Background: an optimization exercise with open tools, aiming at small area and a short achievable clock period. Do not read the settings as production practice. The RTL was checked by simulation tests, not by an equivalence proof against the original design. Some runs may be left out. An edit can pass the tests and still lose a function that they never use. Power figures rest on the tool's default switching activity, not on a simulated workload.

Figure 1. Metal 2 (run 1).
Cells faint in the background.
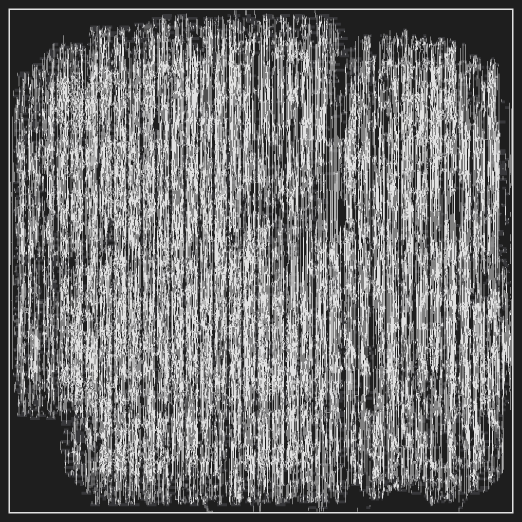
Figure 2. Wiring by layer (run 1).
The bar under the picture is 100 µm long. Two of the layers only.
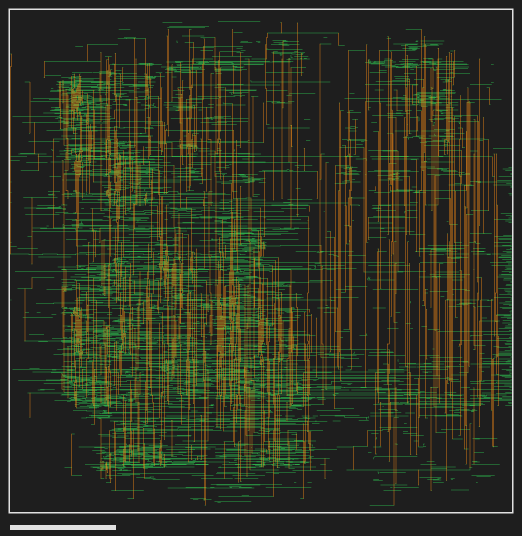
Figure 3. Worst path highlighted (run 1).
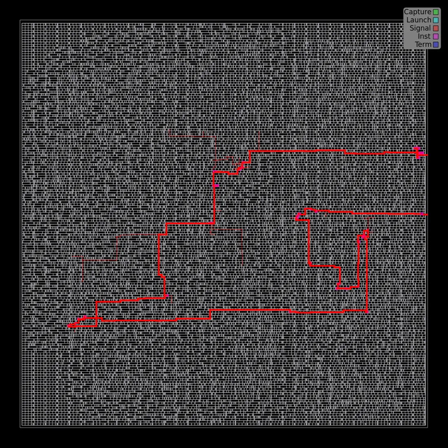
==> flow/design.v <==
module adder_for_auipc (
    input [31:0] pc_for_auipc,    
    input [31:0] imm_for_btype,   
    output [31:0] pc_plus_imm_for_auipc 
);
    assign pc_plus_imm_for_auipc = pc_for_auipc + imm_for_btype; 
endmodule
module alu(
  input [31:0] dataA, dataB,
    input [3:0] sel,
    output reg [31:0] out,
    output reg branch_taken  
);
    always @(*) begin
        branch_taken = 1'b0;  
        case(sel)
            4'b0000: out = dataA + dataB;  
            4'b0001: out = dataA << dataB[4:0];  
            4'b0010: out = (dataA < dataB) ? 32'b1 : 32'b0;  
            4'b0011: out = ($unsigned(dataA) < $unsigned(dataB)) ? 32'b1 : 32'b0;  
            4'b0100: out = dataA ^ dataB;  
            4'b0101: out = dataA >> dataB[4:0];  
            4'b0110: out = dataA | dataB;  
            4'b0111: out = dataA & dataB;  
            4'b1000: out = dataA - dataB;  
            4'b1001: out = $signed(dataA) >>> dataB[4:0];  
            4'b1010: begin  
                out = (dataA == dataB) ? 32'b1 : 32'b0;
                branch_taken = (dataA == dataB) ? 1'b1 : 1'b0;
            end
            4'b1011: begin  
                out = (dataA != dataB) ? 32'b1 : 32'b0;
                branch_taken = (dataA != dataB) ? 1'b1 : 1'b0;
            end
            4'b1100: begin  
                out = ($signed(dataA) < $signed(dataB)) ? 32'b1 : 32'b0;
                branch_taken = ($signed(dataA) < $signed(dataB)) ? 1'b1 : 1'b0;
            end
            4'b1101: begin  
                out = ($signed(dataA) >= $signed(dataB)) ? 32'b1 : 32'b0;
                branch_taken = ($signed(dataA) >= $signed(dataB)) ? 1'b1 : 1'b0;
            end
            4'b1110: begin  
                out = (dataA < dataB) ? 32'b1 : 32'b0;
                branch_taken = (dataA < dataB) ? 1'b1 : 1'b0;
            end
            4'b1111: begin  
                out = (dataA >= dataB) ? 32'b1 : 32'b0;
                branch_taken = (dataA >= dataB) ? 1'b1 : 1'b0;
            end
            default: out = 32'b0;
        endcase
    end
endmodule
module control_unit (
  input [31:0] instruction,
  input wire branch_taken,
    output reg [3:0] sel,
    output reg [1:0] sel_bit_mux,
    output addr, sub, sllr, sltr, sltur, xorr, srlr, srar, orr, andr,
    output addi,addi2, slli, slti, sltui, xori, srli, srai, ori, andi,
    output sw, sh, sb, lb, lh, lw, lbu, lhu,
    output jal, jalr,jalreverse,
    output beq, bne, blt, bge, bltu, bgeu,
    output add, sll, slt, sltu, xorrr, srl, sra, orrr, andd,
    output out0, out1, out2, out3,
    output wenb, rs2_imm_sel,
    output lui_enb, auipc_wenb, load_enb, jal_enb, branch_enb, in_to_pr
);
    wire i0, i1, i2, i3, i4, i5, i6, i7, i8;
    wire [8:0] selected_bits;
    assign i0 = instruction[2];
    assign i1 = instruction[3];
    assign i2 = instruction[4];
    assign i3 = instruction[5];
    assign i4 = instruction[6];
    assign i5 = instruction[12];
    assign i6 = instruction[13];
    assign i7 = instruction[14];
    assign i8 = instruction[30];
    assign addr = (~i0)&(~i1)&(i2)&(i3)&(~i4)&(~i5)&(~i6)&(~i7)&(~i8);
    assign sub = (~i0)&(~i1)&(i2)&(i3)&(~i4)&(~i5)&(~i6)&(~i7)&(i8);
    assign sllr = (~i0)&(~i1)&(i2)&(i3)&(~i4)&(i5)&(~i6)&(~i7)&(~i8);
    assign sltr = (~i0)&(~i1)&(i2)&(i3)&(~i4)&(~i5)&(i6)&(~i7)&(~i8);
    assign sltur = (~i0)&(~i1)&(i2)&(i3)&(~i4)&(i5)&(i6)&(~i7)&(~i8);
    assign xorr = (~i0)&(~i1)&(i2)&(i3)&(~i4)&(~i5)&(~i6)&(i7)&(~i8);
    assign srlr = (~i0)&(~i1)&(i2)&(i3)&(~i4)&(i5)&(~i6)&(i7)&(~i8);
    assign srar = (~i0)&(~i1)&(i2)&(i3)&(~i4)&(i5)&(~i6)&(i7)&(i8);
    assign orr = (~i0)&(~i1)&(i2)&(i3)&(~i4)&(~i5)&(i6)&(i7)&(~i8);
    assign andr = (~i0)&(~i1)&(i2)&(i3)&(~i4)&(i5)&(i6)&(i7)&(~i8);
    assign addi = (~i0)&(~i1)&(i2)&(~i3)&(~i4)&(~i5)&(~i6)&(~i7)&(~i8);
  assign addi2 = (~i0)&(~i1)&(i2)&(~i3)&(~i4)&(~i5)&(~i6)&(~i7)&(i8);
    assign slli = (~i0)&(~i1)&(i2)&(~i3)&(~i4)&(i5)&(~i6)&(~i7)&(~i8); 
    assign slti = (~i0)&(~i1)&(i2)&(~i3)&(~i4)&(~i5)&(i6)&(~i7)&(~i8);
    assign sltui = (~i0)&(~i1)&(i2)&(~i3)&(~i4)&(i5)&(i6)&(~i7)&(~i8);
    assign xori = (~i0)&(~i1)&(i2)&(~i3)&(~i4)&(~i5)&(~i6)&(i7)&(~i8);
    assign srli = (~i0)&(~i1)&(i2)&(~i3)&(~i4)&(i5)&(~i6)&(i7)&(~i8);
    assign srai = (~i0)&(~i1)&(i2)&(~i3)&(~i4)&(i5)&(~i6)&(i7)&(i8);
    assign ori = (~i0)&(~i1)&(i2)&(~i3)&(~i4)&(~i5)&(i6)&(i7)&(~i8);
    assign andi = (~i0)&(~i1)&(i2)&(~i3)&(~i4)&(i5)&(i6)&(i7)&(~i8);
    assign sw = (~i0)&(~i1)&(~i2)&(i3)&(~i4)&(~i5)&(i6)&(~i7)&(~i8);
    assign sh = (~i0)&(~i1)&(~i2)&(i3)&(~i4)&(i5)&(~i6)&(~i7)&(~i8);
    assign sb = (~i0)&(~i1)&(~i2)&(i3)&(~i4)&(~i5)&(~i6)&(~i7)&(~i8);
    assign lb = (~i0)&(~i1)&(~i2)&(~i3)&(~i4)&(~i5)&(~i6)&(~i7)&(~i8);
    assign lh = (~i0)&(~i1)&(~i2)&(~i3)&(~i4)&(i5)&(~i6)&(~i7)&(~i8);
    assign lw = (~i0)&(~i1)&(~i2)&(~i3)&(~i4)&(~i5)&(i6)&(~i7)&(~i8);
    assign lbu = (~i0)&(~i1)&(~i2)&(~i3)&(~i4)&(~i5)&(i6)&(i7)&(~i8);
    assign lhu = (~i0)&(~i1)&(~i2)&(~i3)&(~i4)&(i5)&(~i6)&(i7)&(~i8);
    assign load_enb = (lb) | (lh) | (lw) | (lbu) | (lhu);
    assign jal = (i0)&(i1)&(~i2)&(i3)&(i4)&(~i5)&(~i6)&(~i7)&(~i8);
  	assign jalreverse = (i0)&(i1)&(~i2)&(i3)&(i4)&(i5)&(i6)&(i7)&(i8);
    assign jalr = (i0)&(~i1)&(~i2)&(i3)&(i4)&(~i5)&(~i6)&(~i7)&(~i8);
    assign jal_enb = (jal) | (jalr);
    assign lui_enb = (i0)&(~i1)&(i2)&(i3)&(~i4);
    assign auipc_wenb = (i0)&(~i1)&(i2)&(~i3)&(~i4);
    assign beq = (~i0)&(~i1)&(~i2)&(i3)&(i4)&(~i5)&(~i6)&(~i7);
    assign bne = (~i0)&(~i1)&(~i2)&(i3)&(i4)&(i5)&(~i6)&(~i7);
    assign blt = (~i0)&(~i1)&(~i2)&(i3)&(i4)&(~i5)&(~i6)&(i7);
    assign bge = (~i0)&(~i1)&(~i2)&(i3)&(i4)&(i5)&(~i6)&(i7);
    assign bltu = (~i0)&(~i1)&(~i2)&(i3)&(i4)&(~i5)&(i6)&(i7);
    assign bgeu = (~i0)&(~i1)&(~i2)&(i3)&(i4)&(i5)&(i6)&(i7);
  assign branch_enb = (beq) | (bne) | (blt) | (bge) | (bltu) | (bgeu);
    assign add = (addr) | (addi);
    assign sll = (sllr) | (slli);
    assign slt = (sltr) | (slti);
    assign sltu = (sltur) | (sltui);
    assign xorrr = (xorr) | (xori);
    assign srl = (srlr) | (srli);
    assign sra = (srar) | (srai);
    assign orrr = (orr) | (ori);
    assign andd = (andr) | (andi);
      assign out0 = (sub)| (sra) | (beq) | (bne) | (blt) | (bge) | (bltu) | (bgeu);
  assign out1 = (xorrr) | (orrr) | (andd) | (blt)  | (bge) | (bltu) | (bgeu) | (srl);
  assign out2 =  (orrr) | (andd) | (beq)  | (bne) | (bltu) | (bgeu) | (slt) | (sltu) ;
  assign out3 =  (sra) | (bne)  | (bge) | (bgeu) | (andd) | (sll) | (srl) | (sltu) ;
    always @(*) begin
        sel = {out0, out1, out2, out3};
     end 
    assign wenb = (lw) | (jal) | (lh) | (lb) | (addr) | (sub) | (srar) | (sllr) | (orr) | (andr) | (sltur) | (sltr) | (srai) | (xorr) | (srlr) | (andi) | (auipc_wenb) | (ori) | (xori) | (sltui) | (srli) | (slli) | (addi) | (slti) | (sb) | (sh) | (sw) | (lbu) | (lhu) | (jalr) | (lui_enb) | (addi2);
    assign rs2_imm_sel = (lui_enb) | (jal) | (lb) | (lh) |(addi) | (sh) | (sb) | (sw) | (slli) | (srai) | (auipc_wenb) | (ori) | (andi) | (srli) | (xori) | (sltui) | (slti) | (lbu) | (lhu) | (jalr) | (lw) | (jalreverse) | (addi2);
  assign in_to_pr = ~(jal | jalr | branch_taken);
    always @(*) 
    begin
      casez({branch_taken, jalr, {jal | jalreverse}, in_to_pr})
    		4'b1000 : sel_bit_mux = 2'b11;
    		4'b0100 : sel_bit_mux = 2'b10;
    		4'b0010 : sel_bit_mux = 2'b01;
    		4'b0001 : sel_bit_mux = 2'b00;
    		default : sel_bit_mux = 2'b01;
    	endcase
    end
endmodule
module data_mem(
    input load_enb,
    input sb, sh, sw,
    input lb, lh, lw, lbu, lhu,
    input [31:0] mem_rdata,
    output [3:0] wmask,
    output reg [31:0] read_data
);
    always @(*) begin
        if (load_enb) begin
            case (1'b1)
                lb:  read_data = {{24{mem_rdata[7]}}, mem_rdata[7:0]};
                lh:  read_data = {{16{mem_rdata[15]}}, mem_rdata[15:0]};
                lw:  read_data = mem_rdata;
                lbu: read_data = {24'b0, mem_rdata[7:0]};
                lhu: read_data = {16'b0, mem_rdata[15:0]};
                default: read_data = 32'b0;
            endcase
        end
        else begin
            read_data = 32'b0;
        end
    end
    assign wmask = sb ? 4'b0001 : sh ? 4'b0011 : sw ? 4'b1111 : 4'b0000;
endmodule
module decoder(
    input [31:0] instruction,
    output [4:0] rs1, rs2, rdi
);
    assign rs1 = instruction[19:15];
    assign rs2 = instruction[24:20];
    assign rdi = instruction[11:7];
endmodule
module fetch (
    input wire clk,
    input wire rst,
  	input [1:0] sel,
    input [31:0] pc_plus_4,
  	input [31:0] pc_plus_imm, pc_plus_imm_2,
    input [31:0] rs1_plus_imm_for_jalr,
    output wire [31:0] pc
);
    wire [31:0] pc_next;
    pc PC (
        .clk(clk),
        .rst(rst),
        .pc_next(pc_next),
        .pc_write(1'b1),
        .pc_out(pc)
    );
  	mux_4to1 mux4 (
    .sel(sel),
    .pc_plus_4(pc_plus_4),
    .pc_plus_imm(pc_plus_imm),
    .pc_plus_imm_2(pc_plus_imm_2),
    .rs1_plus_imm_for_jalr(rs1_plus_imm_for_jalr),
    .out(pc_next)
  );
endmodule
module immediate_generator(
  input [31:0] instruction,
  output reg [31:0] imm,
  output reg [3:0] sel
);
  always @(*) begin
    casez (instruction[6:0])
      7'b0010011: sel = 4'b0000;  
      7'b0100011: sel = 4'b0001;  
      7'b1100011: sel = 4'b0010;  
      7'b0110111: sel = 4'b0011;  
      7'b1101111: sel = 4'b0100;  
      7'b0110011: sel = 4'b0101;  
      7'b0000011: sel = 4'b0110;  
      7'b1100111: sel = 4'b0111;  
      7'b0010111: sel = 4'b0011;  
      default: sel = 4'b1111;  
    endcase
  end
  always @(*) begin
    case (sel)
      4'b0000: imm = {{20{instruction[31]}}, instruction[31:20]};  
      4'b0001: imm = {{20{instruction[31]}}, instruction[31:25], instruction[11:7]};  
      4'b0010: imm = {{19{instruction[31]}}, instruction[31], instruction[7], instruction[30:25], instruction[11:8], 1'b0};  
      4'b0011: imm = {instruction[31:12], 12'b0};  
      4'b0100: imm = {{11{instruction[31]}}, instruction[31], instruction[19:12], instruction[20], instruction[30:21], 1'b0};  
      4'b0101: imm = 32'b0;  
      4'b0110: imm = {{20{instruction[31]}}, instruction[31:20]};  
      4'b0111: imm = {{20{instruction[31]}}, instruction[31:20]};  
      default: imm = 32'b0;  
    endcase
  end
endmodule
module pc_plus_4(
    input wire [31:0] pc,        
    output wire [31:0] pc_plus4  
);
    assign pc_plus4 = pc + 32'd4;  
endmodule
module mux_rs2 (
    input [31:0] rs2,   
    input [3:0] sel_bit, 
    output reg [31:0] output_data_forstore 
);
    always @(*) begin
      case (sel_bit)
            4'b0000: output_data_forstore = rs2;                 
            4'b0010: output_data_forstore = {24'b0, rs2[7:0]};   
            4'b0100: output_data_forstore = {16'b0, rs2[15:0]};  
            default: output_data_forstore = 32'b0;               
        endcase
    end
endmodule
module mux2to1(
	input wire [31:0] imm_input,
  input wire [31:0] reg_input,
	input select,
	output wire [31:0] out
);
	assign out = select ? imm_input : reg_input;
endmodule	
module mux_4to1(
  	input [1:0] sel,
    input [31:0] pc_plus_4,
  	input [31:0] pc_plus_imm, pc_plus_imm_2,
    input [31:0] rs1_plus_imm_for_jalr,
    output reg [31:0] out
);
    always @(*) begin
        case (sel)
            2'b00: out = pc_plus_4;
            2'b01: out = pc_plus_imm;
            2'b10: out = rs1_plus_imm_for_jalr;
            2'b11: out = pc_plus_imm_2; 
            default: out = 32'b0; 
        endcase
    end
endmodule
module mux8to1(
    input wire [31:0] alu_result, load_result, pc_plus_4, pc_plus_imm, imm_for_b_type,  
    input wire [2:0] sel,  
    output reg [31:0] out  
);
    always @(*) begin
        case (sel)
            3'b000: out = alu_result;      
            3'b001: out = load_result;     
            3'b010: out = pc_plus_4;       
            3'b011: out = pc_plus_imm;     
            3'b100: out = imm_for_b_type;  
            default: out = 32'b0;          
        endcase
    end
endmodule
module pc (
    input wire clk,             
    input wire rst,             
    input wire [31:0] pc_next,  
    input wire pc_write,        
    output reg [31:0] pc_out    
);
    always @(posedge clk or posedge rst) begin
        if (rst)
            pc_out <= 32'h00000000; 
        else if (pc_write)
            pc_out <= pc_next;      
    end
endmodule
module prienc(
	input wire enable,
	output wire mux_select
);
	assign mux_select = enable;
endmodule
module priority_encoder_8to3 (
    input wire alu_result,     
    input wire load_enable,    
    input wire jal_enb,        
    input wire enable_for_auipc,
    input wire lui_enable,      
    output reg [2:0] sel        
);
    wire [4:0] input_concat = {lui_enable, enable_for_auipc, jal_enb, load_enable, alu_result};
    always @(*) begin
        casez (input_concat)
            5'b1????: sel = 3'b100;  
            5'b01???: sel = 3'b011;  
            5'b001??: sel = 3'b010;  
            5'b0001?: sel = 3'b001;  
            5'b00001: sel = 3'b000;  
            default:  sel = 3'b000;  
        endcase
    end
endmodule
module regfile (
    input clk, reset, enable,
    input [31:0] data_in,
    input [4:0] rs1, rs2, rd_select,
  	output reg [31:0] data_out1, data_out2
);
    reg [31:0] registers [31:0];
    integer i; 
    always @(*) begin
        data_out1 = (rs1 == 0) ? 32'b0 : registers[rs1];
        data_out2 = (rs2 == 0) ? 32'b0 : registers[rs2];
    end    
    always @(posedge clk or posedge reset) begin
        if (reset) begin
            for (i = 0; i < 32; i = i + 1)
                registers[i] <= 32'b0;
        end
        else if (enable && rd_select != 0) begin
            registers[rd_select] <= data_in;   
        end
    end
endmodule
module rs1_plus_imm(
	input [31:0] rs1, imm_input,
	output reg [31:0] rs1_plus_im
);
	always @(*) begin 
        rs1_plus_im = rs1+imm_input+4;
    end 
endmodule
module rs2orimm(
	input [31:0] rs2, imm,
	input select,
	output reg [31:0] dataB
);
	always @(*)
	begin
		dataB = select ? imm : rs2;
	end
endmodule
module riscv_sc_top (
    input         clk,
    input         rst,
    output [31:0] imem_addr,
    input  [31:0] imem_data,
    output        dmem_re,
    output [3:0]  dmem_wmask,
    output [31:0] dmem_addr,
    output [31:0] dmem_wdata,
    input  [31:0] dmem_rdata
);
  wire [31:0] pc, pc_imm, pc_plus4, rs1_plus_imm, out_1;
  wire [31:0] instruction;
  wire [4:0]  rs1, rs2, rdi;
  wire [31:0] imm;
  wire [3:0]  sel, sel_imm;
  wire [31:0] alu_out;
  wire [2:0]  out_for;
  wire [31:0] data1, data2, read_data, outputt;
  wire        branch_taken;
  wire [1:0]  sel_bit_mux;
  wire addr, sub, sllr, sltr, sltur, xorr, srlr, srar, orr, andr, addi, addi2, slli, slti, sltui, xori, srli, srai, ori, andi, sw, sh, sb, lb, lh, lw, lbu, lhu, jal, jalr, jalreverse, beq, bne, blt, bge, bltu, bgeu, add, sll, slt, sltu, xorrr, srl, sra, orrr, andd, out0, out1, out2, out3, wenb, rs2_imm_sel, lui_enb, auipc_wenb, load_enb, jal_enb, branch_enb, in_to_pr;
  assign instruction = imem_data;
  assign imem_addr   = pc;
  assign dmem_re     = load_enb;
  assign dmem_addr   = alu_out;
  assign dmem_wdata  = data2;
  fetch uut (
    .clk(clk),
    .rst(rst),
    .sel(sel_bit_mux),
    .pc_plus_4(pc_plus4),
    .pc_plus_imm(pc_imm),
    .pc_plus_imm_2(pc_imm),
    .rs1_plus_imm_for_jalr(rs1_plus_imm),
    .pc(pc)
  );
  decoder dec (
    .instruction(instruction),
    .rs1(rs1),
    .rs2(rs2),
    .rdi(rdi)
  );
  immediate_generator imm_gen (
    .instruction(instruction),
    .imm(imm),
    .sel(sel_imm)
  );
  alu alu (
    .dataA(data1),
    .dataB(out_1),
    .out(alu_out),
    .sel(sel),
    .branch_taken(branch_taken)
  );
  regfile regfile (
    .clk(clk),
    .reset(rst),
    .enable(1'b1),
    .data_in(outputt),
    .rs1(rs1),
    .rs2(rs2),
    .rd_select(rdi),
    .data_out1(data1),
    .data_out2(data2)
  );
  mux2to1 mux2to1 (
    .imm_input(imm),
    .reg_input(data2),
    .select(rs2_imm_sel),
    .out(out_1)
  );
  control_unit control_inst (
    .branch_taken(branch_taken),
    .addr(addr), .sub(sub), .sllr(sllr), .sltr(sltr), .sltur(sltur),
    .xorr(xorr), .srlr(srlr), .srar(srar), .orr(orr), .andr(andr),
    .addi(addi), .addi2(addi2), .slli(slli), .slti(slti), .sltui(sltui),
    .xori(xori), .srli(srli), .srai(srai), .ori(ori), .andi(andi),
    .sw(sw), .sh(sh), .sb(sb), .lb(lb), .lh(lh), .lw(lw), .lbu(lbu), .lhu(lhu),
    .jal(jal), .jalr(jalr), .jalreverse(jalreverse),
    .beq(beq), .bne(bne), .blt(blt), .bge(bge), .bltu(bltu), .bgeu(bgeu),
    .add(add), .sll(sll), .slt(slt), .sltu(sltu), .xorrr(xorrr), .srl(srl),
    .sra(sra), .orrr(orrr), .andd(andd),
    .out0(out0), .out1(out1), .out2(out2), .out3(out3),
    .instruction(instruction),
    .sel(sel),
    .sel_bit_mux(sel_bit_mux),
    .wenb(wenb),
    .rs2_imm_sel(rs2_imm_sel),
    .lui_enb(lui_enb),
    .auipc_wenb(auipc_wenb),
    .load_enb(load_enb),
    .jal_enb(jal_enb),
    .branch_enb(branch_enb),
    .in_to_pr(in_to_pr)
  );
  data_mem DM (
    .load_enb(load_enb),
    .sb(sb), .sh(sh), .sw(sw),
    .lb(lb), .lh(lh), .lw(lw), .lbu(lbu), .lhu(lhu),
    .mem_rdata(dmem_rdata),
    .wmask(dmem_wmask),
    .read_data(read_data)
  );
  adder_for_auipc adder_auipc (
    .pc_for_auipc(pc),
    .imm_for_btype(imm),
    .pc_plus_imm_for_auipc(pc_imm)
  );
  priority_encoder_8to3 prienc2 (
    .alu_result(1'b1),
    .load_enable(load_enb),
    .jal_enb(jal_enb),
    .enable_for_auipc(branch_taken),
    .lui_enable(lui_enb),
    .sel(out_for)
  );
  mux8to1 mux_8to1 (
    .sel(out_for),
    .alu_result(alu_out),
    .load_result(read_data),
    .pc_plus_4(pc),
    .pc_plus_imm(pc_imm),
    .imm_for_b_type(imm),
    .out(outputt)
  );
  pc_plus_4 pc_4 (
    .pc(pc),
    .pc_plus4(pc_plus4)
  );
  rs1_plus_imm rs1_imm (
    .rs1(data1),
    .imm_input(imm),
    .rs1_plus_im(rs1_plus_imm)
  );
endmodule
==> flow/run.sh <==
#!/bin/bash
# synth_recipe.tcl (not shown) runs the flow's synth.tcl, then flattens the netlist and writes it again
# the make line also repeats each setting of config.mk as NAME=value (left out here)
make -C /OpenROAD-flow-scripts/flow DESIGN_CONFIG=/design/flow/config.mk WORK_HOME=/design/flow/orfs CLKGATE_MAP_FILE= SYNTH_SCRIPT=/design/flow/synth_recipe.tcl finish
==> flow/config.mk <==
export PLATFORM = sky130hd
export DESIGN_NAME = riscv_sc_top
export DESIGN_NICKNAME = riscv_sc_top
export VERILOG_FILES = /design/flow/design.v
export SDC_FILE = /design/flow/constraint.sdc
export NUM_CORES = 4
export LEC_CHECK = 0
export CAP_MARGIN = 20
export CORE_MARGIN = 2
export CORE_UTILIZATION = 30
export PLACE_DENSITY = 0.5
export SETUP_SLACK_MARGIN = 0.4
export SLEW_MARGIN = 20
==> flow/constraint.sdc <==
create_clock -name core_clock -period 11.0 [get_ports {clk}]
set_input_delay 2.2000 -clock core_clock [delete_from_list [all_inputs] [get_ports {clk}]]
set_output_delay 2.2000 -clock core_clock [all_outputs]
set_load 0.01 [all_outputs]
==> run_results.csv, run 1 <==
group,metric,value,unit
synthesis,flip_flop_and_latch_count_after_synthesis,1024,
route,drt-initial-drc-count,12270,
worst_setup_path,regToRegSetupSlack,3.61,ns
route,topRoutingLayerUsed,"met5",
route,met3_wirelength,50590,µm
run_status,status,"no timing/DRC/antenna violations",
synthesis,post_synth.cell_area_avg,8.113,µm²
worst_setup_path,crit_fanout,8,
sta,timing_max_transition_violations_final,0,
sta,skew,0.1131,ns
synthesis,synth_edf_count,0,
placement,place_congestion,1.029,
power_and_ir_drop,total_leakage_power,0.03721,µW
floorplanning,width_of_the_die,474.4,µm
floorplanning,io-pin-count,167,
floorplanning,taps,2958,
cells_and_area,final_cell_area,85690,µm²
worst_setup_path,timing.critical_path.slowest_stage_cell,"sky130_fd_sc_hd__clkdlybuf4s50_1",
grt,grtUsageMet1,52.80,%
power_and_ir_drop,p_comb,10400,µW
run,max_cap_violations,0,
worst_setup_path,critical-path-top-delay-family,"buffers and inverters",
route,via_per_inst,6.417,
synthesis,synth_mux_area_share,2.042,%
route,wire_length_the_detailed_router_placed_on_met1,188300,µm
cells_and_area,clkCellAreaFrac,4.622,%
placement,placed_area,80060,µm²
worst_setup_path,timing.critical_path.slowest_cell_delay,0.54,ns
sta,rsz0062_at_grt,"yes",
clock_tree,ctsLongestPathBuffers,3,
synthesis,ys_seq_area_share,38.61,%
sta,hold-worst-slack,0.5109,ns
clock_tree,htreeDepth,3,
grt,grt_max_degree,153,
## Picture notes: Figure 1
- share of all routed wire: 42%
- wire length on this layer: 207 mm
- nets with wire on the layer: 7310
Final Routed Wirelength: 487000 µm
routed vias: 77.48k
met2 Resource Use GR: 62.81%

## Picture notes: Figure 2
- metal 4: orange (wire length 41.3 mm)
- metal 3: green (wire length 50.6 mm)
average wire per cell in the routed design: 40.34 µm
total routing usage reported by global routing: 42.16%

## Picture notes: Figure 3
final critical path time including I/O delays and setup: 10.59 ns
final core utilization: 39.00%

--- run 2 (changed files replaced; the others as in run 1) ---
==> flow/design.v <==
module add32 (
    input  [31:0] a,
    input  [31:0] b,
    input         ci,
    output [31:0] s,
    output        co
);
  wire [31:0] p0 = a ^ b;
  wire [31:0] g0 = (a & b) | {31'b0, p0[0] & ci};
  wire [31:0] g [0:5];
  wire [31:0] p [0:5];
  assign g[0] = g0;
  assign p[0] = p0;
  genvar l, i;
  generate
    for (l = 0; l < 5; l = l + 1) begin : lv
      for (i = 0; i < 32; i = i + 1) begin : bt
        if ((i >> l) & 1) begin : m
          localparam integer J = ((i >> l) << l) - 1;
          assign g[l+1][i] = g[l][i] | (p[l][i] & g[l][J]);
          assign p[l+1][i] = p[l][i] & p[l][J];
        end else begin : t
          assign g[l+1][i] = g[l][i];
          assign p[l+1][i] = p[l][i];
        end
      end
    end
  endgenerate
  assign s  = p0 ^ {g[5][30:0], ci};
  assign co = g[5][31];
endmodule
module riscv_sc_top (
    input         clk,
    input         rst,
    output [31:0] imem_addr,
    input  [31:0] imem_data,
    output        dmem_re,
    output [3:0]  dmem_wmask,
    output [31:0] dmem_addr,
    output [31:0] dmem_wdata,
    input  [31:0] dmem_rdata
);
  wire [31:0] ins = imem_data;
  wire [4:0]  op  = ins[6:2];
  wire [2:0]  f3  = ins[14:12];
  wire        b30 = ins[30];
  wire [4:0]  rs1 = ins[19:15];
  wire [4:0]  rs2 = ins[24:20];
  wire [4:0]  rd  = ins[11:7];
  wire is_op    = op == 5'b01100;
  wire is_opimm = op == 5'b00100;
  wire is_load  = op == 5'b00000;
  wire is_store = op == 5'b01000;
  wire is_br    = op == 5'b11000;
  wire is_jalop = op == 5'b11011;
  wire is_jalrop= op == 5'b11001;
  wire is_lui   = op == 5'b01101;
  wire is_auipc = op == 5'b00101;
  wire arith    = (is_op | is_opimm) & ~b30;          
  wire f_sub    = is_op & b30 & (f3 == 3'b000);
  wire f_sra    = (is_op | is_opimm) & b30 & (f3 == 3'b101);
  wire f_sll    = arith & (f3 == 3'b001);
  wire f_slt    = arith & (f3[2:1] == 2'b01);         
  wire f_xor    = arith & (f3 == 3'b100);
  wire f_srl    = arith & (f3 == 3'b101);
  wire f_or     = arith & (f3 == 3'b110);
  wire f_and    = arith & (f3 == 3'b111);
  wire f_br     = is_br & (f3[2:1] != 2'b01);
  wire f_shift  = f_sll | f_srl | f_sra;
  wire ld_b     = is_load & ~b30 & (f3 == 3'b000);
  wire ld_h     = is_load & ~b30 & (f3 == 3'b001);
  wire ld_w     = is_load & ~b30 & (f3 == 3'b010);
  wire ld_bu    = is_load & ~b30 & (f3 == 3'b110);
  wire ld_hu    = is_load & ~b30 & (f3 == 3'b101);
  wire ld       = ld_b | ld_h | ld_w | ld_bu | ld_hu;
  wire st_b     = is_store & ~b30 & (f3 == 3'b000);
  wire st_h     = is_store & ~b30 & (f3 == 3'b001);
  wire st_w     = is_store & ~b30 & (f3 == 3'b010);
  wire jal      = is_jalop & ~b30 & (f3 == 3'b000);
  wire jalrev   = is_jalop &  b30 & (f3 == 3'b111);
  wire jalr     = is_jalrop & ~b30 & (f3 == 3'b000);
  wire use_imm  = is_lui | is_auipc | jal | jalrev | jalr | ld | st_b | st_h | st_w
                | (is_opimm & (~b30 | (f3 == 3'b000) | (f3 == 3'b101)));
  wire i11 = ins[1:0] == 2'b11;
  wire im_i = i11 & (is_opimm | is_load | is_jalrop);
  wire im_s = i11 & is_store;
  wire im_b = i11 & is_br;
  wire im_u = i11 & (is_lui | is_auipc);
  wire im_j = i11 & is_jalop;
  wire [31:0] imm =
      ({32{im_i}} & {{20{ins[31]}}, ins[31:20]})
    | ({32{im_s}} & {{20{ins[31]}}, ins[31:25], ins[11:7]})
    | ({32{im_b}} & {{20{ins[31]}}, ins[7], ins[30:25], ins[11:8], 1'b0})
    | ({32{im_u}} & {ins[31:12], 12'b0})
    | ({32{im_j}} & {{12{ins[31]}}, ins[19:12], ins[20], ins[30:21], 1'b0});
  reg  [31:0] pc;
  reg  [31:0] rf [1:31];
  reg  [31:1] vld;
  wire [31:0] wd;
  wire [31:1] we;
  wire [31:1] s1, s2;
  wire [32*32-1:0] rfv;
  assign rfv[31:0] = 32'b0;
  genvar g;
  generate
    for (g = 1; g < 32; g = g + 1) begin : word
      assign we[g] = rd == g;
      assign s1[g] = (rs1 == g) & vld[g];
      assign s2[g] = (rs2 == g) & vld[g];
      always @(posedge clk)
        if (we[g]) rf[g] <= wd;
      assign rfv[g*32 +: 32] = rf[g];
    end
  endgenerate
  always @(posedge clk or posedge rst)
    if (rst) vld <= 31'b0;
    else     vld <= vld | we;
  wire [31:0] ra_n, rb_n;
  rf_read rd1 (.s(s1), .d(rfv), .qn(ra_n));
  rf_read rd2 (.s(s2), .d(rfv), .qn(rb_n));
  wire [31:0] ra = ~ra_n;
  wire [31:0] rb = ~rb_n;
  wire        subi  = f_slt & is_opimm;
  wire [31:0] immx  = jalr ? imm + 32'd4 : imm;
  wire [32:0] sumi;
  add32 addi_u (.a(ra), .b(immx ^ {32{subi}}), .ci(subi), .s(sumi[31:0]), .co(sumi[32]));
  wire        subr  = f_sub | (f_slt & is_op) | f_br;
  wire [32:0] sumr;
  add32 addr_u (.a(ra), .b(rb ^ {32{subr}}), .ci(subr), .s(sumr[31:0]), .co(sumr[32]));
  wire        ltu_r = ~sumr[32];
  wire        ltu_i = ~sumi[32];
  wire        lts   = (ra[31] ^ rb[31]) ? ra[31] : ltu_r;
  wire        eq    = ra == rb;
  wire        cnd   = f3[2] ? (f3[1] ? ltu_r : lts) : eq;
  wire        taken = f_br & (cnd ^ f3[0]);
  wire [31:0] B = use_imm ? imm : rb;
  function [31:0] rev32;
    input [31:0] v;
    integer j;
    begin
      for (j = 0; j < 32; j = j + 1) rev32[j] = v[31 - j];
    end
  endfunction
  wire [31:0] sh_in  = f_sll ? rev32(ra) : ra;
  wire [63:0] sh_ext = {{32{f_sra & ra[31]}}, sh_in};
  wire [63:0] sh_r   = sh_ext >> B[4:0];
  wire [31:0] sh_out = f_sll ? rev32(sh_r[31:0]) : sh_r[31:0];
  wire [31:0] ldv =
      ld_w ? dmem_rdata :
      (ld_h | ld_hu) ? {{16{ld_h & dmem_rdata[15]}}, dmem_rdata[15:0]} :
                       {{24{ld_b & dmem_rdata[7]}}, dmem_rdata[7:0]};
  wire [31:0] pc_imm = pc + imm;
  wire [31:0] pc4    = pc + 32'd4;
  wire other   = is_lui | jal | jalr | ld | f_shift | f_xor | f_or | f_and | f_slt | f_br;
  wire sel_si  = ~other & use_imm;
  wire sel_sr  = ~other & ~use_imm;
  wire slt_v   = f_slt & (is_opimm ? ltu_i : ltu_r);
  assign wd = ({32{is_lui}} & imm)
            | ({32{taken}} & pc_imm)
            | ({32{jal | jalr}} & pc)
            | ({32{ld}} & ldv)
            | ({32{f_shift}} & sh_out)
            | ({32{f_xor}} & (ra ^ B))
            | ({32{f_or}} & (ra | B))
            | ({32{f_and}} & (ra & B))
            | {31'b0, slt_v}
            | ({32{sel_si}} & sumi[31:0])
            | ({32{sel_sr}} & sumr[31:0]);
  wire [31:0] pc_next = (taken | jal | jalrev) ? pc_imm :
                        jalr ? sumi[31:0] : pc4;
  always @(posedge clk or posedge rst)
    if (rst) pc <= 32'b0;
    else     pc <= pc_next;
  assign imem_addr  = pc;
  assign dmem_re    = ld;
  assign dmem_wmask = st_w ? 4'b1111 : st_h ? 4'b0011 : st_b ? 4'b0001 : 4'b0000;
  assign dmem_addr  = sumi[31:0];
  assign dmem_wdata = rb;
endmodule
module rf_read (
    input  [31:1]        s,
    input  [32*32-1:0]   d,
    output [31:0]        qn
);
  genvar b, j;
  generate
    for (b = 0; b < 32; b = b + 1) begin : bt
      wire [10:0] n;
      for (j = 0; j < 10; j = j + 1) begin : grp
        rf_aoi222 u (
          .a0(s[3*j+1]), .b0(d[(3*j+1)*32+b]),
          .a1(s[3*j+2]), .b1(d[(3*j+2)*32+b]),
          .a2(s[3*j+3]), .b2(d[(3*j+3)*32+b]),
          .y(n[j]));
      end
      assign n[10] = ~(s[31] & d[31*32+b]);
      rf_and11 o (.a(n), .y(qn[b]));
    end
  endgenerate
endmodule
module rf_aoi222 (input a0, b0, a1, b1, a2, b2, output y);
  assign y = ~((a0 & b0) | (a1 & b1) | (a2 & b2));
endmodule
module rf_and11 (input [10:0] a, output y);
  assign y = &a;
endmodule
==> flow/config.mk <==
export PLATFORM = sky130hd
export DESIGN_NAME = riscv_sc_top
export DESIGN_NICKNAME = riscv_sc_top
export VERILOG_FILES = /design/flow/design.v
export SDC_FILE = /design/flow/constraint.sdc
export NUM_CORES = 4
export LEC_CHECK = 0
export CAP_MARGIN = 20
export CORE_MARGIN = 2
export CORE_UTILIZATION = 55
export PLACE_DENSITY = 0.65
export SETUP_SLACK_MARGIN = 3.0
export SLEW_MARGIN = 20
export SYNTH_HIERARCHICAL = 1
export TNS_END_PERCENT = 5
Figure 4. Pin map (run 2).
Pins as bars across the die edge, other pins in gray.
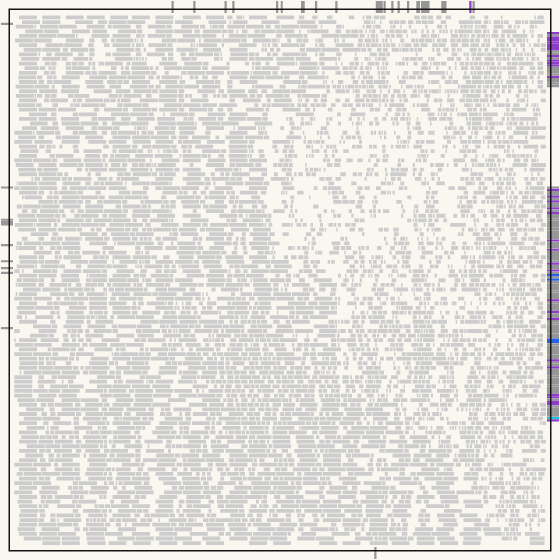
- `dmem_addr`: purple (pins 32; direction output; edge 31 right, 1 top)
- `dmem_wmask`: blue (pins 4; direction output; edge right)
- `rst`: cyan (pins 1; direction input; edge right)
chip height: 318.6 µm
width of the die: 318.6 µm
number of buffers inserted by port buffering: 166

Figure 5. Metal 2 (run 2).
Cells faint in the background.
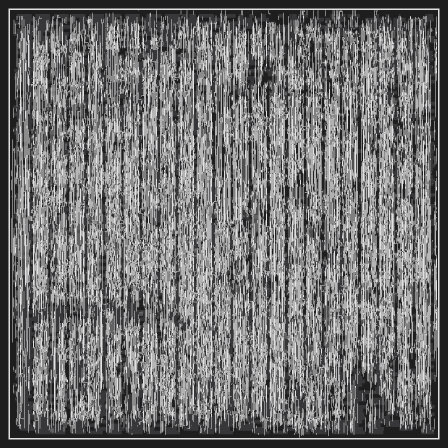
- nets with wire on the layer: 4687
- wire length on this layer: 112 mm
Final Routed Wirelength: 279500 µm
routed vias: 52.35k

==> run 2 against run 1 <==
Sequential power decreased by 28%. Worst hold slack got worse by 0.0094 ns. Still clean on timing, DRC and antenna. Register-to-register slack got worse by 0.06 ns. Critical endpoint is now dmem_addr[31].
==> run_results.csv, run 2 <==
group,metric,value,unit
route,met3_wirelength,49060,µm
route,wire_length_the_detailed_router_placed_on_met1,87340,µm
power_and_ir_drop,top_power_group,"registers",
placement,placed_area,59960,µm²
route,drt-initial-drc-count,14400,
power_and_ir_drop,p_comb,4520,µW
floorplanning,coreArea,98280,µm²
route,via_per_inst,8.185,
run_status,status,"no timing/DRC/antenna violations",
cells_and_area,final_common_cell,"sky130_fd_sc_hd__edfxtp_1",
route,drc_errors,0,
sta,rsz0062_at_grt,"yes",
worst_setup_path,regToRegSetupSlack,3.55,ns
grt,grt_max_degree,64,
route,topRoutingLayerUsed,"met5",
cells_and_area,nNonClkBuffers,752,
floorplanning,taps,1287,
cells_and_area,postLayoutCoreUtil,69.60,%
power_and_ir_drop,total_leakage_power,0.02458,µW
worst_setup_path,critical_path.n_buffers_inverters,4,
sta,hold-worst-slack,0.5015,ns
worst_setup_path,timing.critical_path.slowest_cell_delay,0.70,ns
synthesis,post_synth.cell_area_avg,12.81,µm²
worst_setup_path,crit_fanout,6,
cells_and_area,areaGrowthSynthToFinish,25.68,%
cells_and_area,top_register,"rf",
sta,final-setup-viol-count,0,
worst_setup_path,timing.critical_path.slowest_stage_cell,"sky130_fd_sc_hd__nand4_1",
placement,place_congestion,1.152,
sta,skew,0.03585,ns
cells_and_area,num-fill-cells,7009,
grt,first_global_vias,47800,
sta,finalCriticalPeriod,9.110,ns
worst_setup_path,critical-path-top-delay-family,"compound AO/OA/AOI/OAI gates",
cells_and_area,multi_input_comb_area,24340,µm²
grt,grtUsageMet1,63.64,%
floorplanning,io-pin-count,167,
grt,grtUsageMet2,74.96,%
clock_tree,htreeDepth,3,
sta,timing_max_transition_violations_final,0,
cells_and_area,final_cell_area,68400,µm²
cells_and_area,clkCellAreaFrac,4.921,%
clock_tree,ctsLongestPathBuffers,3,
grt,grt-ovfl-total,0,
run,max_cap_violations,0,
Figure 6. Wiring by layer (run 2).
The bar under the picture is 100 µm long. Two of the layers only.
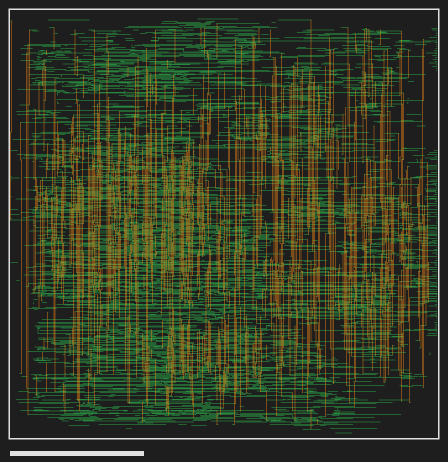
- metal 3: green (wire length 49.1 mm)
- metal 4: orange (wire length 31.1 mm)
average wire per cell in the routed design: 43.70 µm
total routing usage reported by global routing: 53.16%

==> run 2 -> run 3 <==
--- a/flow/design.v
+++ b/flow/design.v
@@ -1,10 +1,11 @@
 module add32 (
-    input  [31:0] a,
+    input  [31:0] an,
     input  [31:0] b,
     input         ci,
     output [31:0] s,
     output        co
 );
+  wire [31:0] a  = ~an;
   wire [31:0] p0 = a ^ b;
   wire [31:0] g0 = (a & b) | {31'b0, p0[0] & ci};
   wire [31:0] g [0:5];
@@ -28,6 +29,70 @@
   endgenerate
   assign s  = p0 ^ {g[5][30:0], ci};
   assign co = g[5][31];
+endmodule
+module add32f (
+    input  [31:0] an,
+    input  [31:0] b,
+    input         ci,
+    output [31:0] s,
+    output        co
+);
+  wire [31:0] a  = ~an;
+  wire [31:0] x  = a ^ b;
+  wire [31:0] g [0:5];
+  wire [31:0] t [0:5];
+  assign g[0] = {a[31:1] & b[31:1], (a[0] & b[0]) | (x[0] & ci)};
+  assign t[0] = a | b;
+  genvar l, i;
+  generate
+    for (l = 0; l < 5; l = l + 1) begin : lv
+      for (i = 0; i < 32; i = i + 1) begin : bt
+        localparam FIN = ((i >> (l + 1)) == 0);
+        if ((i >> l) & 1) begin : m
+          localparam integer J = ((i >> l) << l) - 1;
+          if (l % 2 == 0 && FIN) begin : ag
+            pfx_aoi_g u (.gi(g[l][i]), .ti(t[l][i]), .gj(g[l][J]), .y(g[l+1][i]));
+            assign t[l+1][i] = 1'b0;
+          end else if (l % 2 == 0) begin : agt
+            pfx_aoi_gt u (.gi(g[l][i]), .ti(t[l][i]), .gj(g[l][J]), .tj(t[l][J]),
+                          .gy(g[l+1][i]), .ty(t[l+1][i]));
+          end else if (FIN) begin : og
+            pfx_oai_g u (.gi(g[l][i]), .ti(t[l][i]), .gj(g[l][J]), .y(g[l+1][i]));
+            assign t[l+1][i] = 1'b0;
+          end else begin : ogt
+            pfx_oai_gt u (.gi(g[l][i]), .ti(t[l][i]), .gj(g[l][J]), .tj(t[l][J]),
+                          .gy(g[l+1][i]), .ty(t[l+1][i]));
+          end
+        end else begin : p
+          pfx_inv ug (.a(g[l][i]), .y(g[l+1][i]));
+          if (!FIN) begin : tt
+            pfx_inv ut (.a(t[l][i]), .y(t[l+1][i]));
+          end else begin : tz
+            assign t[l+1][i] = 1'b0;
+          end
+        end
+      end
+    end
+  endgenerate
+  assign s  = ~(x ^ {g[5][30:0], ~ci});
+  assign co = ~g[5][31];
+endmodule
+module pfx_aoi_g (input gi, ti, gj, output y);
+  assign y = ~(gi | (ti & gj));
+endmodule
+module pfx_aoi_gt (input gi, ti, gj, tj, output gy, ty);
+  assign gy = ~(gi | (ti & gj));
+  assign ty = ~(ti & tj);
+endmodule
+module pfx_oai_g (input gi, ti, gj, output y);
+  assign y = ~(gi & (ti | gj));
+endmodule
+module pfx_oai_gt (input gi, ti, gj, tj, output gy, ty);
+  assign gy = ~(gi & (ti | gj));
+  assign ty = ~(ti | tj);
+endmodule
+module pfx_inv (input a, output y);
+  assign y = ~a;
 endmodule
 module riscv_sc_top (
     input         clk,
@@ -121,12 +186,13 @@
   wire [31:0] ra = ~ra_n;
   wire [31:0] rb = ~rb_n;
   wire        subi  = f_slt & is_opimm;
-  wire [31:0] immx  = jalr ? imm + 32'd4 : imm;
+  wire [12:0] ij4   = {ins[31], ins[31:20]} + 13'd4;      
+  wire [31:0] immx  = ~jalr ? imm : i11 ? {{19{ij4[12]}}, ij4} : 32'd4;
   wire [32:0] sumi;
-  add32 addi_u (.a(ra), .b(immx ^ {32{subi}}), .ci(subi), .s(sumi[31:0]), .co(sumi[32]));
+  add32f addi_u (.an(ra_n), .b(immx ^ {32{subi}}), .ci(subi), .s(sumi[31:0]), .co(sumi[32]));
   wire        subr  = f_sub | (f_slt & is_op) | f_br;
   wire [32:0] sumr;
-  add32 addr_u (.a(ra), .b(rb ^ {32{subr}}), .ci(subr), .s(sumr[31:0]), .co(sumr[32]));
+  add32 addr_u (.an(ra_n), .b(rb ^ {32{subr}}), .ci(subr), .s(sumr[31:0]), .co(sumr[32]));
   wire        ltu_r = ~sumr[32];
   wire        ltu_i = ~sumi[32];
   wire        lts   = (ra[31] ^ rb[31]) ? ra[31] : ltu_r;
@@ -149,7 +215,9 @@
       ld_w ? dmem_rdata :
       (ld_h | ld_hu) ? {{16{ld_h & dmem_rdata[15]}}, dmem_rdata[15:0]} :
                        {{24{ld_b & dmem_rdata[7]}}, dmem_rdata[7:0]};
-  wire [31:0] pc_imm = pc + imm;
+  wire [20:0] tim    = ({21{im_b}} & {{9{ins[31]}}, ins[7], ins[30:25], ins[11:8], 1'b0})
+                     | ({21{im_j}} & {ins[31], ins[19:12], ins[20], ins[30:21], 1'b0});
+  wire [31:0] pc_imm = pc + {{11{tim[20]}}, tim};
   wire [31:0] pc4    = pc + 32'd4;
   wire other   = is_lui | jal | jalr | ld | f_shift | f_xor | f_or | f_and | f_slt | f_br;
   wire sel_si  = ~other & use_imm;
--- a/flow/config.mk
+++ b/flow/config.mk
@@ -7,8 +7,9 @@
 export LEC_CHECK = 0
 export CAP_MARGIN = 20
 export CORE_MARGIN = 2
-export CORE_UTILIZATION = 55
-export PLACE_DENSITY = 0.65
+export CORE_UTILIZATION = 65
+export CTS_BUF_LIST = sky130_fd_sc_hd__clkbuf_4 sky130_fd_sc_hd__clkbuf_8
+export PLACE_DENSITY = 0.75
 export SETUP_SLACK_MARGIN = 3.0
 export SLEW_MARGIN = 20
 export SYNTH_HIERARCHICAL = 1
==> run 3 against run 2 <==
Synthesized cell count grew 6.3%. The run now fails in 5_1_grt. Area after synthesis is 3.1% higher.
==> run_results.csv, run 3 <==
group,metric,value,unit
run_status,status,"aborted with a tool error",
run_status,lastStage,"5_1_grt",
run_status,error,"[ERROR GRT-0232] Routing congestion too high. Check the congestion heatmap in the GUI.",
floorplanning,io-pin-count,167,
grt,grt_antenna_before_repair,27,
placement,placed_cells_incl_taps,5980,
synthesis,synthCells,4517,
floorplanning,width_of_the_die,297.7,µm
grt,total_routing_usage_reported_by_global_routing,80.09,%
synthesis,post_synth.cell_area_avg,12.42,µm²
sta,worst-ep-kind,"top-level output",
placement,dp.final_hpwl,177700,µm
grt,global_routing_usage_on_met3,68.94,%
grt,global_route.peak_usage_layer,"met2",
floorplanning,initial_core_util,65.77,%
grt,grt_max_degree,65,
placement,placed_area,61500,µm²
grt,grt-ovfl-total,121,
clock_tree,post-cts-setup-buffers,160,
clock_tree,cts.repair.resized,517,
clock_tree,cts.sink_count,1055,
clock_tree,ctsLongestPathBuffers,3,
synthesis,yosys_warnings,10,
clock_tree,hold_buffers,0,
grt,grtUsageMet2,92.97,%
clock_tree,clock_tree.root_cell,"sky130_fd_sc_hd__clkbuf_8",
placement,place_congestion,1.150,
floorplanning,fp-row-count,107,
placement,post-place-ws,0.4868,ns
clock_tree,cts-buffers-inserted,161,
floorplanning,die_height,297.7,µm
placement,port-buffer-count,166,
clock_tree,htreeDepth,4,
grt,grtUsageMet1,80.14,%
synthesis,synth_area,56090,µm²
==> run 3 -> run 4 <==
--- a/flow/design.v
+++ b/flow/design.v
@@ -47,9 +47,9 @@
   generate
     for (l = 0; l < 5; l = l + 1) begin : lv
       for (i = 0; i < 32; i = i + 1) begin : bt
-        localparam FIN = ((i >> (l + 1)) == 0);
-        if ((i >> l) & 1) begin : m
-          localparam integer J = ((i >> l) << l) - 1;
+        localparam FIN = (i < (2 << l));
+        if (i >= (1 << l)) begin : m
+          localparam integer J = i - (1 << l);
           if (l % 2 == 0 && FIN) begin : ag
             pfx_aoi_g u (.gi(g[l][i]), .ti(t[l][i]), .gj(g[l][J]), .y(g[l+1][i]));
             assign t[l+1][i] = 1'b0;
@@ -65,11 +65,7 @@
           end
         end else begin : p
           pfx_inv ug (.a(g[l][i]), .y(g[l+1][i]));
-          if (!FIN) begin : tt
-            pfx_inv ut (.a(t[l][i]), .y(t[l+1][i]));
-          end else begin : tz
-            assign t[l+1][i] = 1'b0;
-          end
+          assign t[l+1][i] = 1'b0;
         end
       end
     end
@@ -170,8 +166,6 @@
   generate
     for (g = 1; g < 32; g = g + 1) begin : word
       assign we[g] = rd == g;
-      assign s1[g] = (rs1 == g) & vld[g];
-      assign s2[g] = (rs2 == g) & vld[g];
       always @(posedge clk)
         if (we[g]) rf[g] <= wd;
       assign rfv[g*32 +: 32] = rf[g];
@@ -180,10 +174,12 @@
   always @(posedge clk or posedge rst)
     if (rst) vld <= 31'b0;
     else     vld <= vld | we;
-  wire [31:0] ra_n, rb_n;
-  rf_read rd1 (.s(s1), .d(rfv), .qn(ra_n));
-  rf_read rd2 (.s(s2), .d(rfv), .qn(rb_n));
-  wire [31:0] ra = ~ra_n;
+  rs_dec dc1 (.r(rs1), .v(vld), .s(s1));
+  rs_dec dc2 (.r(rs2), .v(vld), .s(s2));
+  wire [31:0] ra_n, ra_n2, rb_n;
+  rf_read rd1 (.s(s1), .d(rfv), .qn(ra_n), .qn2(ra_n2));
+  rf_read rd2 (.s(s2), .d(rfv), .qn(rb_n), .qn2());
+  wire [31:0] ra = ~ra_n2;
   wire [31:0] rb = ~rb_n;
   wire        subi  = f_slt & is_opimm;
   wire [12:0] ij4   = {ins[31], ins[31:20]} + 13'd4;      
@@ -192,7 +188,7 @@
   add32f addi_u (.an(ra_n), .b(immx ^ {32{subi}}), .ci(subi), .s(sumi[31:0]), .co(sumi[32]));
   wire        subr  = f_sub | (f_slt & is_op) | f_br;
   wire [32:0] sumr;
-  add32 addr_u (.an(ra_n), .b(rb ^ {32{subr}}), .ci(subr), .s(sumr[31:0]), .co(sumr[32]));
+  add32 addr_u (.an(ra_n2), .b(rb ^ {32{subr}}), .ci(subr), .s(sumr[31:0]), .co(sumr[32]));
   wire        ltu_r = ~sumr[32];
   wire        ltu_i = ~sumi[32];
   wire        lts   = (ra[31] ^ rb[31]) ? ra[31] : ltu_r;
@@ -248,12 +244,14 @@
 module rf_read (
     input  [31:1]        s,
     input  [32*32-1:0]   d,
-    output [31:0]        qn
+    output [31:0]        qn,
+    output [31:0]        qn2
 );
   genvar b, j;
   generate
     for (b = 0; b < 32; b = b + 1) begin : bt
       wire [10:0] n;
+      wire [2:0]  p;
       for (j = 0; j < 10; j = j + 1) begin : grp
         rf_aoi222 u (
           .a0(s[3*j+1]), .b0(d[(3*j+1)*32+b]),
@@ -262,13 +260,45 @@
           .y(n[j]));
       end
       assign n[10] = ~(s[31] & d[31*32+b]);
-      rf_and11 o (.a(n), .y(qn[b]));
+      rf_nand4 o0 (.a(n[3:0]), .y(p[0]));
+      rf_nand4 o1 (.a(n[7:4]), .y(p[1]));
+      rf_nand4 o2 (.a({1'b1, n[10:8]}), .y(p[2]));
+      rf_nor3  f1 (.a(p), .y(qn[b]));
+      rf_nor3  f2 (.a(p), .y(qn2[b]));
     end
   endgenerate
 endmodule
 module rf_aoi222 (input a0, b0, a1, b1, a2, b2, output y);
   assign y = ~((a0 & b0) | (a1 & b1) | (a2 & b2));
 endmodule
-module rf_and11 (input [10:0] a, output y);
-  assign y = &a;
-endmodule
+module rf_nand4 (input [3:0] a, output y);
+  assign y = ~&a;
+endmodule
+module rf_nor3 (input [2:0] a, output y);
+  assign y = ~|a;
+endmodule
+module rs_dec (
+    input  [4:0]  r,
+    input  [31:1] v,
+    output [31:1] s
+);
+  wire [3:0] lo;
+  wire [7:0] hi;
+  rs_dec2 dl (.a(r[1:0]), .y(lo));
+  rs_dec3 dh (.a(r[4:2]), .y(hi));
+  genvar g;
+  generate
+    for (g = 1; g < 32; g = g + 1) begin : w
+      rs_and3 u (.a(lo[g % 4]), .b(hi[g / 4]), .c(v[g]), .y(s[g]));
+    end
+  endgenerate
+endmodule
+module rs_dec2 (input [1:0] a, output [3:0] y);
+  assign y = 4'b1 << a;
+endmodule
+module rs_dec3 (input [2:0] a, output [7:0] y);
+  assign y = 8'b1 << a;
+endmodule
+module rs_and3 (input a, b, c, output y);
+  assign y = a & b & c;
+endmodule
==> flow/config.mk (replaced) <==
export PLATFORM = sky130hd
export DESIGN_NAME = riscv_sc_top
export DESIGN_NICKNAME = riscv_sc_top
export VERILOG_FILES = /design/flow/design.v
export SDC_FILE = /design/flow/constraint.sdc
export NUM_CORES = 4
export LEC_CHECK = 0
export CAP_MARGIN = 20
export CORE_MARGIN = 2
export CORE_UTILIZATION = 55
export CTS_BUF_LIST = sky130_fd_sc_hd__clkbuf_4
export CTS_CLUSTER_SIZE = 24
export PLACE_DENSITY = 0.65
export SETUP_SLACK_MARGIN = 2.6
export SLEW_MARGIN = 20
export SYNTH_HIERARCHICAL = 1
export TNS_END_PERCENT = 5
Figure 7. Metal 2 (run 4).
Cells faint in the background.
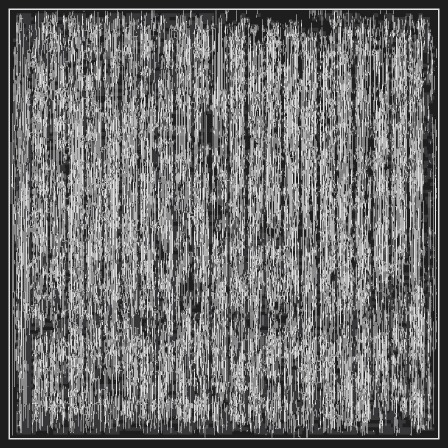
- main direction: vertical
- nets with wire on the layer: 4915
- share of all routed wire: 41%
- longest straight run: 174 µm
- wire length on this layer: 109 mm
routed vias: 51.53k
Final Routed Wirelength: 264100 µm

Figure 8. Pin map (run 4).
Pins as bars across the die edge, other pins in gray.
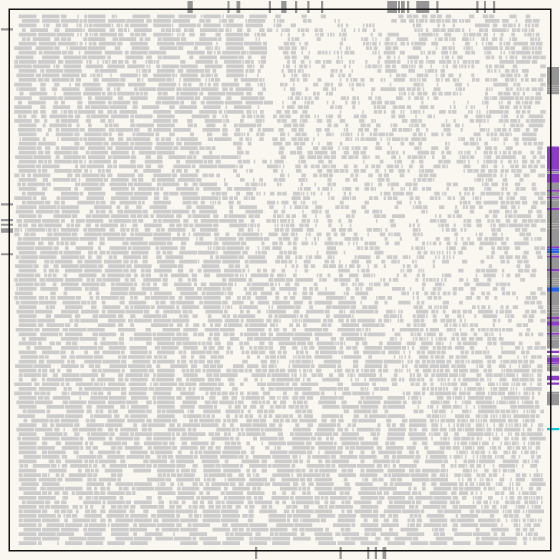
- `dmem_wmask`: blue (pins 4; direction output; edge right)
- `rst`: cyan (pins 1; direction input; edge right)
- `dmem_addr`: purple (pins 32; direction output; edge right)
- all pins by edge: 119 right, 35 top, 7 left, 6 bottom
chip height: 323.4 µm
width of the die: 323.4 µm

==> run 4 against run 3 <==
The run now finishes clean. Synthesized cell count decreased by 1.7%. Area after synthesis about the same.
==> run_results.csv, run 4 <==
group,metric,value,unit
run_status,status,"no timing/DRC/antenna violations",
placement,place_congestion,1.077,
route,drt-initial-drc-count,13280,
cells_and_area,nNonClkBuffers,588,
route,wire_length_the_detailed_router_placed_on_met1,86590,µm
cells_and_area,num-fill-cells,7735,
sta,finalCriticalPeriod,8.749,ns
clock_tree,cts.sink_count,1055,
power_and_ir_drop,total_leakage_power,0.02455,µW
floorplanning,initial_core_util,55.32,%
placement,port-buffer-count,166,
synthesis,synthCells,4441,
run,max_cap_violations,0,
placement,placed_cells_incl_taps,6189,
grt,grt-ovfl-total,0,
clock_tree,htreeDepth,5,
floorplanning,coreArea,101400,µm²
floorplanning,die_area,104600,µm²
cells_and_area,postLayoutCoreUtil,66.94,%
clock_tree,cts-buffers-inserted,284,
route,topRoutingLayerUsed,"met5",
cells_and_area,signal_buffer_area_fraction,7.630,%
worst_setup_path,critical_path.n_buffers_inverters,4,
placement,post-place-ws,0.2475,ns
grt,grtUsageMet2,71.17,%
cells_and_area,final_common_cell,"sky130_fd_sc_hd__edfxtp_1",
grt,grt_max_degree,64,
grt,grtUsageMet1,60.53,%
synthesis,yosys_warnings,10,
grt,global_route.peak_usage_layer,"met2",
clock_tree,cts.repair.resized,301,
power_and_ir_drop,p_comb,3480,µW
synthesis,post_synth.cell_area_avg,12.64,µm²
sta,hold-worst-slack,0.4956,ns
route,via_per_inst,7.552,
clock_tree,hold_buffers,0,
route,drc_errors,0,
sta,rsz0062_at_grt,"yes",
worst_setup_path,crit_fanout,16,
clock_tree,ctsLongestPathBuffers,4,
clock_tree,clock_tree.root_cell,"sky130_fd_sc_hd__clkbuf_4",
floorplanning,io-pin-count,167,
worst_setup_path,regToRegSetupSlack,3.70,ns
floorplanning,taps,1368,
grt,global_routing_usage_on_met3,17.56,%
worst_setup_path,timing.critical_path.slowest_stage_cell,"sky130_fd_sc_hd__a222oi_1",
worst_setup_path,timing.critical_path.slowest_cell_delay,0.70,ns
sta,timing_max_transition_violations_final,0,
cells_and_area,areaGrowthSynthToFinish,20.99,%
synthesis,synth_area,56120,µm²
power_and_ir_drop,top_power_group,"registers",
clock_tree,post-cts-setup-buffers,127,
floorplanning,fp-row-count,117,
power_and_ir_drop,power_density,177.8,nW/µm²
sta,final-setup-viol-count,0,
placement,placed_area,61880,µm²
grt,first_global_vias,47930,
cells_and_area,final_cell_area,67910,µm²
Figure 9. Wiring by layer (run 4).
The bar under the picture is 100 µm long. Two of the layers only.
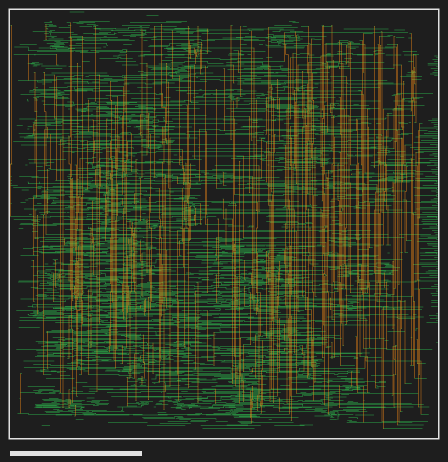
- metal 4: orange (wire length 25.9 mm)
- metal 3: green (wire length 42.2 mm)
average wire per cell in the routed design: 38.71 µm
total routing usage reported by global routing: 49.57%

==> run 4 -> run 5 <==
==> flow/flow/run.sh (new file) <==
#!/bin/bash
# The standard layout, with the port buffers that buffer_ports inserts made
# plain buffers (sky130_fd_sc_hd__buf_2) instead of the default delay cells.
set -e
export BUFFER_PORTS_ARGS="-buffer_cell sky130_fd_sc_hd__buf_2"
bash standard.sh > standard.log 2>&1
==> flow/standard.sh (new file) <==
#!/bin/bash
# synth_recipe.tcl (not shown) runs the flow's synth.tcl, then flattens the netlist and writes it again
# the make line also repeats each setting of config.mk as NAME=value (left out here)
make -C /OpenROAD-flow-scripts/flow DESIGN_CONFIG=/design/flow/config.mk WORK_HOME=/design/flow/orfs CLKGATE_MAP_FILE= SYNTH_SCRIPT=/design/flow/synth_recipe.tcl "${@:-finish}"
removed: flow/run.sh
Figure 10. Wiring by layer (run 5).
The bar under the picture is 100 µm long. Two of the layers only.
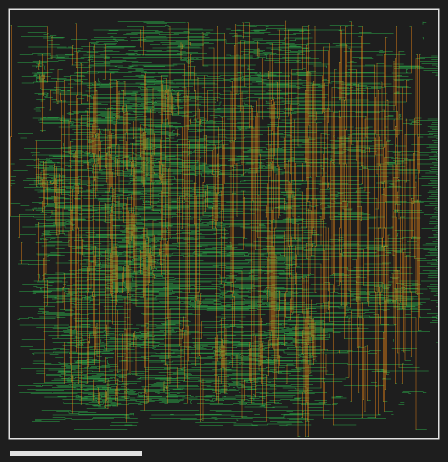
- metal 4: orange (wire length 28.7 mm)
- metal 3: green (wire length 44.2 mm)
average wire per cell in the routed design: 39.54 µm
total routing usage reported by global routing: 50.10%
routed vias: 51.85k
Final Routed Wirelength: 267600 µm

Figure 11. Metal 2 (run 5).
Cells faint in the background.
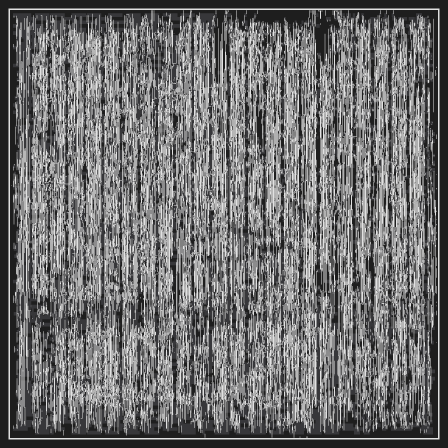
- main direction: vertical
- nets with wire on the layer: 4838
- share of all routed wire: 41%
met2 Resource Use GR: 71.98%

==> run 5 against run 4 <==
Clock skew is 0.063 ns lower. Non-clock buffer count is 59 lower. Flip-flop and latch count stayed put. Cell count is 0.79% lower. Clock power is 3% lower. Die area stayed put.
==> run_results.csv, run 5 <==
group,metric,value,unit
floorplanning,initial_core_util,55.32,%
power_and_ir_drop,top_power_group,"registers",
cells_and_area,num-fill-cells,7953,
route,drt-initial-drc-count,12890,
run,max_cap_violations,0,
synthesis,synth_area,56120,µm²
grt,global_route.peak_usage_layer,"met2",
placement,post-place-ws,0.6708,ns
worst_setup_path,critical_path.n_buffers_inverters,7,
clock_tree,ctsLongestPathBuffers,4,
grt,grt_antenna_before_repair,22,
route,topRoutingLayerUsed,"met5",
clock_tree,cts-buffers-inserted,283,
worst_setup_path,timing.critical_path.slowest_cell_delay,0.78,ns
route,drc_errors,0,
grt,grtUsageMet1,60.04,%
floorplanning,io-pin-count,167,
placement,place_congestion,1.074,
cells_and_area,final_cell_area,65930,µm²
cells_and_area,nNonClkBuffers,529,
synthesis,post_synth.cell_area_avg,12.64,µm²
sta,hold-worst-slack,0.4949,ns
synthesis,yosys_warnings,10,
placement,placed_area,60750,µm²
clock_tree,clock_tree.root_cell,"sky130_fd_sc_hd__clkbuf_4",
clock_tree,cts.sink_count,1055,
worst_setup_path,crit_fanout,19,
run_status,status,"no timing/DRC/antenna violations",
clock_tree,post-cts-setup-buffers,72,
floorplanning,coreArea,101400,µm²
cells_and_area,top_register,"rf",
floorplanning,width_of_the_die,323.4,µm
grt,grt_max_degree,64,
power_and_ir_drop,total_leakage_power,0.02401,µW
floorplanning,die_height,323.4,µm
route,via_per_inst,7.660,
worst_setup_path,critical-path-top-delay-family,"simple AND/OR/NAND/NOR gates",
placement,dp.final_hpwl,186800,µm
cells_and_area,signal_buffer_area_fraction,5.868,%
cells_and_area,final_common_cell,"sky130_fd_sc_hd__edfxtp_1",
Figure 12. The metal 3 layer (run 5).
Cells faint in the background.
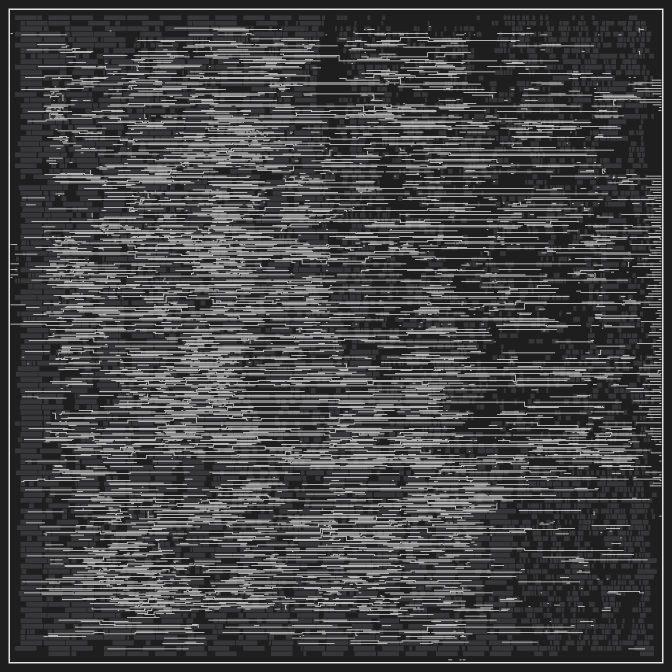
- longest straight run: 147 µm
- wire length on this layer: 44.2 mm
- main direction: horizontal
- share of all routed wire: 17%
global routing usage on met3: 18.97%

==> run 5 -> run 6 <==
--- a/flow/config.mk
+++ b/flow/config.mk
@@ -7,10 +7,10 @@
 export LEC_CHECK = 0
 export CAP_MARGIN = 20
 export CORE_MARGIN = 2
-export CORE_UTILIZATION = 55
+export CORE_UTILIZATION = 60
 export CTS_BUF_LIST = sky130_fd_sc_hd__clkbuf_4
 export CTS_CLUSTER_SIZE = 24
-export PLACE_DENSITY = 0.65
+export PLACE_DENSITY = 0.7
 export SETUP_SLACK_MARGIN = 2.6
 export SLEW_MARGIN = 20
 export SYNTH_HIERARCHICAL = 1
Figure 13. Metal 2 (run 6).
Cells faint in the background.
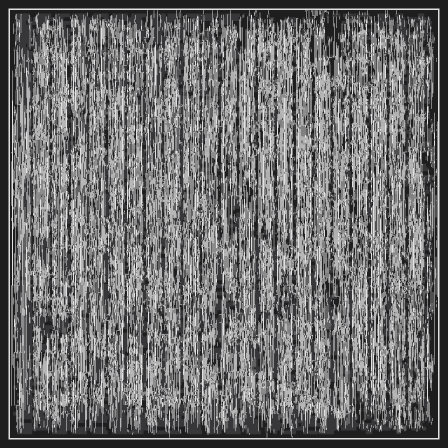
- longest straight run: 192 µm
- nets with wire on the layer: 4808
Final Routed Wirelength: 257100 µm
routed vias: 51.60k
met2 Resource Use GR: 72.92%

Figure 14. Pin map (run 6).
Pins as bars across the die edge, other pins in gray.
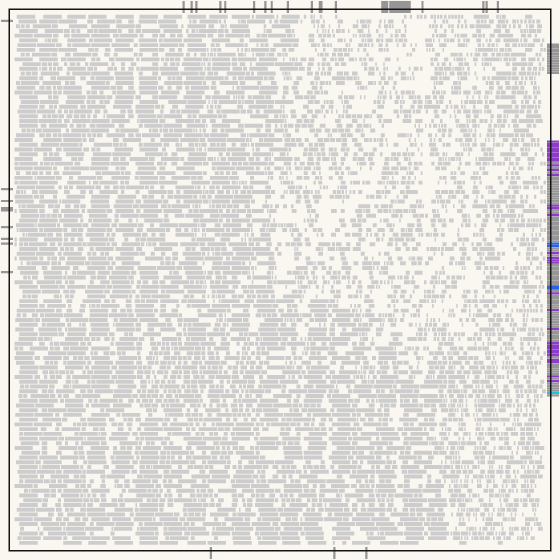
- `dmem_addr`: purple (pins 32; direction output; edge right)
- `rst`: cyan (pins 1; direction input; edge right)
- `dmem_wmask`: blue (pins 4; direction output; edge right)
- all pins by edge: 121 right, 34 top, 9 left, 3 bottom
width of the die: 309.8 µm
chip height: 309.8 µm

==> run 6 against run 5 <==
Utilization is 5.2 points higher. Area after synthesis stayed put. Fmax down 0.80%. Via count down 0.49%. Global-route usage increased by 2.7 points. Flip-flop and latch count unchanged. Critical endpoint is now rf[26][15]$_DFFE_PP_. Highest routed layer unchanged.
==> run_results.csv, run 6 <==
group,metric,value,unit
cells_and_area,num-fill-cells,6821,
placement,port-buffer-count,166,
cells_and_area,final_cell_area,65340,µm²
worst_setup_path,critical_path.n_buffers_inverters,3,
route,topRoutingLayerUsed,"met5",
sta,rsz0062_at_grt,"yes",
floorplanning,taps,1254,
cells_and_area,areaGrowthSynthToFinish,16.42,%
grt,grt-ovfl-total,0,
run_status,status,"no timing/DRC/antenna violations",
floorplanning,io-pin-count,167,
power_and_ir_drop,power_density,180.4,nW/µm²
route,drt-initial-drc-count,13800,
synthesis,synthCells,4441,
cells_and_area,postLayoutCoreUtil,70.22,%
cells_and_area,nNonClkBuffers,467,
worst_setup_path,timing.critical_path.slowest_cell_delay,0.73,ns
placement,placed_area,60120,µm²
clock_tree,clock_tree.root_cell,"sky130_fd_sc_hd__clkbuf_4",
grt,global_route.peak_usage_layer,"met2",
cells_and_area,clkCellAreaFrac,5.157,%
grt,first_global_vias,47120,
worst_setup_path,timing.critical_path.slowest_stage_cell,"sky130_fd_sc_hd__nand4_1",
clock_tree,cts.repair.resized,129,
synthesis,synth_area,56120,µm²
clock_tree,htreeDepth,5,
synthesis,yosys_warnings,10,
power_and_ir_drop,top_power_group,"registers",
route,wire_length_the_detailed_router_placed_on_met1,79100,µm
Figure 15. Wiring by layer (run 6).
The bar under the picture is 100 µm long. Two of the layers only.
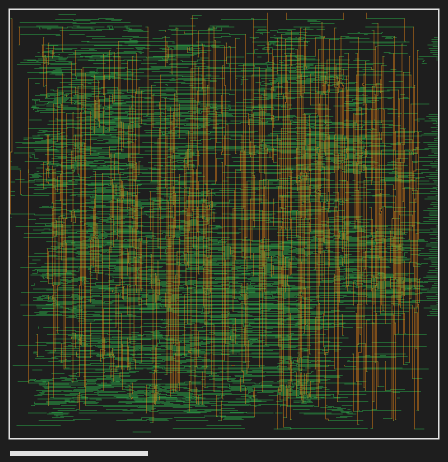
- metal 3: green (wire length 46.4 mm)
- metal 4: orange (wire length 28.0 mm)
total routing usage reported by global routing: 52.84%
average wire per cell in the routed design: 39.04 µm

==> run 6 -> run 7 <==
--- a/flow/config.mk
+++ b/flow/config.mk
@@ -7,10 +7,10 @@
 export LEC_CHECK = 0
 export CAP_MARGIN = 20
 export CORE_MARGIN = 2
-export CORE_UTILIZATION = 60
+export CORE_UTILIZATION = 55
 export CTS_BUF_LIST = sky130_fd_sc_hd__clkbuf_4
-export CTS_CLUSTER_SIZE = 24
-export PLACE_DENSITY = 0.7
+export CTS_CLUSTER_SIZE = 40
+export PLACE_DENSITY = 0.72
 export SETUP_SLACK_MARGIN = 2.6
 export SLEW_MARGIN = 20
 export SYNTH_HIERARCHICAL = 1
Figure 16. Worst path highlighted (run 7).
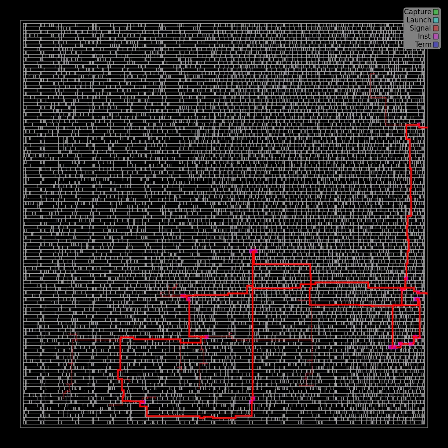
aggregate negative setup slack: 0 ns
number of non-filler instances in the completed layout: 6758

Figure 17. Pin map (run 7).
Pins as bars across the die edge, other pins in gray.
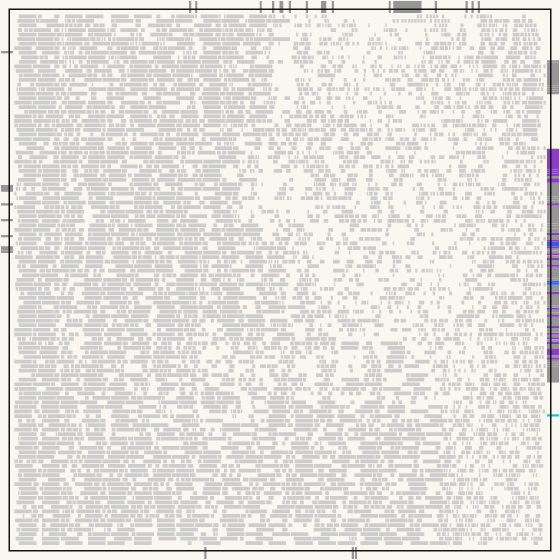
- `dmem_addr`: purple (pins 32; direction output; edge right)
- `rst`: cyan (pins 1; direction input; edge right)
- `dmem_wmask`: blue (pins 4; direction output; edge right)
width of the die: 323.4 µm
chip height: 323.4 µm

==> run 7 against run 6 <==
Still clean on timing, DRC and antenna. Non-clock buffer count increased by 60. Sequential power barely moved. Clock power is 2% higher. Cell count up 2.6%. Clock-buffer cell count fell by 18. Power is 0.88% higher. Synthesized cell count is the same. Critical path depth decreased by 7. Combinational power hardly changed. Global-route usage decreased by 3.9 points. Critical endpoint is now dmem_addr[30]. Largest cell class unchanged. Largest power group unchanged. Highest routed layer unchanged.
==> run_results.csv, run 7 <==
group,metric,value,unit
grt,grt_max_degree,64,
floorplanning,coreArea,101400,µm²
cells_and_area,multi_input_comb_area,24440,µm²
cells_and_area,final_common_cell,"sky130_fd_sc_hd__edfxtp_1",
route,wire_length_the_detailed_router_placed_on_met1,84980,µm
clock_tree,post-cts-setup-buffers,94,
cells_and_area,postLayoutCoreUtil,64.92,%
grt,total_routing_usage_reported_by_global_routing,48.90,%
worst_setup_path,crit_fanout,22,
power_and_ir_drop,top_power_group,"registers",
clock_tree,cts.sink_count,1055,
grt,grt-ovfl-total,0,
placement,port-buffer-count,166,
clock_tree,clock_tree.root_cell,"sky130_fd_sc_hd__clkbuf_4",
power_and_ir_drop,p_comb,3260,µW
synthesis,post_synth.cell_area_avg,12.64,µm²
synthesis,synth_area,56120,µm²
run,max_cap_violations,0,
grt,global_route.peak_usage_layer,"met2",
synthesis,yosys_warnings,10,
worst_setup_path,critical_path.n_buffers_inverters,6,
clock_tree,cts.repair.resized,92,
sta,hold-worst-slack,0.4786,ns
worst_setup_path,timing.critical_path.slowest_cell_delay,0.76,ns
clock_tree,hold_buffers,0,
cells_and_area,nNonClkBuffers,527,
cells_and_area,num-fill-cells,7784,
clock_tree,htreeDepth,5,
synthesis,synthCells,4441,
floorplanning,initial_core_util,55.32,%
cells_and_area,top_register,"rf",
power_and_ir_drop,total_leakage_power,0.02395,µW
route,met3_wirelength,41820,µm
worst_setup_path,critical-path-top-delay-family,"compound AO/OA/AOI/OAI gates",
route,via_per_inst,7.564,
floorplanning,die_area,104600,µm²
run_status,status,"no timing/DRC/antenna violations",
sta,skew,0.1312,ns
power_and_ir_drop,power_density,180.6,nW/µm²
grt,grtUsageMet2,71.27,%
Figure 18. The metal 3 layer (run 7).
Cells faint in the background.
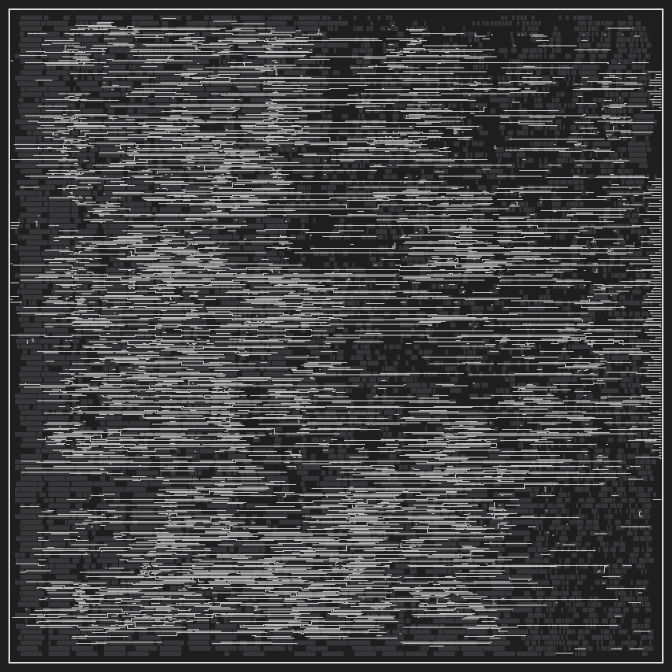
- wire length on this layer: 41.8 mm
- main direction: horizontal
global routing usage on met3: 16.47%
routed vias: 51.12k
Final Routed Wirelength: 261100 µm

==> run 7 -> run 8 <==
--- a/flow/config.mk
+++ b/flow/config.mk
@@ -10,7 +10,7 @@
 export CORE_UTILIZATION = 55
 export CTS_BUF_LIST = sky130_fd_sc_hd__clkbuf_4
 export CTS_CLUSTER_SIZE = 40
-export PLACE_DENSITY = 0.72
+export PLACE_DENSITY = 0.78
 export SETUP_SLACK_MARGIN = 2.6
 export SLEW_MARGIN = 20
 export SYNTH_HIERARCHICAL = 1
Figure 19. Wiring by layer (run 8).
The bar under the picture is 100 µm long. Two of the layers only.
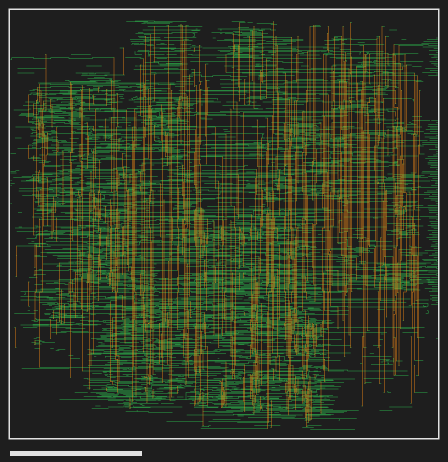
- metal 4: orange (wire length 26.3 mm)
- metal 3: green (wire length 44.9 mm)
average wire per cell in the routed design: 38.03 µm
routed vias: 51.57k
Final Routed Wirelength: 254500 µm
total routing usage reported by global routing: 47.80%

Figure 20. Pin map (run 8).
Pins as bars across the die edge, other pins in gray.
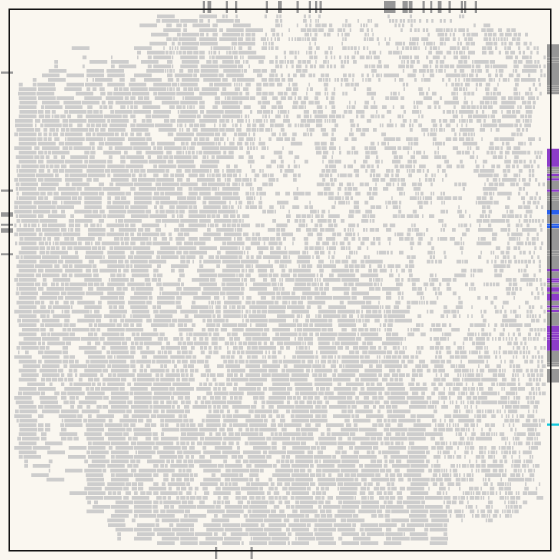
- `dmem_addr`: purple (pins 32; direction output; edge right)
- `dmem_wmask`: blue (pins 4; direction output; edge right)
- `rst`: cyan (pins 1; direction input; edge right)
- all pins by edge: 125 right, 32 top, 8 left, 2 bottom

==> run 8 against run 7 <==
Fmax is 1.3% lower. Register-to-register slack better by 0.06 ns. Still clean. Clock skew is 0.014 ns higher. Sequential power hardly changed. Worst hold slack better by 0.0038 ns. Utilization is 0.39 points lower. Critical path depth is 2 lower. Cell count is 0.98% lower.
==> run_results.csv, run 8 <==
group,metric,value,unit
cells_and_area,clkCellAreaFrac,4.895,%
run_status,status,"no timing/DRC/antenna violations",
floorplanning,taps,1368,
worst_setup_path,timing.critical_path.slowest_cell_delay,0.64,ns
power_and_ir_drop,power_density,178.8,nW/µm²
grt,first_global_vias,47240,
synthesis,synth_area,56120,µm²
route,drt-initial-drc-count,14080,
placement,placed_area,60350,µm²
floorplanning,io-pin-count,167,
placement,placed_cells_incl_taps,6131,
grt,global_route.peak_usage_layer,"met2",
floorplanning,width_of_the_die,323.4,µm
placement,place_congestion,1.098,
cells_and_area,final_cell_area,65460,µm²
cells_and_area,multi_input_comb_area,24620,µm²
grt,global_routing_usage_on_met3,19.52,%
clock_tree,clock_tree.root_cell,"sky130_fd_sc_hd__clkbuf_4",
power_and_ir_drop,p_comb,3220,µW
sta,finalCriticalPeriod,8.658,ns
grt,grtUsageMet1,57.28,%
floorplanning,fp-row-count,117,
clock_tree,ctsLongestPathBuffers,4,
route,drc_errors,0,
placement,dp.final_hpwl,178400,µm
grt,grt-ovfl-total,0,
run,max_cap_violations,0,
synthesis,post_synth.cell_area_avg,12.64,µm²
placement,post-place-ws,0.8798,ns
worst_setup_path,critical_path.n_buffers_inverters,7,
route,via_per_inst,7.706,
Figure 21. Metal 2 (run 8).
Cells faint in the background.
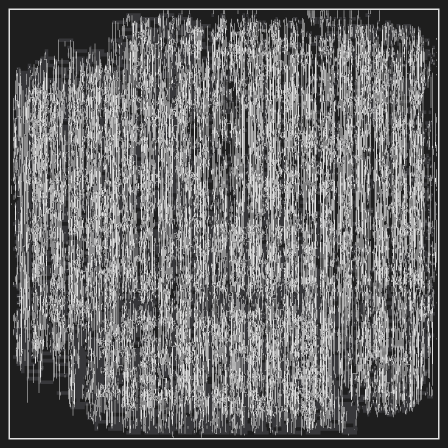
- main direction: vertical
- wire length on this layer: 103 mm
- nets with wire on the layer: 4834
- share of all routed wire: 41%
met2 Resource Use GR: 68.32%

==> run 8 -> run 9 <==
--- a/flow/design.v
+++ b/flow/design.v
@@ -174,11 +174,14 @@
   always @(posedge clk or posedge rst)
     if (rst) vld <= 31'b0;
     else     vld <= vld | we;
+  wire [31:1] s1h, s2h;
   rs_dec dc1 (.r(rs1), .v(vld), .s(s1));
+  rs_dec dc1h (.r(rs1), .v(vld), .s(s1h));
   rs_dec dc2 (.r(rs2), .v(vld), .s(s2));
+  rs_dec dc2h (.r(rs2), .v(vld), .s(s2h));
   wire [31:0] ra_n, ra_n2, rb_n;
-  rf_read rd1 (.s(s1), .d(rfv), .qn(ra_n), .qn2(ra_n2));
-  rf_read rd2 (.s(s2), .d(rfv), .qn(rb_n), .qn2());
+  rf_read rd1 (.s(s1), .sh(s1h), .d(rfv), .qn(ra_n), .qn2(ra_n2));
+  rf_read rd2 (.s(s2), .sh(s2h), .d(rfv), .qn(rb_n), .qn2());
   wire [31:0] ra = ~ra_n2;
   wire [31:0] rb = ~rb_n;
   wire        subi  = f_slt & is_opimm;
@@ -242,7 +245,8 @@
   assign dmem_wdata = rb;
 endmodule
 module rf_read (
-    input  [31:1]        s,
+    input  [31:1]        s,       
+    input  [31:1]        sh,      
     input  [32*32-1:0]   d,
     output [31:0]        qn,
     output [31:0]        qn2
@@ -252,14 +256,15 @@
     for (b = 0; b < 32; b = b + 1) begin : bt
       wire [10:0] n;
       wire [2:0]  p;
+      wire [31:1] ss = (b < 16) ? s : sh;
       for (j = 0; j < 10; j = j + 1) begin : grp
         rf_aoi222 u (
-          .a0(s[3*j+1]), .b0(d[(3*j+1)*32+b]),
-          .a1(s[3*j+2]), .b1(d[(3*j+2)*32+b]),
-          .a2(s[3*j+3]), .b2(d[(3*j+3)*32+b]),
+          .a0(ss[3*j+1]), .b0(d[(3*j+1)*32+b]),
+          .a1(ss[3*j+2]), .b1(d[(3*j+2)*32+b]),
+          .a2(ss[3*j+3]), .b2(d[(3*j+3)*32+b]),
           .y(n[j]));
       end
-      assign n[10] = ~(s[31] & d[31*32+b]);
+      assign n[10] = ~(ss[31] & d[31*32+b]);
       rf_nand4 o0 (.a(n[3:0]), .y(p[0]));
       rf_nand4 o1 (.a(n[7:4]), .y(p[1]));
       rf_nand4 o2 (.a({1'b1, n[10:8]}), .y(p[2]));
--- a/flow/config.mk
+++ b/flow/config.mk
@@ -9,8 +9,8 @@
 export CORE_MARGIN = 2
 export CORE_UTILIZATION = 55
 export CTS_BUF_LIST = sky130_fd_sc_hd__clkbuf_4
-export CTS_CLUSTER_SIZE = 40
-export PLACE_DENSITY = 0.78
+export CTS_CLUSTER_SIZE = 24
+export PLACE_DENSITY = 0.65
 export SETUP_SLACK_MARGIN = 2.6
 export SLEW_MARGIN = 20
 export SYNTH_HIERARCHICAL = 1
Figure 22. The metal 3 layer (run 9).
Cells faint in the background.
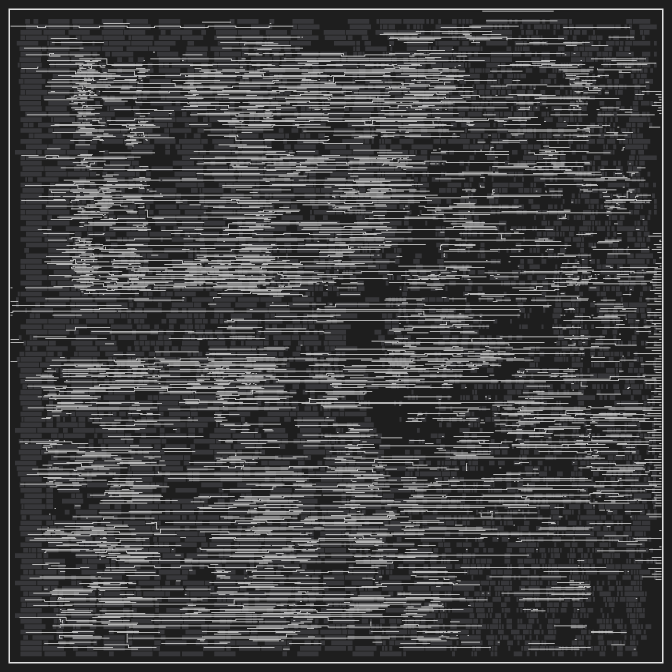
- nets with wire on the layer: 1357
- wire length on this layer: 39.8 mm
- share of all routed wire: 16%
- longest straight run: 202 µm
routed vias: 50.91k
global routing usage on met3: 15.32%
Final Routed Wirelength: 245300 µm

Figure 23. Pin map (run 9).
Pins as bars across the die edge, other pins in gray.
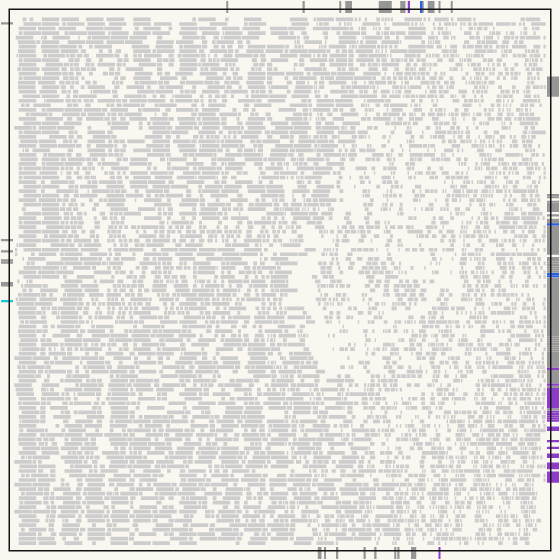
- `dmem_wmask`: blue (pins 4; direction output; edge 3 right, 1 top)
- `dmem_addr`: purple (pins 32; direction output; edge 30 right, 1 top, 1 bottom)
- `rst`: cyan (pins 1; direction input; edge left)
- all pins by edge: 120 right, 27 top, 12 bottom, 8 left
width of the die: 325.3 µm
chip height: 325.3 µm

==> run 9 against run 8 <==
Clock power grew 4%. Fmax up 0.20%. Final area grew 1.2%. Clock skew increased by 0.013 ns. Critical path depth is 1 lower. Flip-flop and latch count did not move. Sequential share of layout area down 0.57 points. Critical path type unchanged.
==> run_results.csv, run 9 <==
group,metric,value,unit
grt,grt-ovfl-total,0,
sta,final-setup-viol-count,0,
cells_and_area,nNonClkBuffers,470,
grt,grtUsageMet1,57.61,%
placement,dp.final_hpwl,173000,µm
sta,rsz0062_at_grt,"yes",
synthesis,post_synth.cell_area_avg,12.54,µm²
floorplanning,taps,1368,
route,met3_wirelength,39760,µm
sta,finalCriticalPeriod,8.641,ns
route,wire_length_the_detailed_router_placed_on_met1,83610,µm
sta,skew,0.1575,ns
placement,post-place-ws,0.8166,ns
clock_tree,cts.sink_count,1055,
worst_setup_path,critical_path.n_buffers_inverters,6,
floorplanning,coreArea,102000,µm²
grt,first_global_vias,47610,
cells_and_area,num-fill-cells,8001,
synthesis,synth_area,56780,µm²
power_and_ir_drop,top_power_group,"registers",
clock_tree,post-cts-setup-buffers,53,
run,max_cap_violations,0,
route,drc_errors,0,
clock_tree,hold_buffers,0,
cells_and_area,signal_buffer_area_fraction,5.155,%
clock_tree,clock_tree.root_cell,"sky130_fd_sc_hd__clkbuf_4",
sta,hold-worst-slack,0.5772,ns
cells_and_area,postLayoutCoreUtil,64.92,%
route,topRoutingLayerUsed,"met5",
run_status,status,"no timing/DRC/antenna violations",
Figure 24. Metal 2 (run 9).
Cells faint in the background.
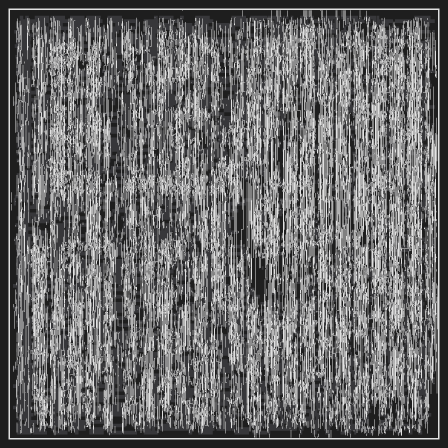
- longest straight run: 146 µm
- main direction: vertical
- share of all routed wire: 42%
- nets with wire on the layer: 4846
- wire length on this layer: 104 mm
met2 Resource Use GR: 65.67%

==> run 9 -> run 10 <==
--- a/flow/config.mk
+++ b/flow/config.mk
@@ -9,8 +9,8 @@
 export CORE_MARGIN = 2
 export CORE_UTILIZATION = 55
 export CTS_BUF_LIST = sky130_fd_sc_hd__clkbuf_4
-export CTS_CLUSTER_SIZE = 24
-export PLACE_DENSITY = 0.65
+export CTS_CLUSTER_SIZE = 40
+export PLACE_DENSITY = 0.72
 export SETUP_SLACK_MARGIN = 2.6
 export SLEW_MARGIN = 20
 export SYNTH_HIERARCHICAL = 1
Figure 25. Metal 2 (run 10).
Cells faint in the background.
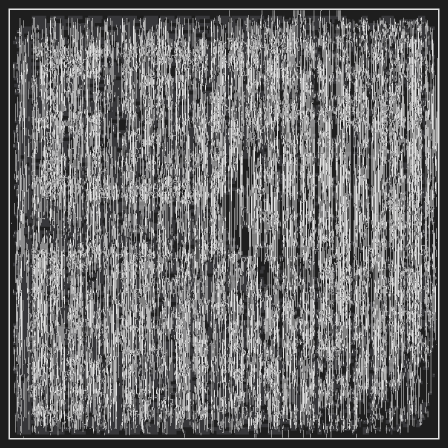
- nets with wire on the layer: 4899
- share of all routed wire: 43%
- wire length on this layer: 108 mm
- main direction: vertical
- longest straight run: 102 µm
Final Routed Wirelength: 252600 µm
met2 Resource Use GR: 68.57%

Figure 26. Pin map (run 10).
Pins as bars across the die edge, other pins in gray.
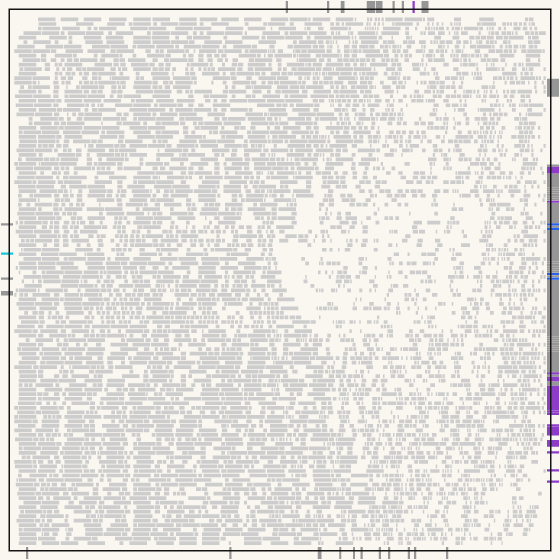
- `dmem_addr`: purple (pins 32; direction output; edge 31 right, 1 top)
- `dmem_wmask`: blue (pins 4; direction output; edge right)
- `rst`: cyan (pins 1; direction input; edge left)

==> run 10 against run 9 <==
Still clean. Via count increased by 1.2%. Worst setup slack got worse by 0.051 ns. Combinational power increased by 1%. Fmax decreased by 0.58%. Worst hold slack improved by 0.0097 ns. Critical path depth unchanged. Clock-buffer cell count decreased by 12. Die area unchanged. Largest cell class unchanged. Largest power group unchanged.
==> run_results.csv, run 10 <==
group,metric,value,unit
run_status,status,"no timing/DRC/antenna violations",
synthesis,synth_area,56780,µm²
placement,placed_cells_incl_taps,6247,
sta,timing_max_transition_violations_final,0,
route,drt-initial-drc-count,12860,
grt,global_routing_usage_on_met3,16.82,%
grt,grt-ovfl-total,0,
cells_and_area,num-fill-cells,7984,
clock_tree,cts.repair.resized,97,
grt,global_route.peak_usage_layer,"met2",
cells_and_area,top_register,"rf",
floorplanning,initial_core_util,55.65,%
cells_and_area,areaGrowthSynthToFinish,16.28,%
worst_setup_path,timing.critical_path.slowest_stage_cell,"sky130_fd_sc_hd__xnor2_2",
placement,dp.final_hpwl,176900,µm
synthesis,post_synth.cell_area_avg,12.54,µm²
clock_tree,cts-buffers-inserted,284,
clock_tree,hold_buffers,0,
floorplanning,width_of_the_die,325.3,µm
route,detail_route.wl_per_cell,37.20,µm
route,met3_wirelength,40710,µm
cells_and_area,final_common_cell,"sky130_fd_sc_hd__edfxtp_1",
sta,final-setup-viol-count,0,
clock_tree,htreeDepth,5,
placement,port-buffer-count,166,
grt,grt_max_degree,52,
cells_and_area,nNonClkBuffers,493,
placement,place_congestion,1.117,
cells_and_area,signal_buffer_area_fraction,5.355,%
synthesis,synthCells,4529,
cells_and_area,postLayoutCoreUtil,64.71,%
sta,skew,0.1847,ns
synthesis,yosys_warnings,10,
floorplanning,io-pin-count,167,
floorplanning,die_area,105800,µm²
route,topRoutingLayerUsed,"met5",
worst_setup_path,crit_fanout,16,
clock_tree,post-cts-setup-buffers,46,
grt,grt_antenna_before_repair,11,
power_and_ir_drop,p_comb,3150,µW
cells_and_area,clkCellAreaFrac,4.957,%
grt,total_routing_usage_reported_by_global_routing,46.27,%
route,via_per_inst,7.587,
Figure 27. Worst path highlighted (run 10).
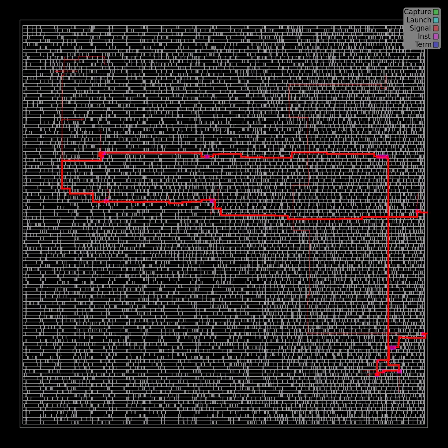
final critical path time including I/O delays and setup: 8.692 ns
number of non-filler instances in the completed layout: 6791
final worst-path setup slack: 2.308 ns

==> run 10 -> run 11 <==
--- a/flow/design.v
+++ b/flow/design.v
@@ -3,7 +3,10 @@
     input  [31:0] b,
     input         ci,
     output [31:0] s,
-    output        co
+    output        co,
+    output [31:0] x,       
+    output [31:0] gg,      
+    output [31:0] tt       
 );
   wire [31:0] a  = ~an;
   wire [31:0] p0 = a ^ b;
@@ -29,6 +32,9 @@
   endgenerate
   assign s  = p0 ^ {g[5][30:0], ci};
   assign co = g[5][31];
+  assign x  = p0;
+  assign gg = g0;
+  assign tt = a | b;
 endmodule
 module add32f (
     input  [31:0] an,
@@ -174,31 +180,28 @@
   always @(posedge clk or posedge rst)
     if (rst) vld <= 31'b0;
     else     vld <= vld | we;
-  wire [31:1] s1h, s2h;
   rs_dec dc1 (.r(rs1), .v(vld), .s(s1));
-  rs_dec dc1h (.r(rs1), .v(vld), .s(s1h));
   rs_dec dc2 (.r(rs2), .v(vld), .s(s2));
-  rs_dec dc2h (.r(rs2), .v(vld), .s(s2h));
   wire [31:0] ra_n, ra_n2, rb_n;
-  rf_read rd1 (.s(s1), .sh(s1h), .d(rfv), .qn(ra_n), .qn2(ra_n2));
-  rf_read rd2 (.s(s2), .sh(s2h), .d(rfv), .qn(rb_n), .qn2());
+  rf_read rd1 (.s(s1), .d(rfv), .qn(ra_n), .qn2(ra_n2));
+  rf_read rd2 (.s(s2), .d(rfv), .qn(rb_n), .qn2());
   wire [31:0] ra = ~ra_n2;
   wire [31:0] rb = ~rb_n;
-  wire        subi  = f_slt & is_opimm;
   wire [12:0] ij4   = {ins[31], ins[31:20]} + 13'd4;      
   wire [31:0] immx  = ~jalr ? imm : i11 ? {{19{ij4[12]}}, ij4} : 32'd4;
   wire [32:0] sumi;
-  add32f addi_u (.an(ra_n), .b(immx ^ {32{subi}}), .ci(subi), .s(sumi[31:0]), .co(sumi[32]));
-  wire        subr  = f_sub | (f_slt & is_op) | f_br;
+  add32f addi_u (.an(ra_n), .b(immx), .ci(1'b0), .s(sumi[31:0]), .co(sumi[32]));
+  wire [31:0] B     = use_imm ? imm : rb;
+  wire        subr  = f_sub | f_slt | f_br;
   wire [32:0] sumr;
-  add32 addr_u (.an(ra_n2), .b(rb ^ {32{subr}}), .ci(subr), .s(sumr[31:0]), .co(sumr[32]));
+  wire [31:0] xr, gr, tr;
+  add32 addr_u (.an(ra_n2), .b(B ^ {32{subr}}), .ci(subr), .s(sumr[31:0]), .co(sumr[32]),
+                .x(xr), .gg(gr), .tt(tr));
   wire        ltu_r = ~sumr[32];
-  wire        ltu_i = ~sumi[32];
   wire        lts   = (ra[31] ^ rb[31]) ? ra[31] : ltu_r;
-  wire        eq    = ra == rb;
+  wire        eq    = &xr;                  
   wire        cnd   = f3[2] ? (f3[1] ? ltu_r : lts) : eq;
   wire        taken = f_br & (cnd ^ f3[0]);
-  wire [31:0] B = use_imm ? imm : rb;
   function [31:0] rev32;
     input [31:0] v;
     integer j;
@@ -221,15 +224,15 @@
   wire other   = is_lui | jal | jalr | ld | f_shift | f_xor | f_or | f_and | f_slt | f_br;
   wire sel_si  = ~other & use_imm;
   wire sel_sr  = ~other & ~use_imm;
-  wire slt_v   = f_slt & (is_opimm ? ltu_i : ltu_r);
+  wire slt_v   = f_slt & ltu_r;
   assign wd = ({32{is_lui}} & imm)
             | ({32{taken}} & pc_imm)
             | ({32{jal | jalr}} & pc)
             | ({32{ld}} & ldv)
             | ({32{f_shift}} & sh_out)
-            | ({32{f_xor}} & (ra ^ B))
-            | ({32{f_or}} & (ra | B))
-            | ({32{f_and}} & (ra & B))
+            | ({32{f_xor}} & xr)
+            | ({32{f_or}} & tr)
+            | ({32{f_and}} & gr)
             | {31'b0, slt_v}
             | ({32{sel_si}} & sumi[31:0])
             | ({32{sel_sr}} & sumr[31:0]);
@@ -245,8 +248,7 @@
   assign dmem_wdata = rb;
 endmodule
 module rf_read (
-    input  [31:1]        s,       
-    input  [31:1]        sh,      
+    input  [31:1]        s,
     input  [32*32-1:0]   d,
     output [31:0]        qn,
     output [31:0]        qn2
@@ -256,15 +258,14 @@
     for (b = 0; b < 32; b = b + 1) begin : bt
       wire [10:0] n;
       wire [2:0]  p;
-      wire [31:1] ss = (b < 16) ? s : sh;
       for (j = 0; j < 10; j = j + 1) begin : grp
         rf_aoi222 u (
-          .a0(ss[3*j+1]), .b0(d[(3*j+1)*32+b]),
-          .a1(ss[3*j+2]), .b1(d[(3*j+2)*32+b]),
-          .a2(ss[3*j+3]), .b2(d[(3*j+3)*32+b]),
+          .a0(s[3*j+1]), .b0(d[(3*j+1)*32+b]),
+          .a1(s[3*j+2]), .b1(d[(3*j+2)*32+b]),
+          .a2(s[3*j+3]), .b2(d[(3*j+3)*32+b]),
           .y(n[j]));
       end
-      assign n[10] = ~(ss[31] & d[31*32+b]);
+      assign n[10] = ~(s[31] & d[31*32+b]);
       rf_nand4 o0 (.a(n[3:0]), .y(p[0]));
       rf_nand4 o1 (.a(n[7:4]), .y(p[1]));
       rf_nand4 o2 (.a({1'b1, n[10:8]}), .y(p[2]));
==> flow/run.sh (new file) <==
#!/bin/bash
# synth_recipe.tcl (not shown) runs the flow's synth.tcl, then flattens the netlist and writes it again
# the make line also repeats each setting of config.mk as NAME=value (left out here)
make -C /OpenROAD-flow-scripts/flow DESIGN_CONFIG=/design/flow/config.mk WORK_HOME=/design/flow/orfs CLKGATE_MAP_FILE= SYNTH_SCRIPT=/design/flow/synth_recipe.tcl finish
--- a/flow/config.mk
+++ b/flow/config.mk
@@ -8,9 +8,7 @@
 export CAP_MARGIN = 20
 export CORE_MARGIN = 2
 export CORE_UTILIZATION = 55
-export CTS_BUF_LIST = sky130_fd_sc_hd__clkbuf_4
-export CTS_CLUSTER_SIZE = 40
-export PLACE_DENSITY = 0.72
+export PLACE_DENSITY = 0.65
 export SETUP_SLACK_MARGIN = 2.6
 export SLEW_MARGIN = 20
 export SYNTH_HIERARCHICAL = 1
removed: flow/flow/run.sh
removed: flow/standard.sh
Figure 28. Metal 2 (run 11).
Cells faint in the background.
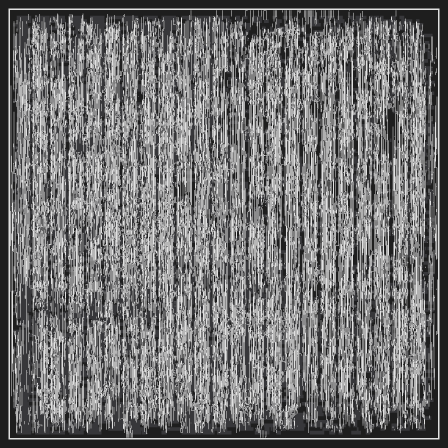
- main direction: vertical
- longest straight run: 155 µm
- nets with wire on the layer: 4821
- share of all routed wire: 40%
Final Routed Wirelength: 285400 µm
routed vias: 53.56k
met2 Resource Use GR: 75.23%

Figure 29. Pin map (run 11).
Pins as bars across the die edge, other pins in gray.
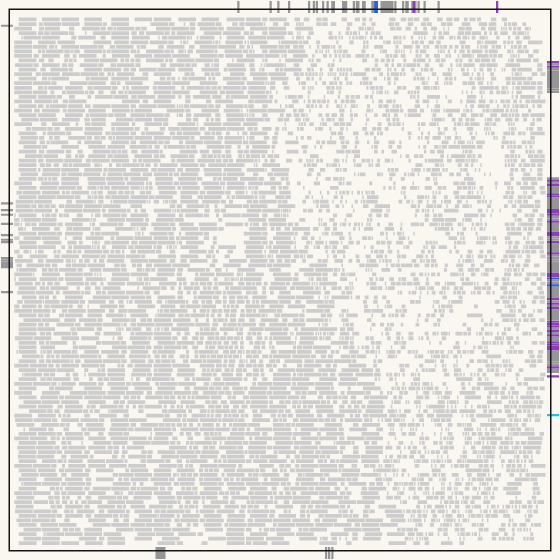
- `dmem_addr`: purple (pins 32; direction output; edge 30 right, 2 top)
- `dmem_wmask`: blue (pins 4; direction output; edge 2 top, 2 right)
- `rst`: cyan (pins 1; direction input; edge right)
- all pins by edge: 102 right, 42 top, 14 left, 9 bottom
chip height: 322.5 µm
width of the die: 322.5 µm

==> run 11 against run 10 <==
Still clean. Combinational power increased by 22%. First-iteration DRC count rose by 8.4%. Clock skew down 0.13 ns. Sequential power rose by 4%. Final area rose by 4.1%. Power up 9.8%. Via count is 3.9% higher. Area after synthesis shrank 1.7%. Critical path depth grew 1. Non-clock buffer count increased by 199. Wire length grew 13%. Clock power increased by 8.5%.
==> run_results.csv, run 11 <==
group,metric,value,unit
run_status,status,"no timing/DRC/antenna violations",
clock_tree,hold_buffers,0,
power_and_ir_drop,top_power_group,"registers",
floorplanning,io-pin-count,167,
worst_setup_path,crit_fanout,12,
cells_and_area,areaGrowthSynthToFinish,23.15,%
cells_and_area,top_register,"rf",
route,wire_length_the_detailed_router_placed_on_met1,85040,µm
clock_tree,cts.sink_count,1055,
cells_and_area,final_common_cell,"sky130_fd_sc_hd__edfxtp_1",
route,via_per_inst,8.006,
synthesis,synthCells,4469,
cells_and_area,multi_input_comb_area,24980,µm²
route,drc_errors,0,
floorplanning,initial_core_util,55.65,%
worst_setup_path,critical_path.n_buffers_inverters,5,
grt,global_routing_usage_on_met3,22.63,%
grt,grt_max_degree,64,
route,drt-initial-drc-count,13950,
placement,post-place-ws,0.4712,ns
sta,timing_max_transition_violations_final,0,
clock_tree,cts.repair.resized,357,
placement,placed_area,61700,µm²
placement,dp.final_hpwl,182800,µm
grt,first_global_vias,49710,
sta,rsz0062_at_grt,"yes",
sta,totalNegativeSetupSlack,0,ns
cells_and_area,num-fill-cells,7281,
grt,grt-ovfl-total,0,
sta,finalCriticalPeriod,8.719,ns
Figure 30. Wiring by layer (run 11).
The bar under the picture is 100 µm long. Two of the layers only.
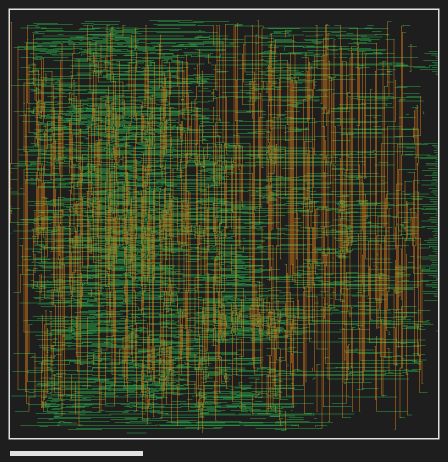
- metal 3: green (wire length 49.2 mm)
- metal 4: orange (wire length 36.1 mm)
total routing usage reported by global routing: 53.42%
average wire per cell in the routed design: 42.66 µm

==> run 11 -> run 12 <==
--- a/flow/design.v
+++ b/flow/design.v
@@ -187,10 +187,9 @@
   rf_read rd2 (.s(s2), .d(rfv), .qn(rb_n), .qn2());
   wire [31:0] ra = ~ra_n2;
   wire [31:0] rb = ~rb_n;
-  wire [12:0] ij4   = {ins[31], ins[31:20]} + 13'd4;      
-  wire [31:0] immx  = ~jalr ? imm : i11 ? {{19{ij4[12]}}, ij4} : 32'd4;
   wire [32:0] sumi;
-  add32f addi_u (.an(ra_n), .b(immx), .ci(1'b0), .s(sumi[31:0]), .co(sumi[32]));
+  add32f addi_u (.an(ra_n), .b(imm), .ci(1'b0), .s(sumi[31:0]), .co(sumi[32]));
+  wire [31:0] jt    = {sumi[31:2] + 30'd1, sumi[1:0]};    
   wire [31:0] B     = use_imm ? imm : rb;
   wire        subr  = f_sub | f_slt | f_br;
   wire [32:0] sumr;
@@ -237,7 +236,7 @@
             | ({32{sel_si}} & sumi[31:0])
             | ({32{sel_sr}} & sumr[31:0]);
   wire [31:0] pc_next = (taken | jal | jalrev) ? pc_imm :
-                        jalr ? sumi[31:0] : pc4;
+                        jalr ? jt : pc4;
   always @(posedge clk or posedge rst)
     if (rst) pc <= 32'b0;
     else     pc <= pc_next;
Figure 31. Worst path highlighted (run 12).
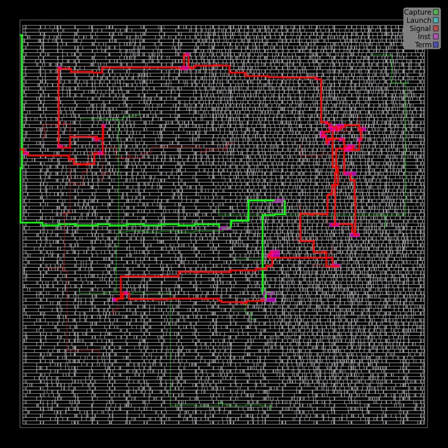
number of non-filler instances in the completed layout: 6780
final critical path time including I/O delays and setup: 8.545 ns
final worst-path setup slack: 2.455 ns
final core utilization: 67.63%

Figure 32. The metal 3 layer (run 12).
Cells faint in the background.
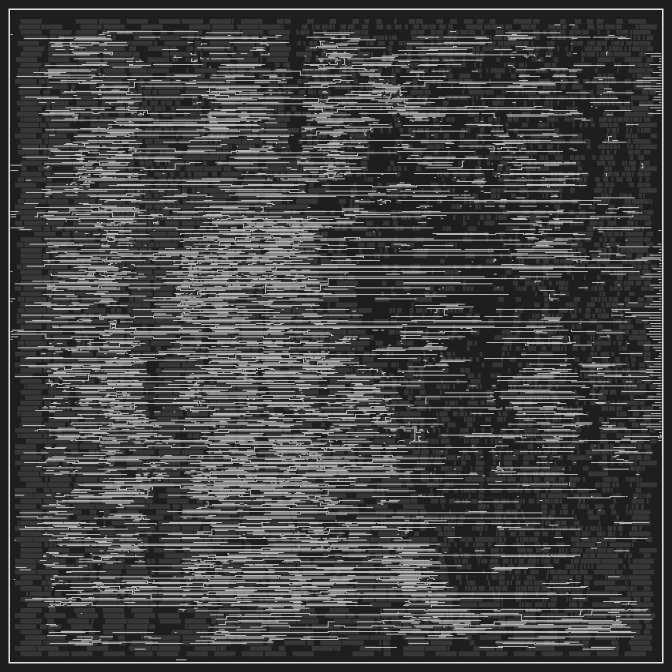
- wire length on this layer: 43.1 mm
- share of all routed wire: 16%
- nets with wire on the layer: 1417
- main direction: horizontal
- longest straight run: 178 µm
routed vias: 53.10k
global routing usage on met3: 16.10%
Final Routed Wirelength: 270900 µm

==> run 12 against run 11 <==
Power decreased by 2.8%. Clock power increased by 3%. Largest power group unchanged. Global-route usage decreased by 5.1 points. Final area increased by 0.40%. Critical endpoint is now rf[25][21]$_DFFE_PP_. Largest cell class unchanged. Non-clock buffer count decreased by 61. Sequential share of layout area decreased by 0.18 points. Critical path type is now in -> reg. Clock-buffer cell count increased by 10. Critical path depth increased by 16. Sequential power decreased by 2%. Register-to-register slack got worse by 0.12 ns.
==> run_results.csv, run 12 <==
group,metric,value,unit
floorplanning,die_height,325.3,µm
cells_and_area,final_cell_area,69000,µm²
grt,first_global_vias,48300,
run_status,status,"no timing/DRC/antenna violations",
floorplanning,io-pin-count,167,
floorplanning,initial_core_util,55.64,%
clock_tree,cts.sink_count,1055,
sta,hold-worst-slack,0.5042,ns
clock_tree,htreeDepth,3,
grt,grtUsageMet2,72.23,%
sta,timing_max_transition_violations_final,0,
sta,totalNegativeSetupSlack,0,ns
grt,global_route.peak_usage_layer,"met2",
floorplanning,taps,1368,
grt,grt_max_degree,58,
sta,rsz0062_at_grt,"yes",
sta,skew,0.06898,ns
placement,placed_cells_incl_taps,6360,
clock_tree,post-cts-setup-buffers,111,
placement,dp.final_hpwl,184100,µm
route,drt-initial-drc-count,13910,
clock_tree,hold_buffers,0,
worst_setup_path,regToRegSetupSlack,3.75,ns
cells_and_area,areaGrowthSynthToFinish,21.54,%
cells_and_area,top_register,"rf",
placement,place_congestion,1.080,
synthesis,synth_area,56770,µm²
cells_and_area,multi_input_comb_area,25760,µm²
placement,placed_area,62450,µm²
grt,grtUsageMet1,58.74,%
clock_tree,cts-buffers-inserted,103,
cells_and_area,num-fill-cells,7510,
cells_and_area,signal_buffer_area_fraction,8.029,%
worst_setup_path,crit_fanout,19,
clock_tree,clock_tree.root_cell,"sky130_fd_sc_hd__clkbuf_16",
floorplanning,fp-row-count,117,
grt,grt_antenna_before_repair,18,
floorplanning,width_of_the_die,325.3,µm
power_and_ir_drop,power_density,180.4,nW/µm²
route,met3_wirelength,43100,µm
cells_and_area,clkCellAreaFrac,5.012,%
power_and_ir_drop,total_leakage_power,0.02442,µW
cells_and_area,nNonClkBuffers,631,
worst_setup_path,critical-path-top-delay-family,"compound AO/OA/AOI/OAI gates",
worst_setup_path,timing.critical_path.slowest_cell_delay,0.61,ns
placement,port-buffer-count,166,
floorplanning,coreArea,102000,µm²
power_and_ir_drop,p_comb,3500,µW
worst_setup_path,timing.critical_path.slowest_stage_cell,"sky130_fd_sc_hd__a222oi_1",
route,wire_length_the_detailed_router_placed_on_met1,86360,µm
clock_tree,cts.repair.resized,288,
worst_setup_path,critical_path.n_buffers_inverters,7,
cells_and_area,final_common_cell,"sky130_fd_sc_hd__edfxtp_1",
synthesis,post_synth.cell_area_avg,12.24,µm²
power_and_ir_drop,top_power_group,"registers",
placement,post-place-ws,0.6770,ns
floorplanning,die_area,105800,µm²
clock_tree,ctsLongestPathBuffers,3,
grt,grt-ovfl-total,0,
Figure 33. Wiring by layer (run 12).
The bar under the picture is 100 µm long. Two of the layers only.
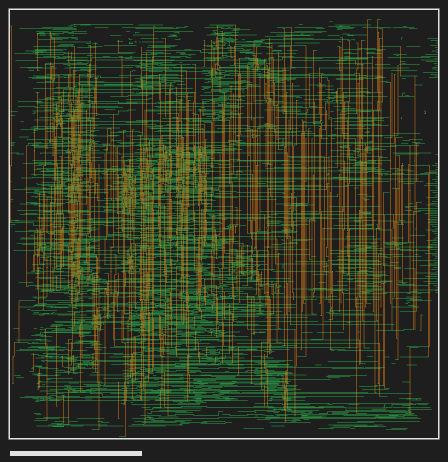
- metal 3: green (wire length 43.1 mm)
- metal 4: orange (wire length 27.7 mm)
average wire per cell in the routed design: 39.96 µm
total routing usage reported by global routing: 48.28%


==> notes/layouts.md <==
Pictures saved along the way, in no particular order.

Wiring by layer.
The bar under the picture is 100 µm long. Two of the layers only.
picture 1
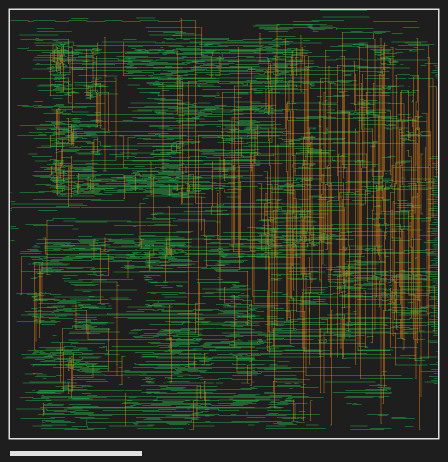
picture 2
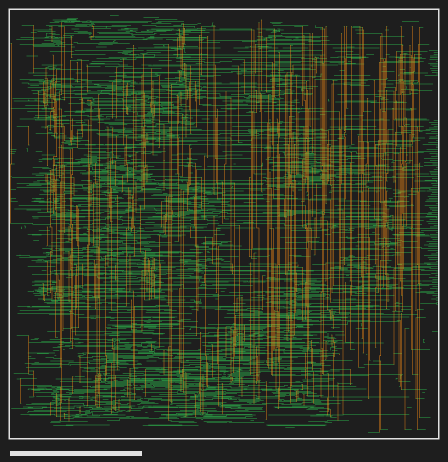
run 9 -> picture 1
run 7 -> picture 2

Key to picture 1:
- metal 3: green (wire length 39.8 mm)
- metal 4: orange (wire length 18100 µm)

-- what the ideal ports hide --
How much do the figures lean on ideal ports? The routed layouts below were timed once more, with nothing changed but the port constraints.
Step 1 sets driving cells, clkbuf_16 on the clock port and buf_2 on the other inputs (assumed; they add their load-dependent delay and slew).
Step 2 also shifts input and output timing later by t, the mid clock arrival at the registers, as if the neighbouring blocks saw the same clock.
Slacks: no drivers / after step 1 / after step 2; pairs: no drivers / after step 1.
run	t (ns)	setup slack, ns	worst hold slack (ns)	worst setup path at the end	latest minus earliest clock arrival (ns)
run 1	0.885	0.411 / 0.374 / 0.374	0.511 / 0.511 / 0.511	input to output	0.113 / 0.113
run 2	0.786	1.890 / 1.670 / 1.373	0.502 / 0.502 / 0.502	input to register	0.036 / 0.036
run 4	1.245	2.251 / 2.219 / 1.360	0.496 / 0.496 / 0.496	input to register	0.151 / 0.151
run 5	1.223	2.380 / 2.345 / 1.390	0.495 / 0.495 / 0.495	input to register	0.088 / 0.088
run 6	1.231	2.310 / 2.358 / 1.128	0.492 / 0.492 / 0.492	input to register	0.099 / 0.099
run 7	1.196	2.458 / 2.432 / 1.350	0.479 / 0.479 / 0.479	input to register	0.131 / 0.131
run 8	1.264	2.342 / 2.313 / 1.370	0.482 / 0.482 / 0.482	input to register	0.145 / 0.145
run 9	1.214	2.359 / 2.336 / 1.341	0.577 / 0.577 / 0.577	input to register	0.157 / 0.157
run 10	1.198	2.308 / 2.281 / 1.368	0.587 / 0.587 / 0.587	input to register	0.185 / 0.185
run 11	0.799	2.281 / 2.239 / 1.596	0.487 / 0.487 / 0.487	input to register	0.055 / 0.056
run 12	0.788	2.455 / 2.395 / 1.704	0.504 / 0.504 / 0.504	input to register	0.069 / 0.069
After both steps setup and hold are still met in every run listed. For run 6, which loses most, drivers alone change the setup slack by +0.048 ns; drivers and shift together by -1.182 ns.
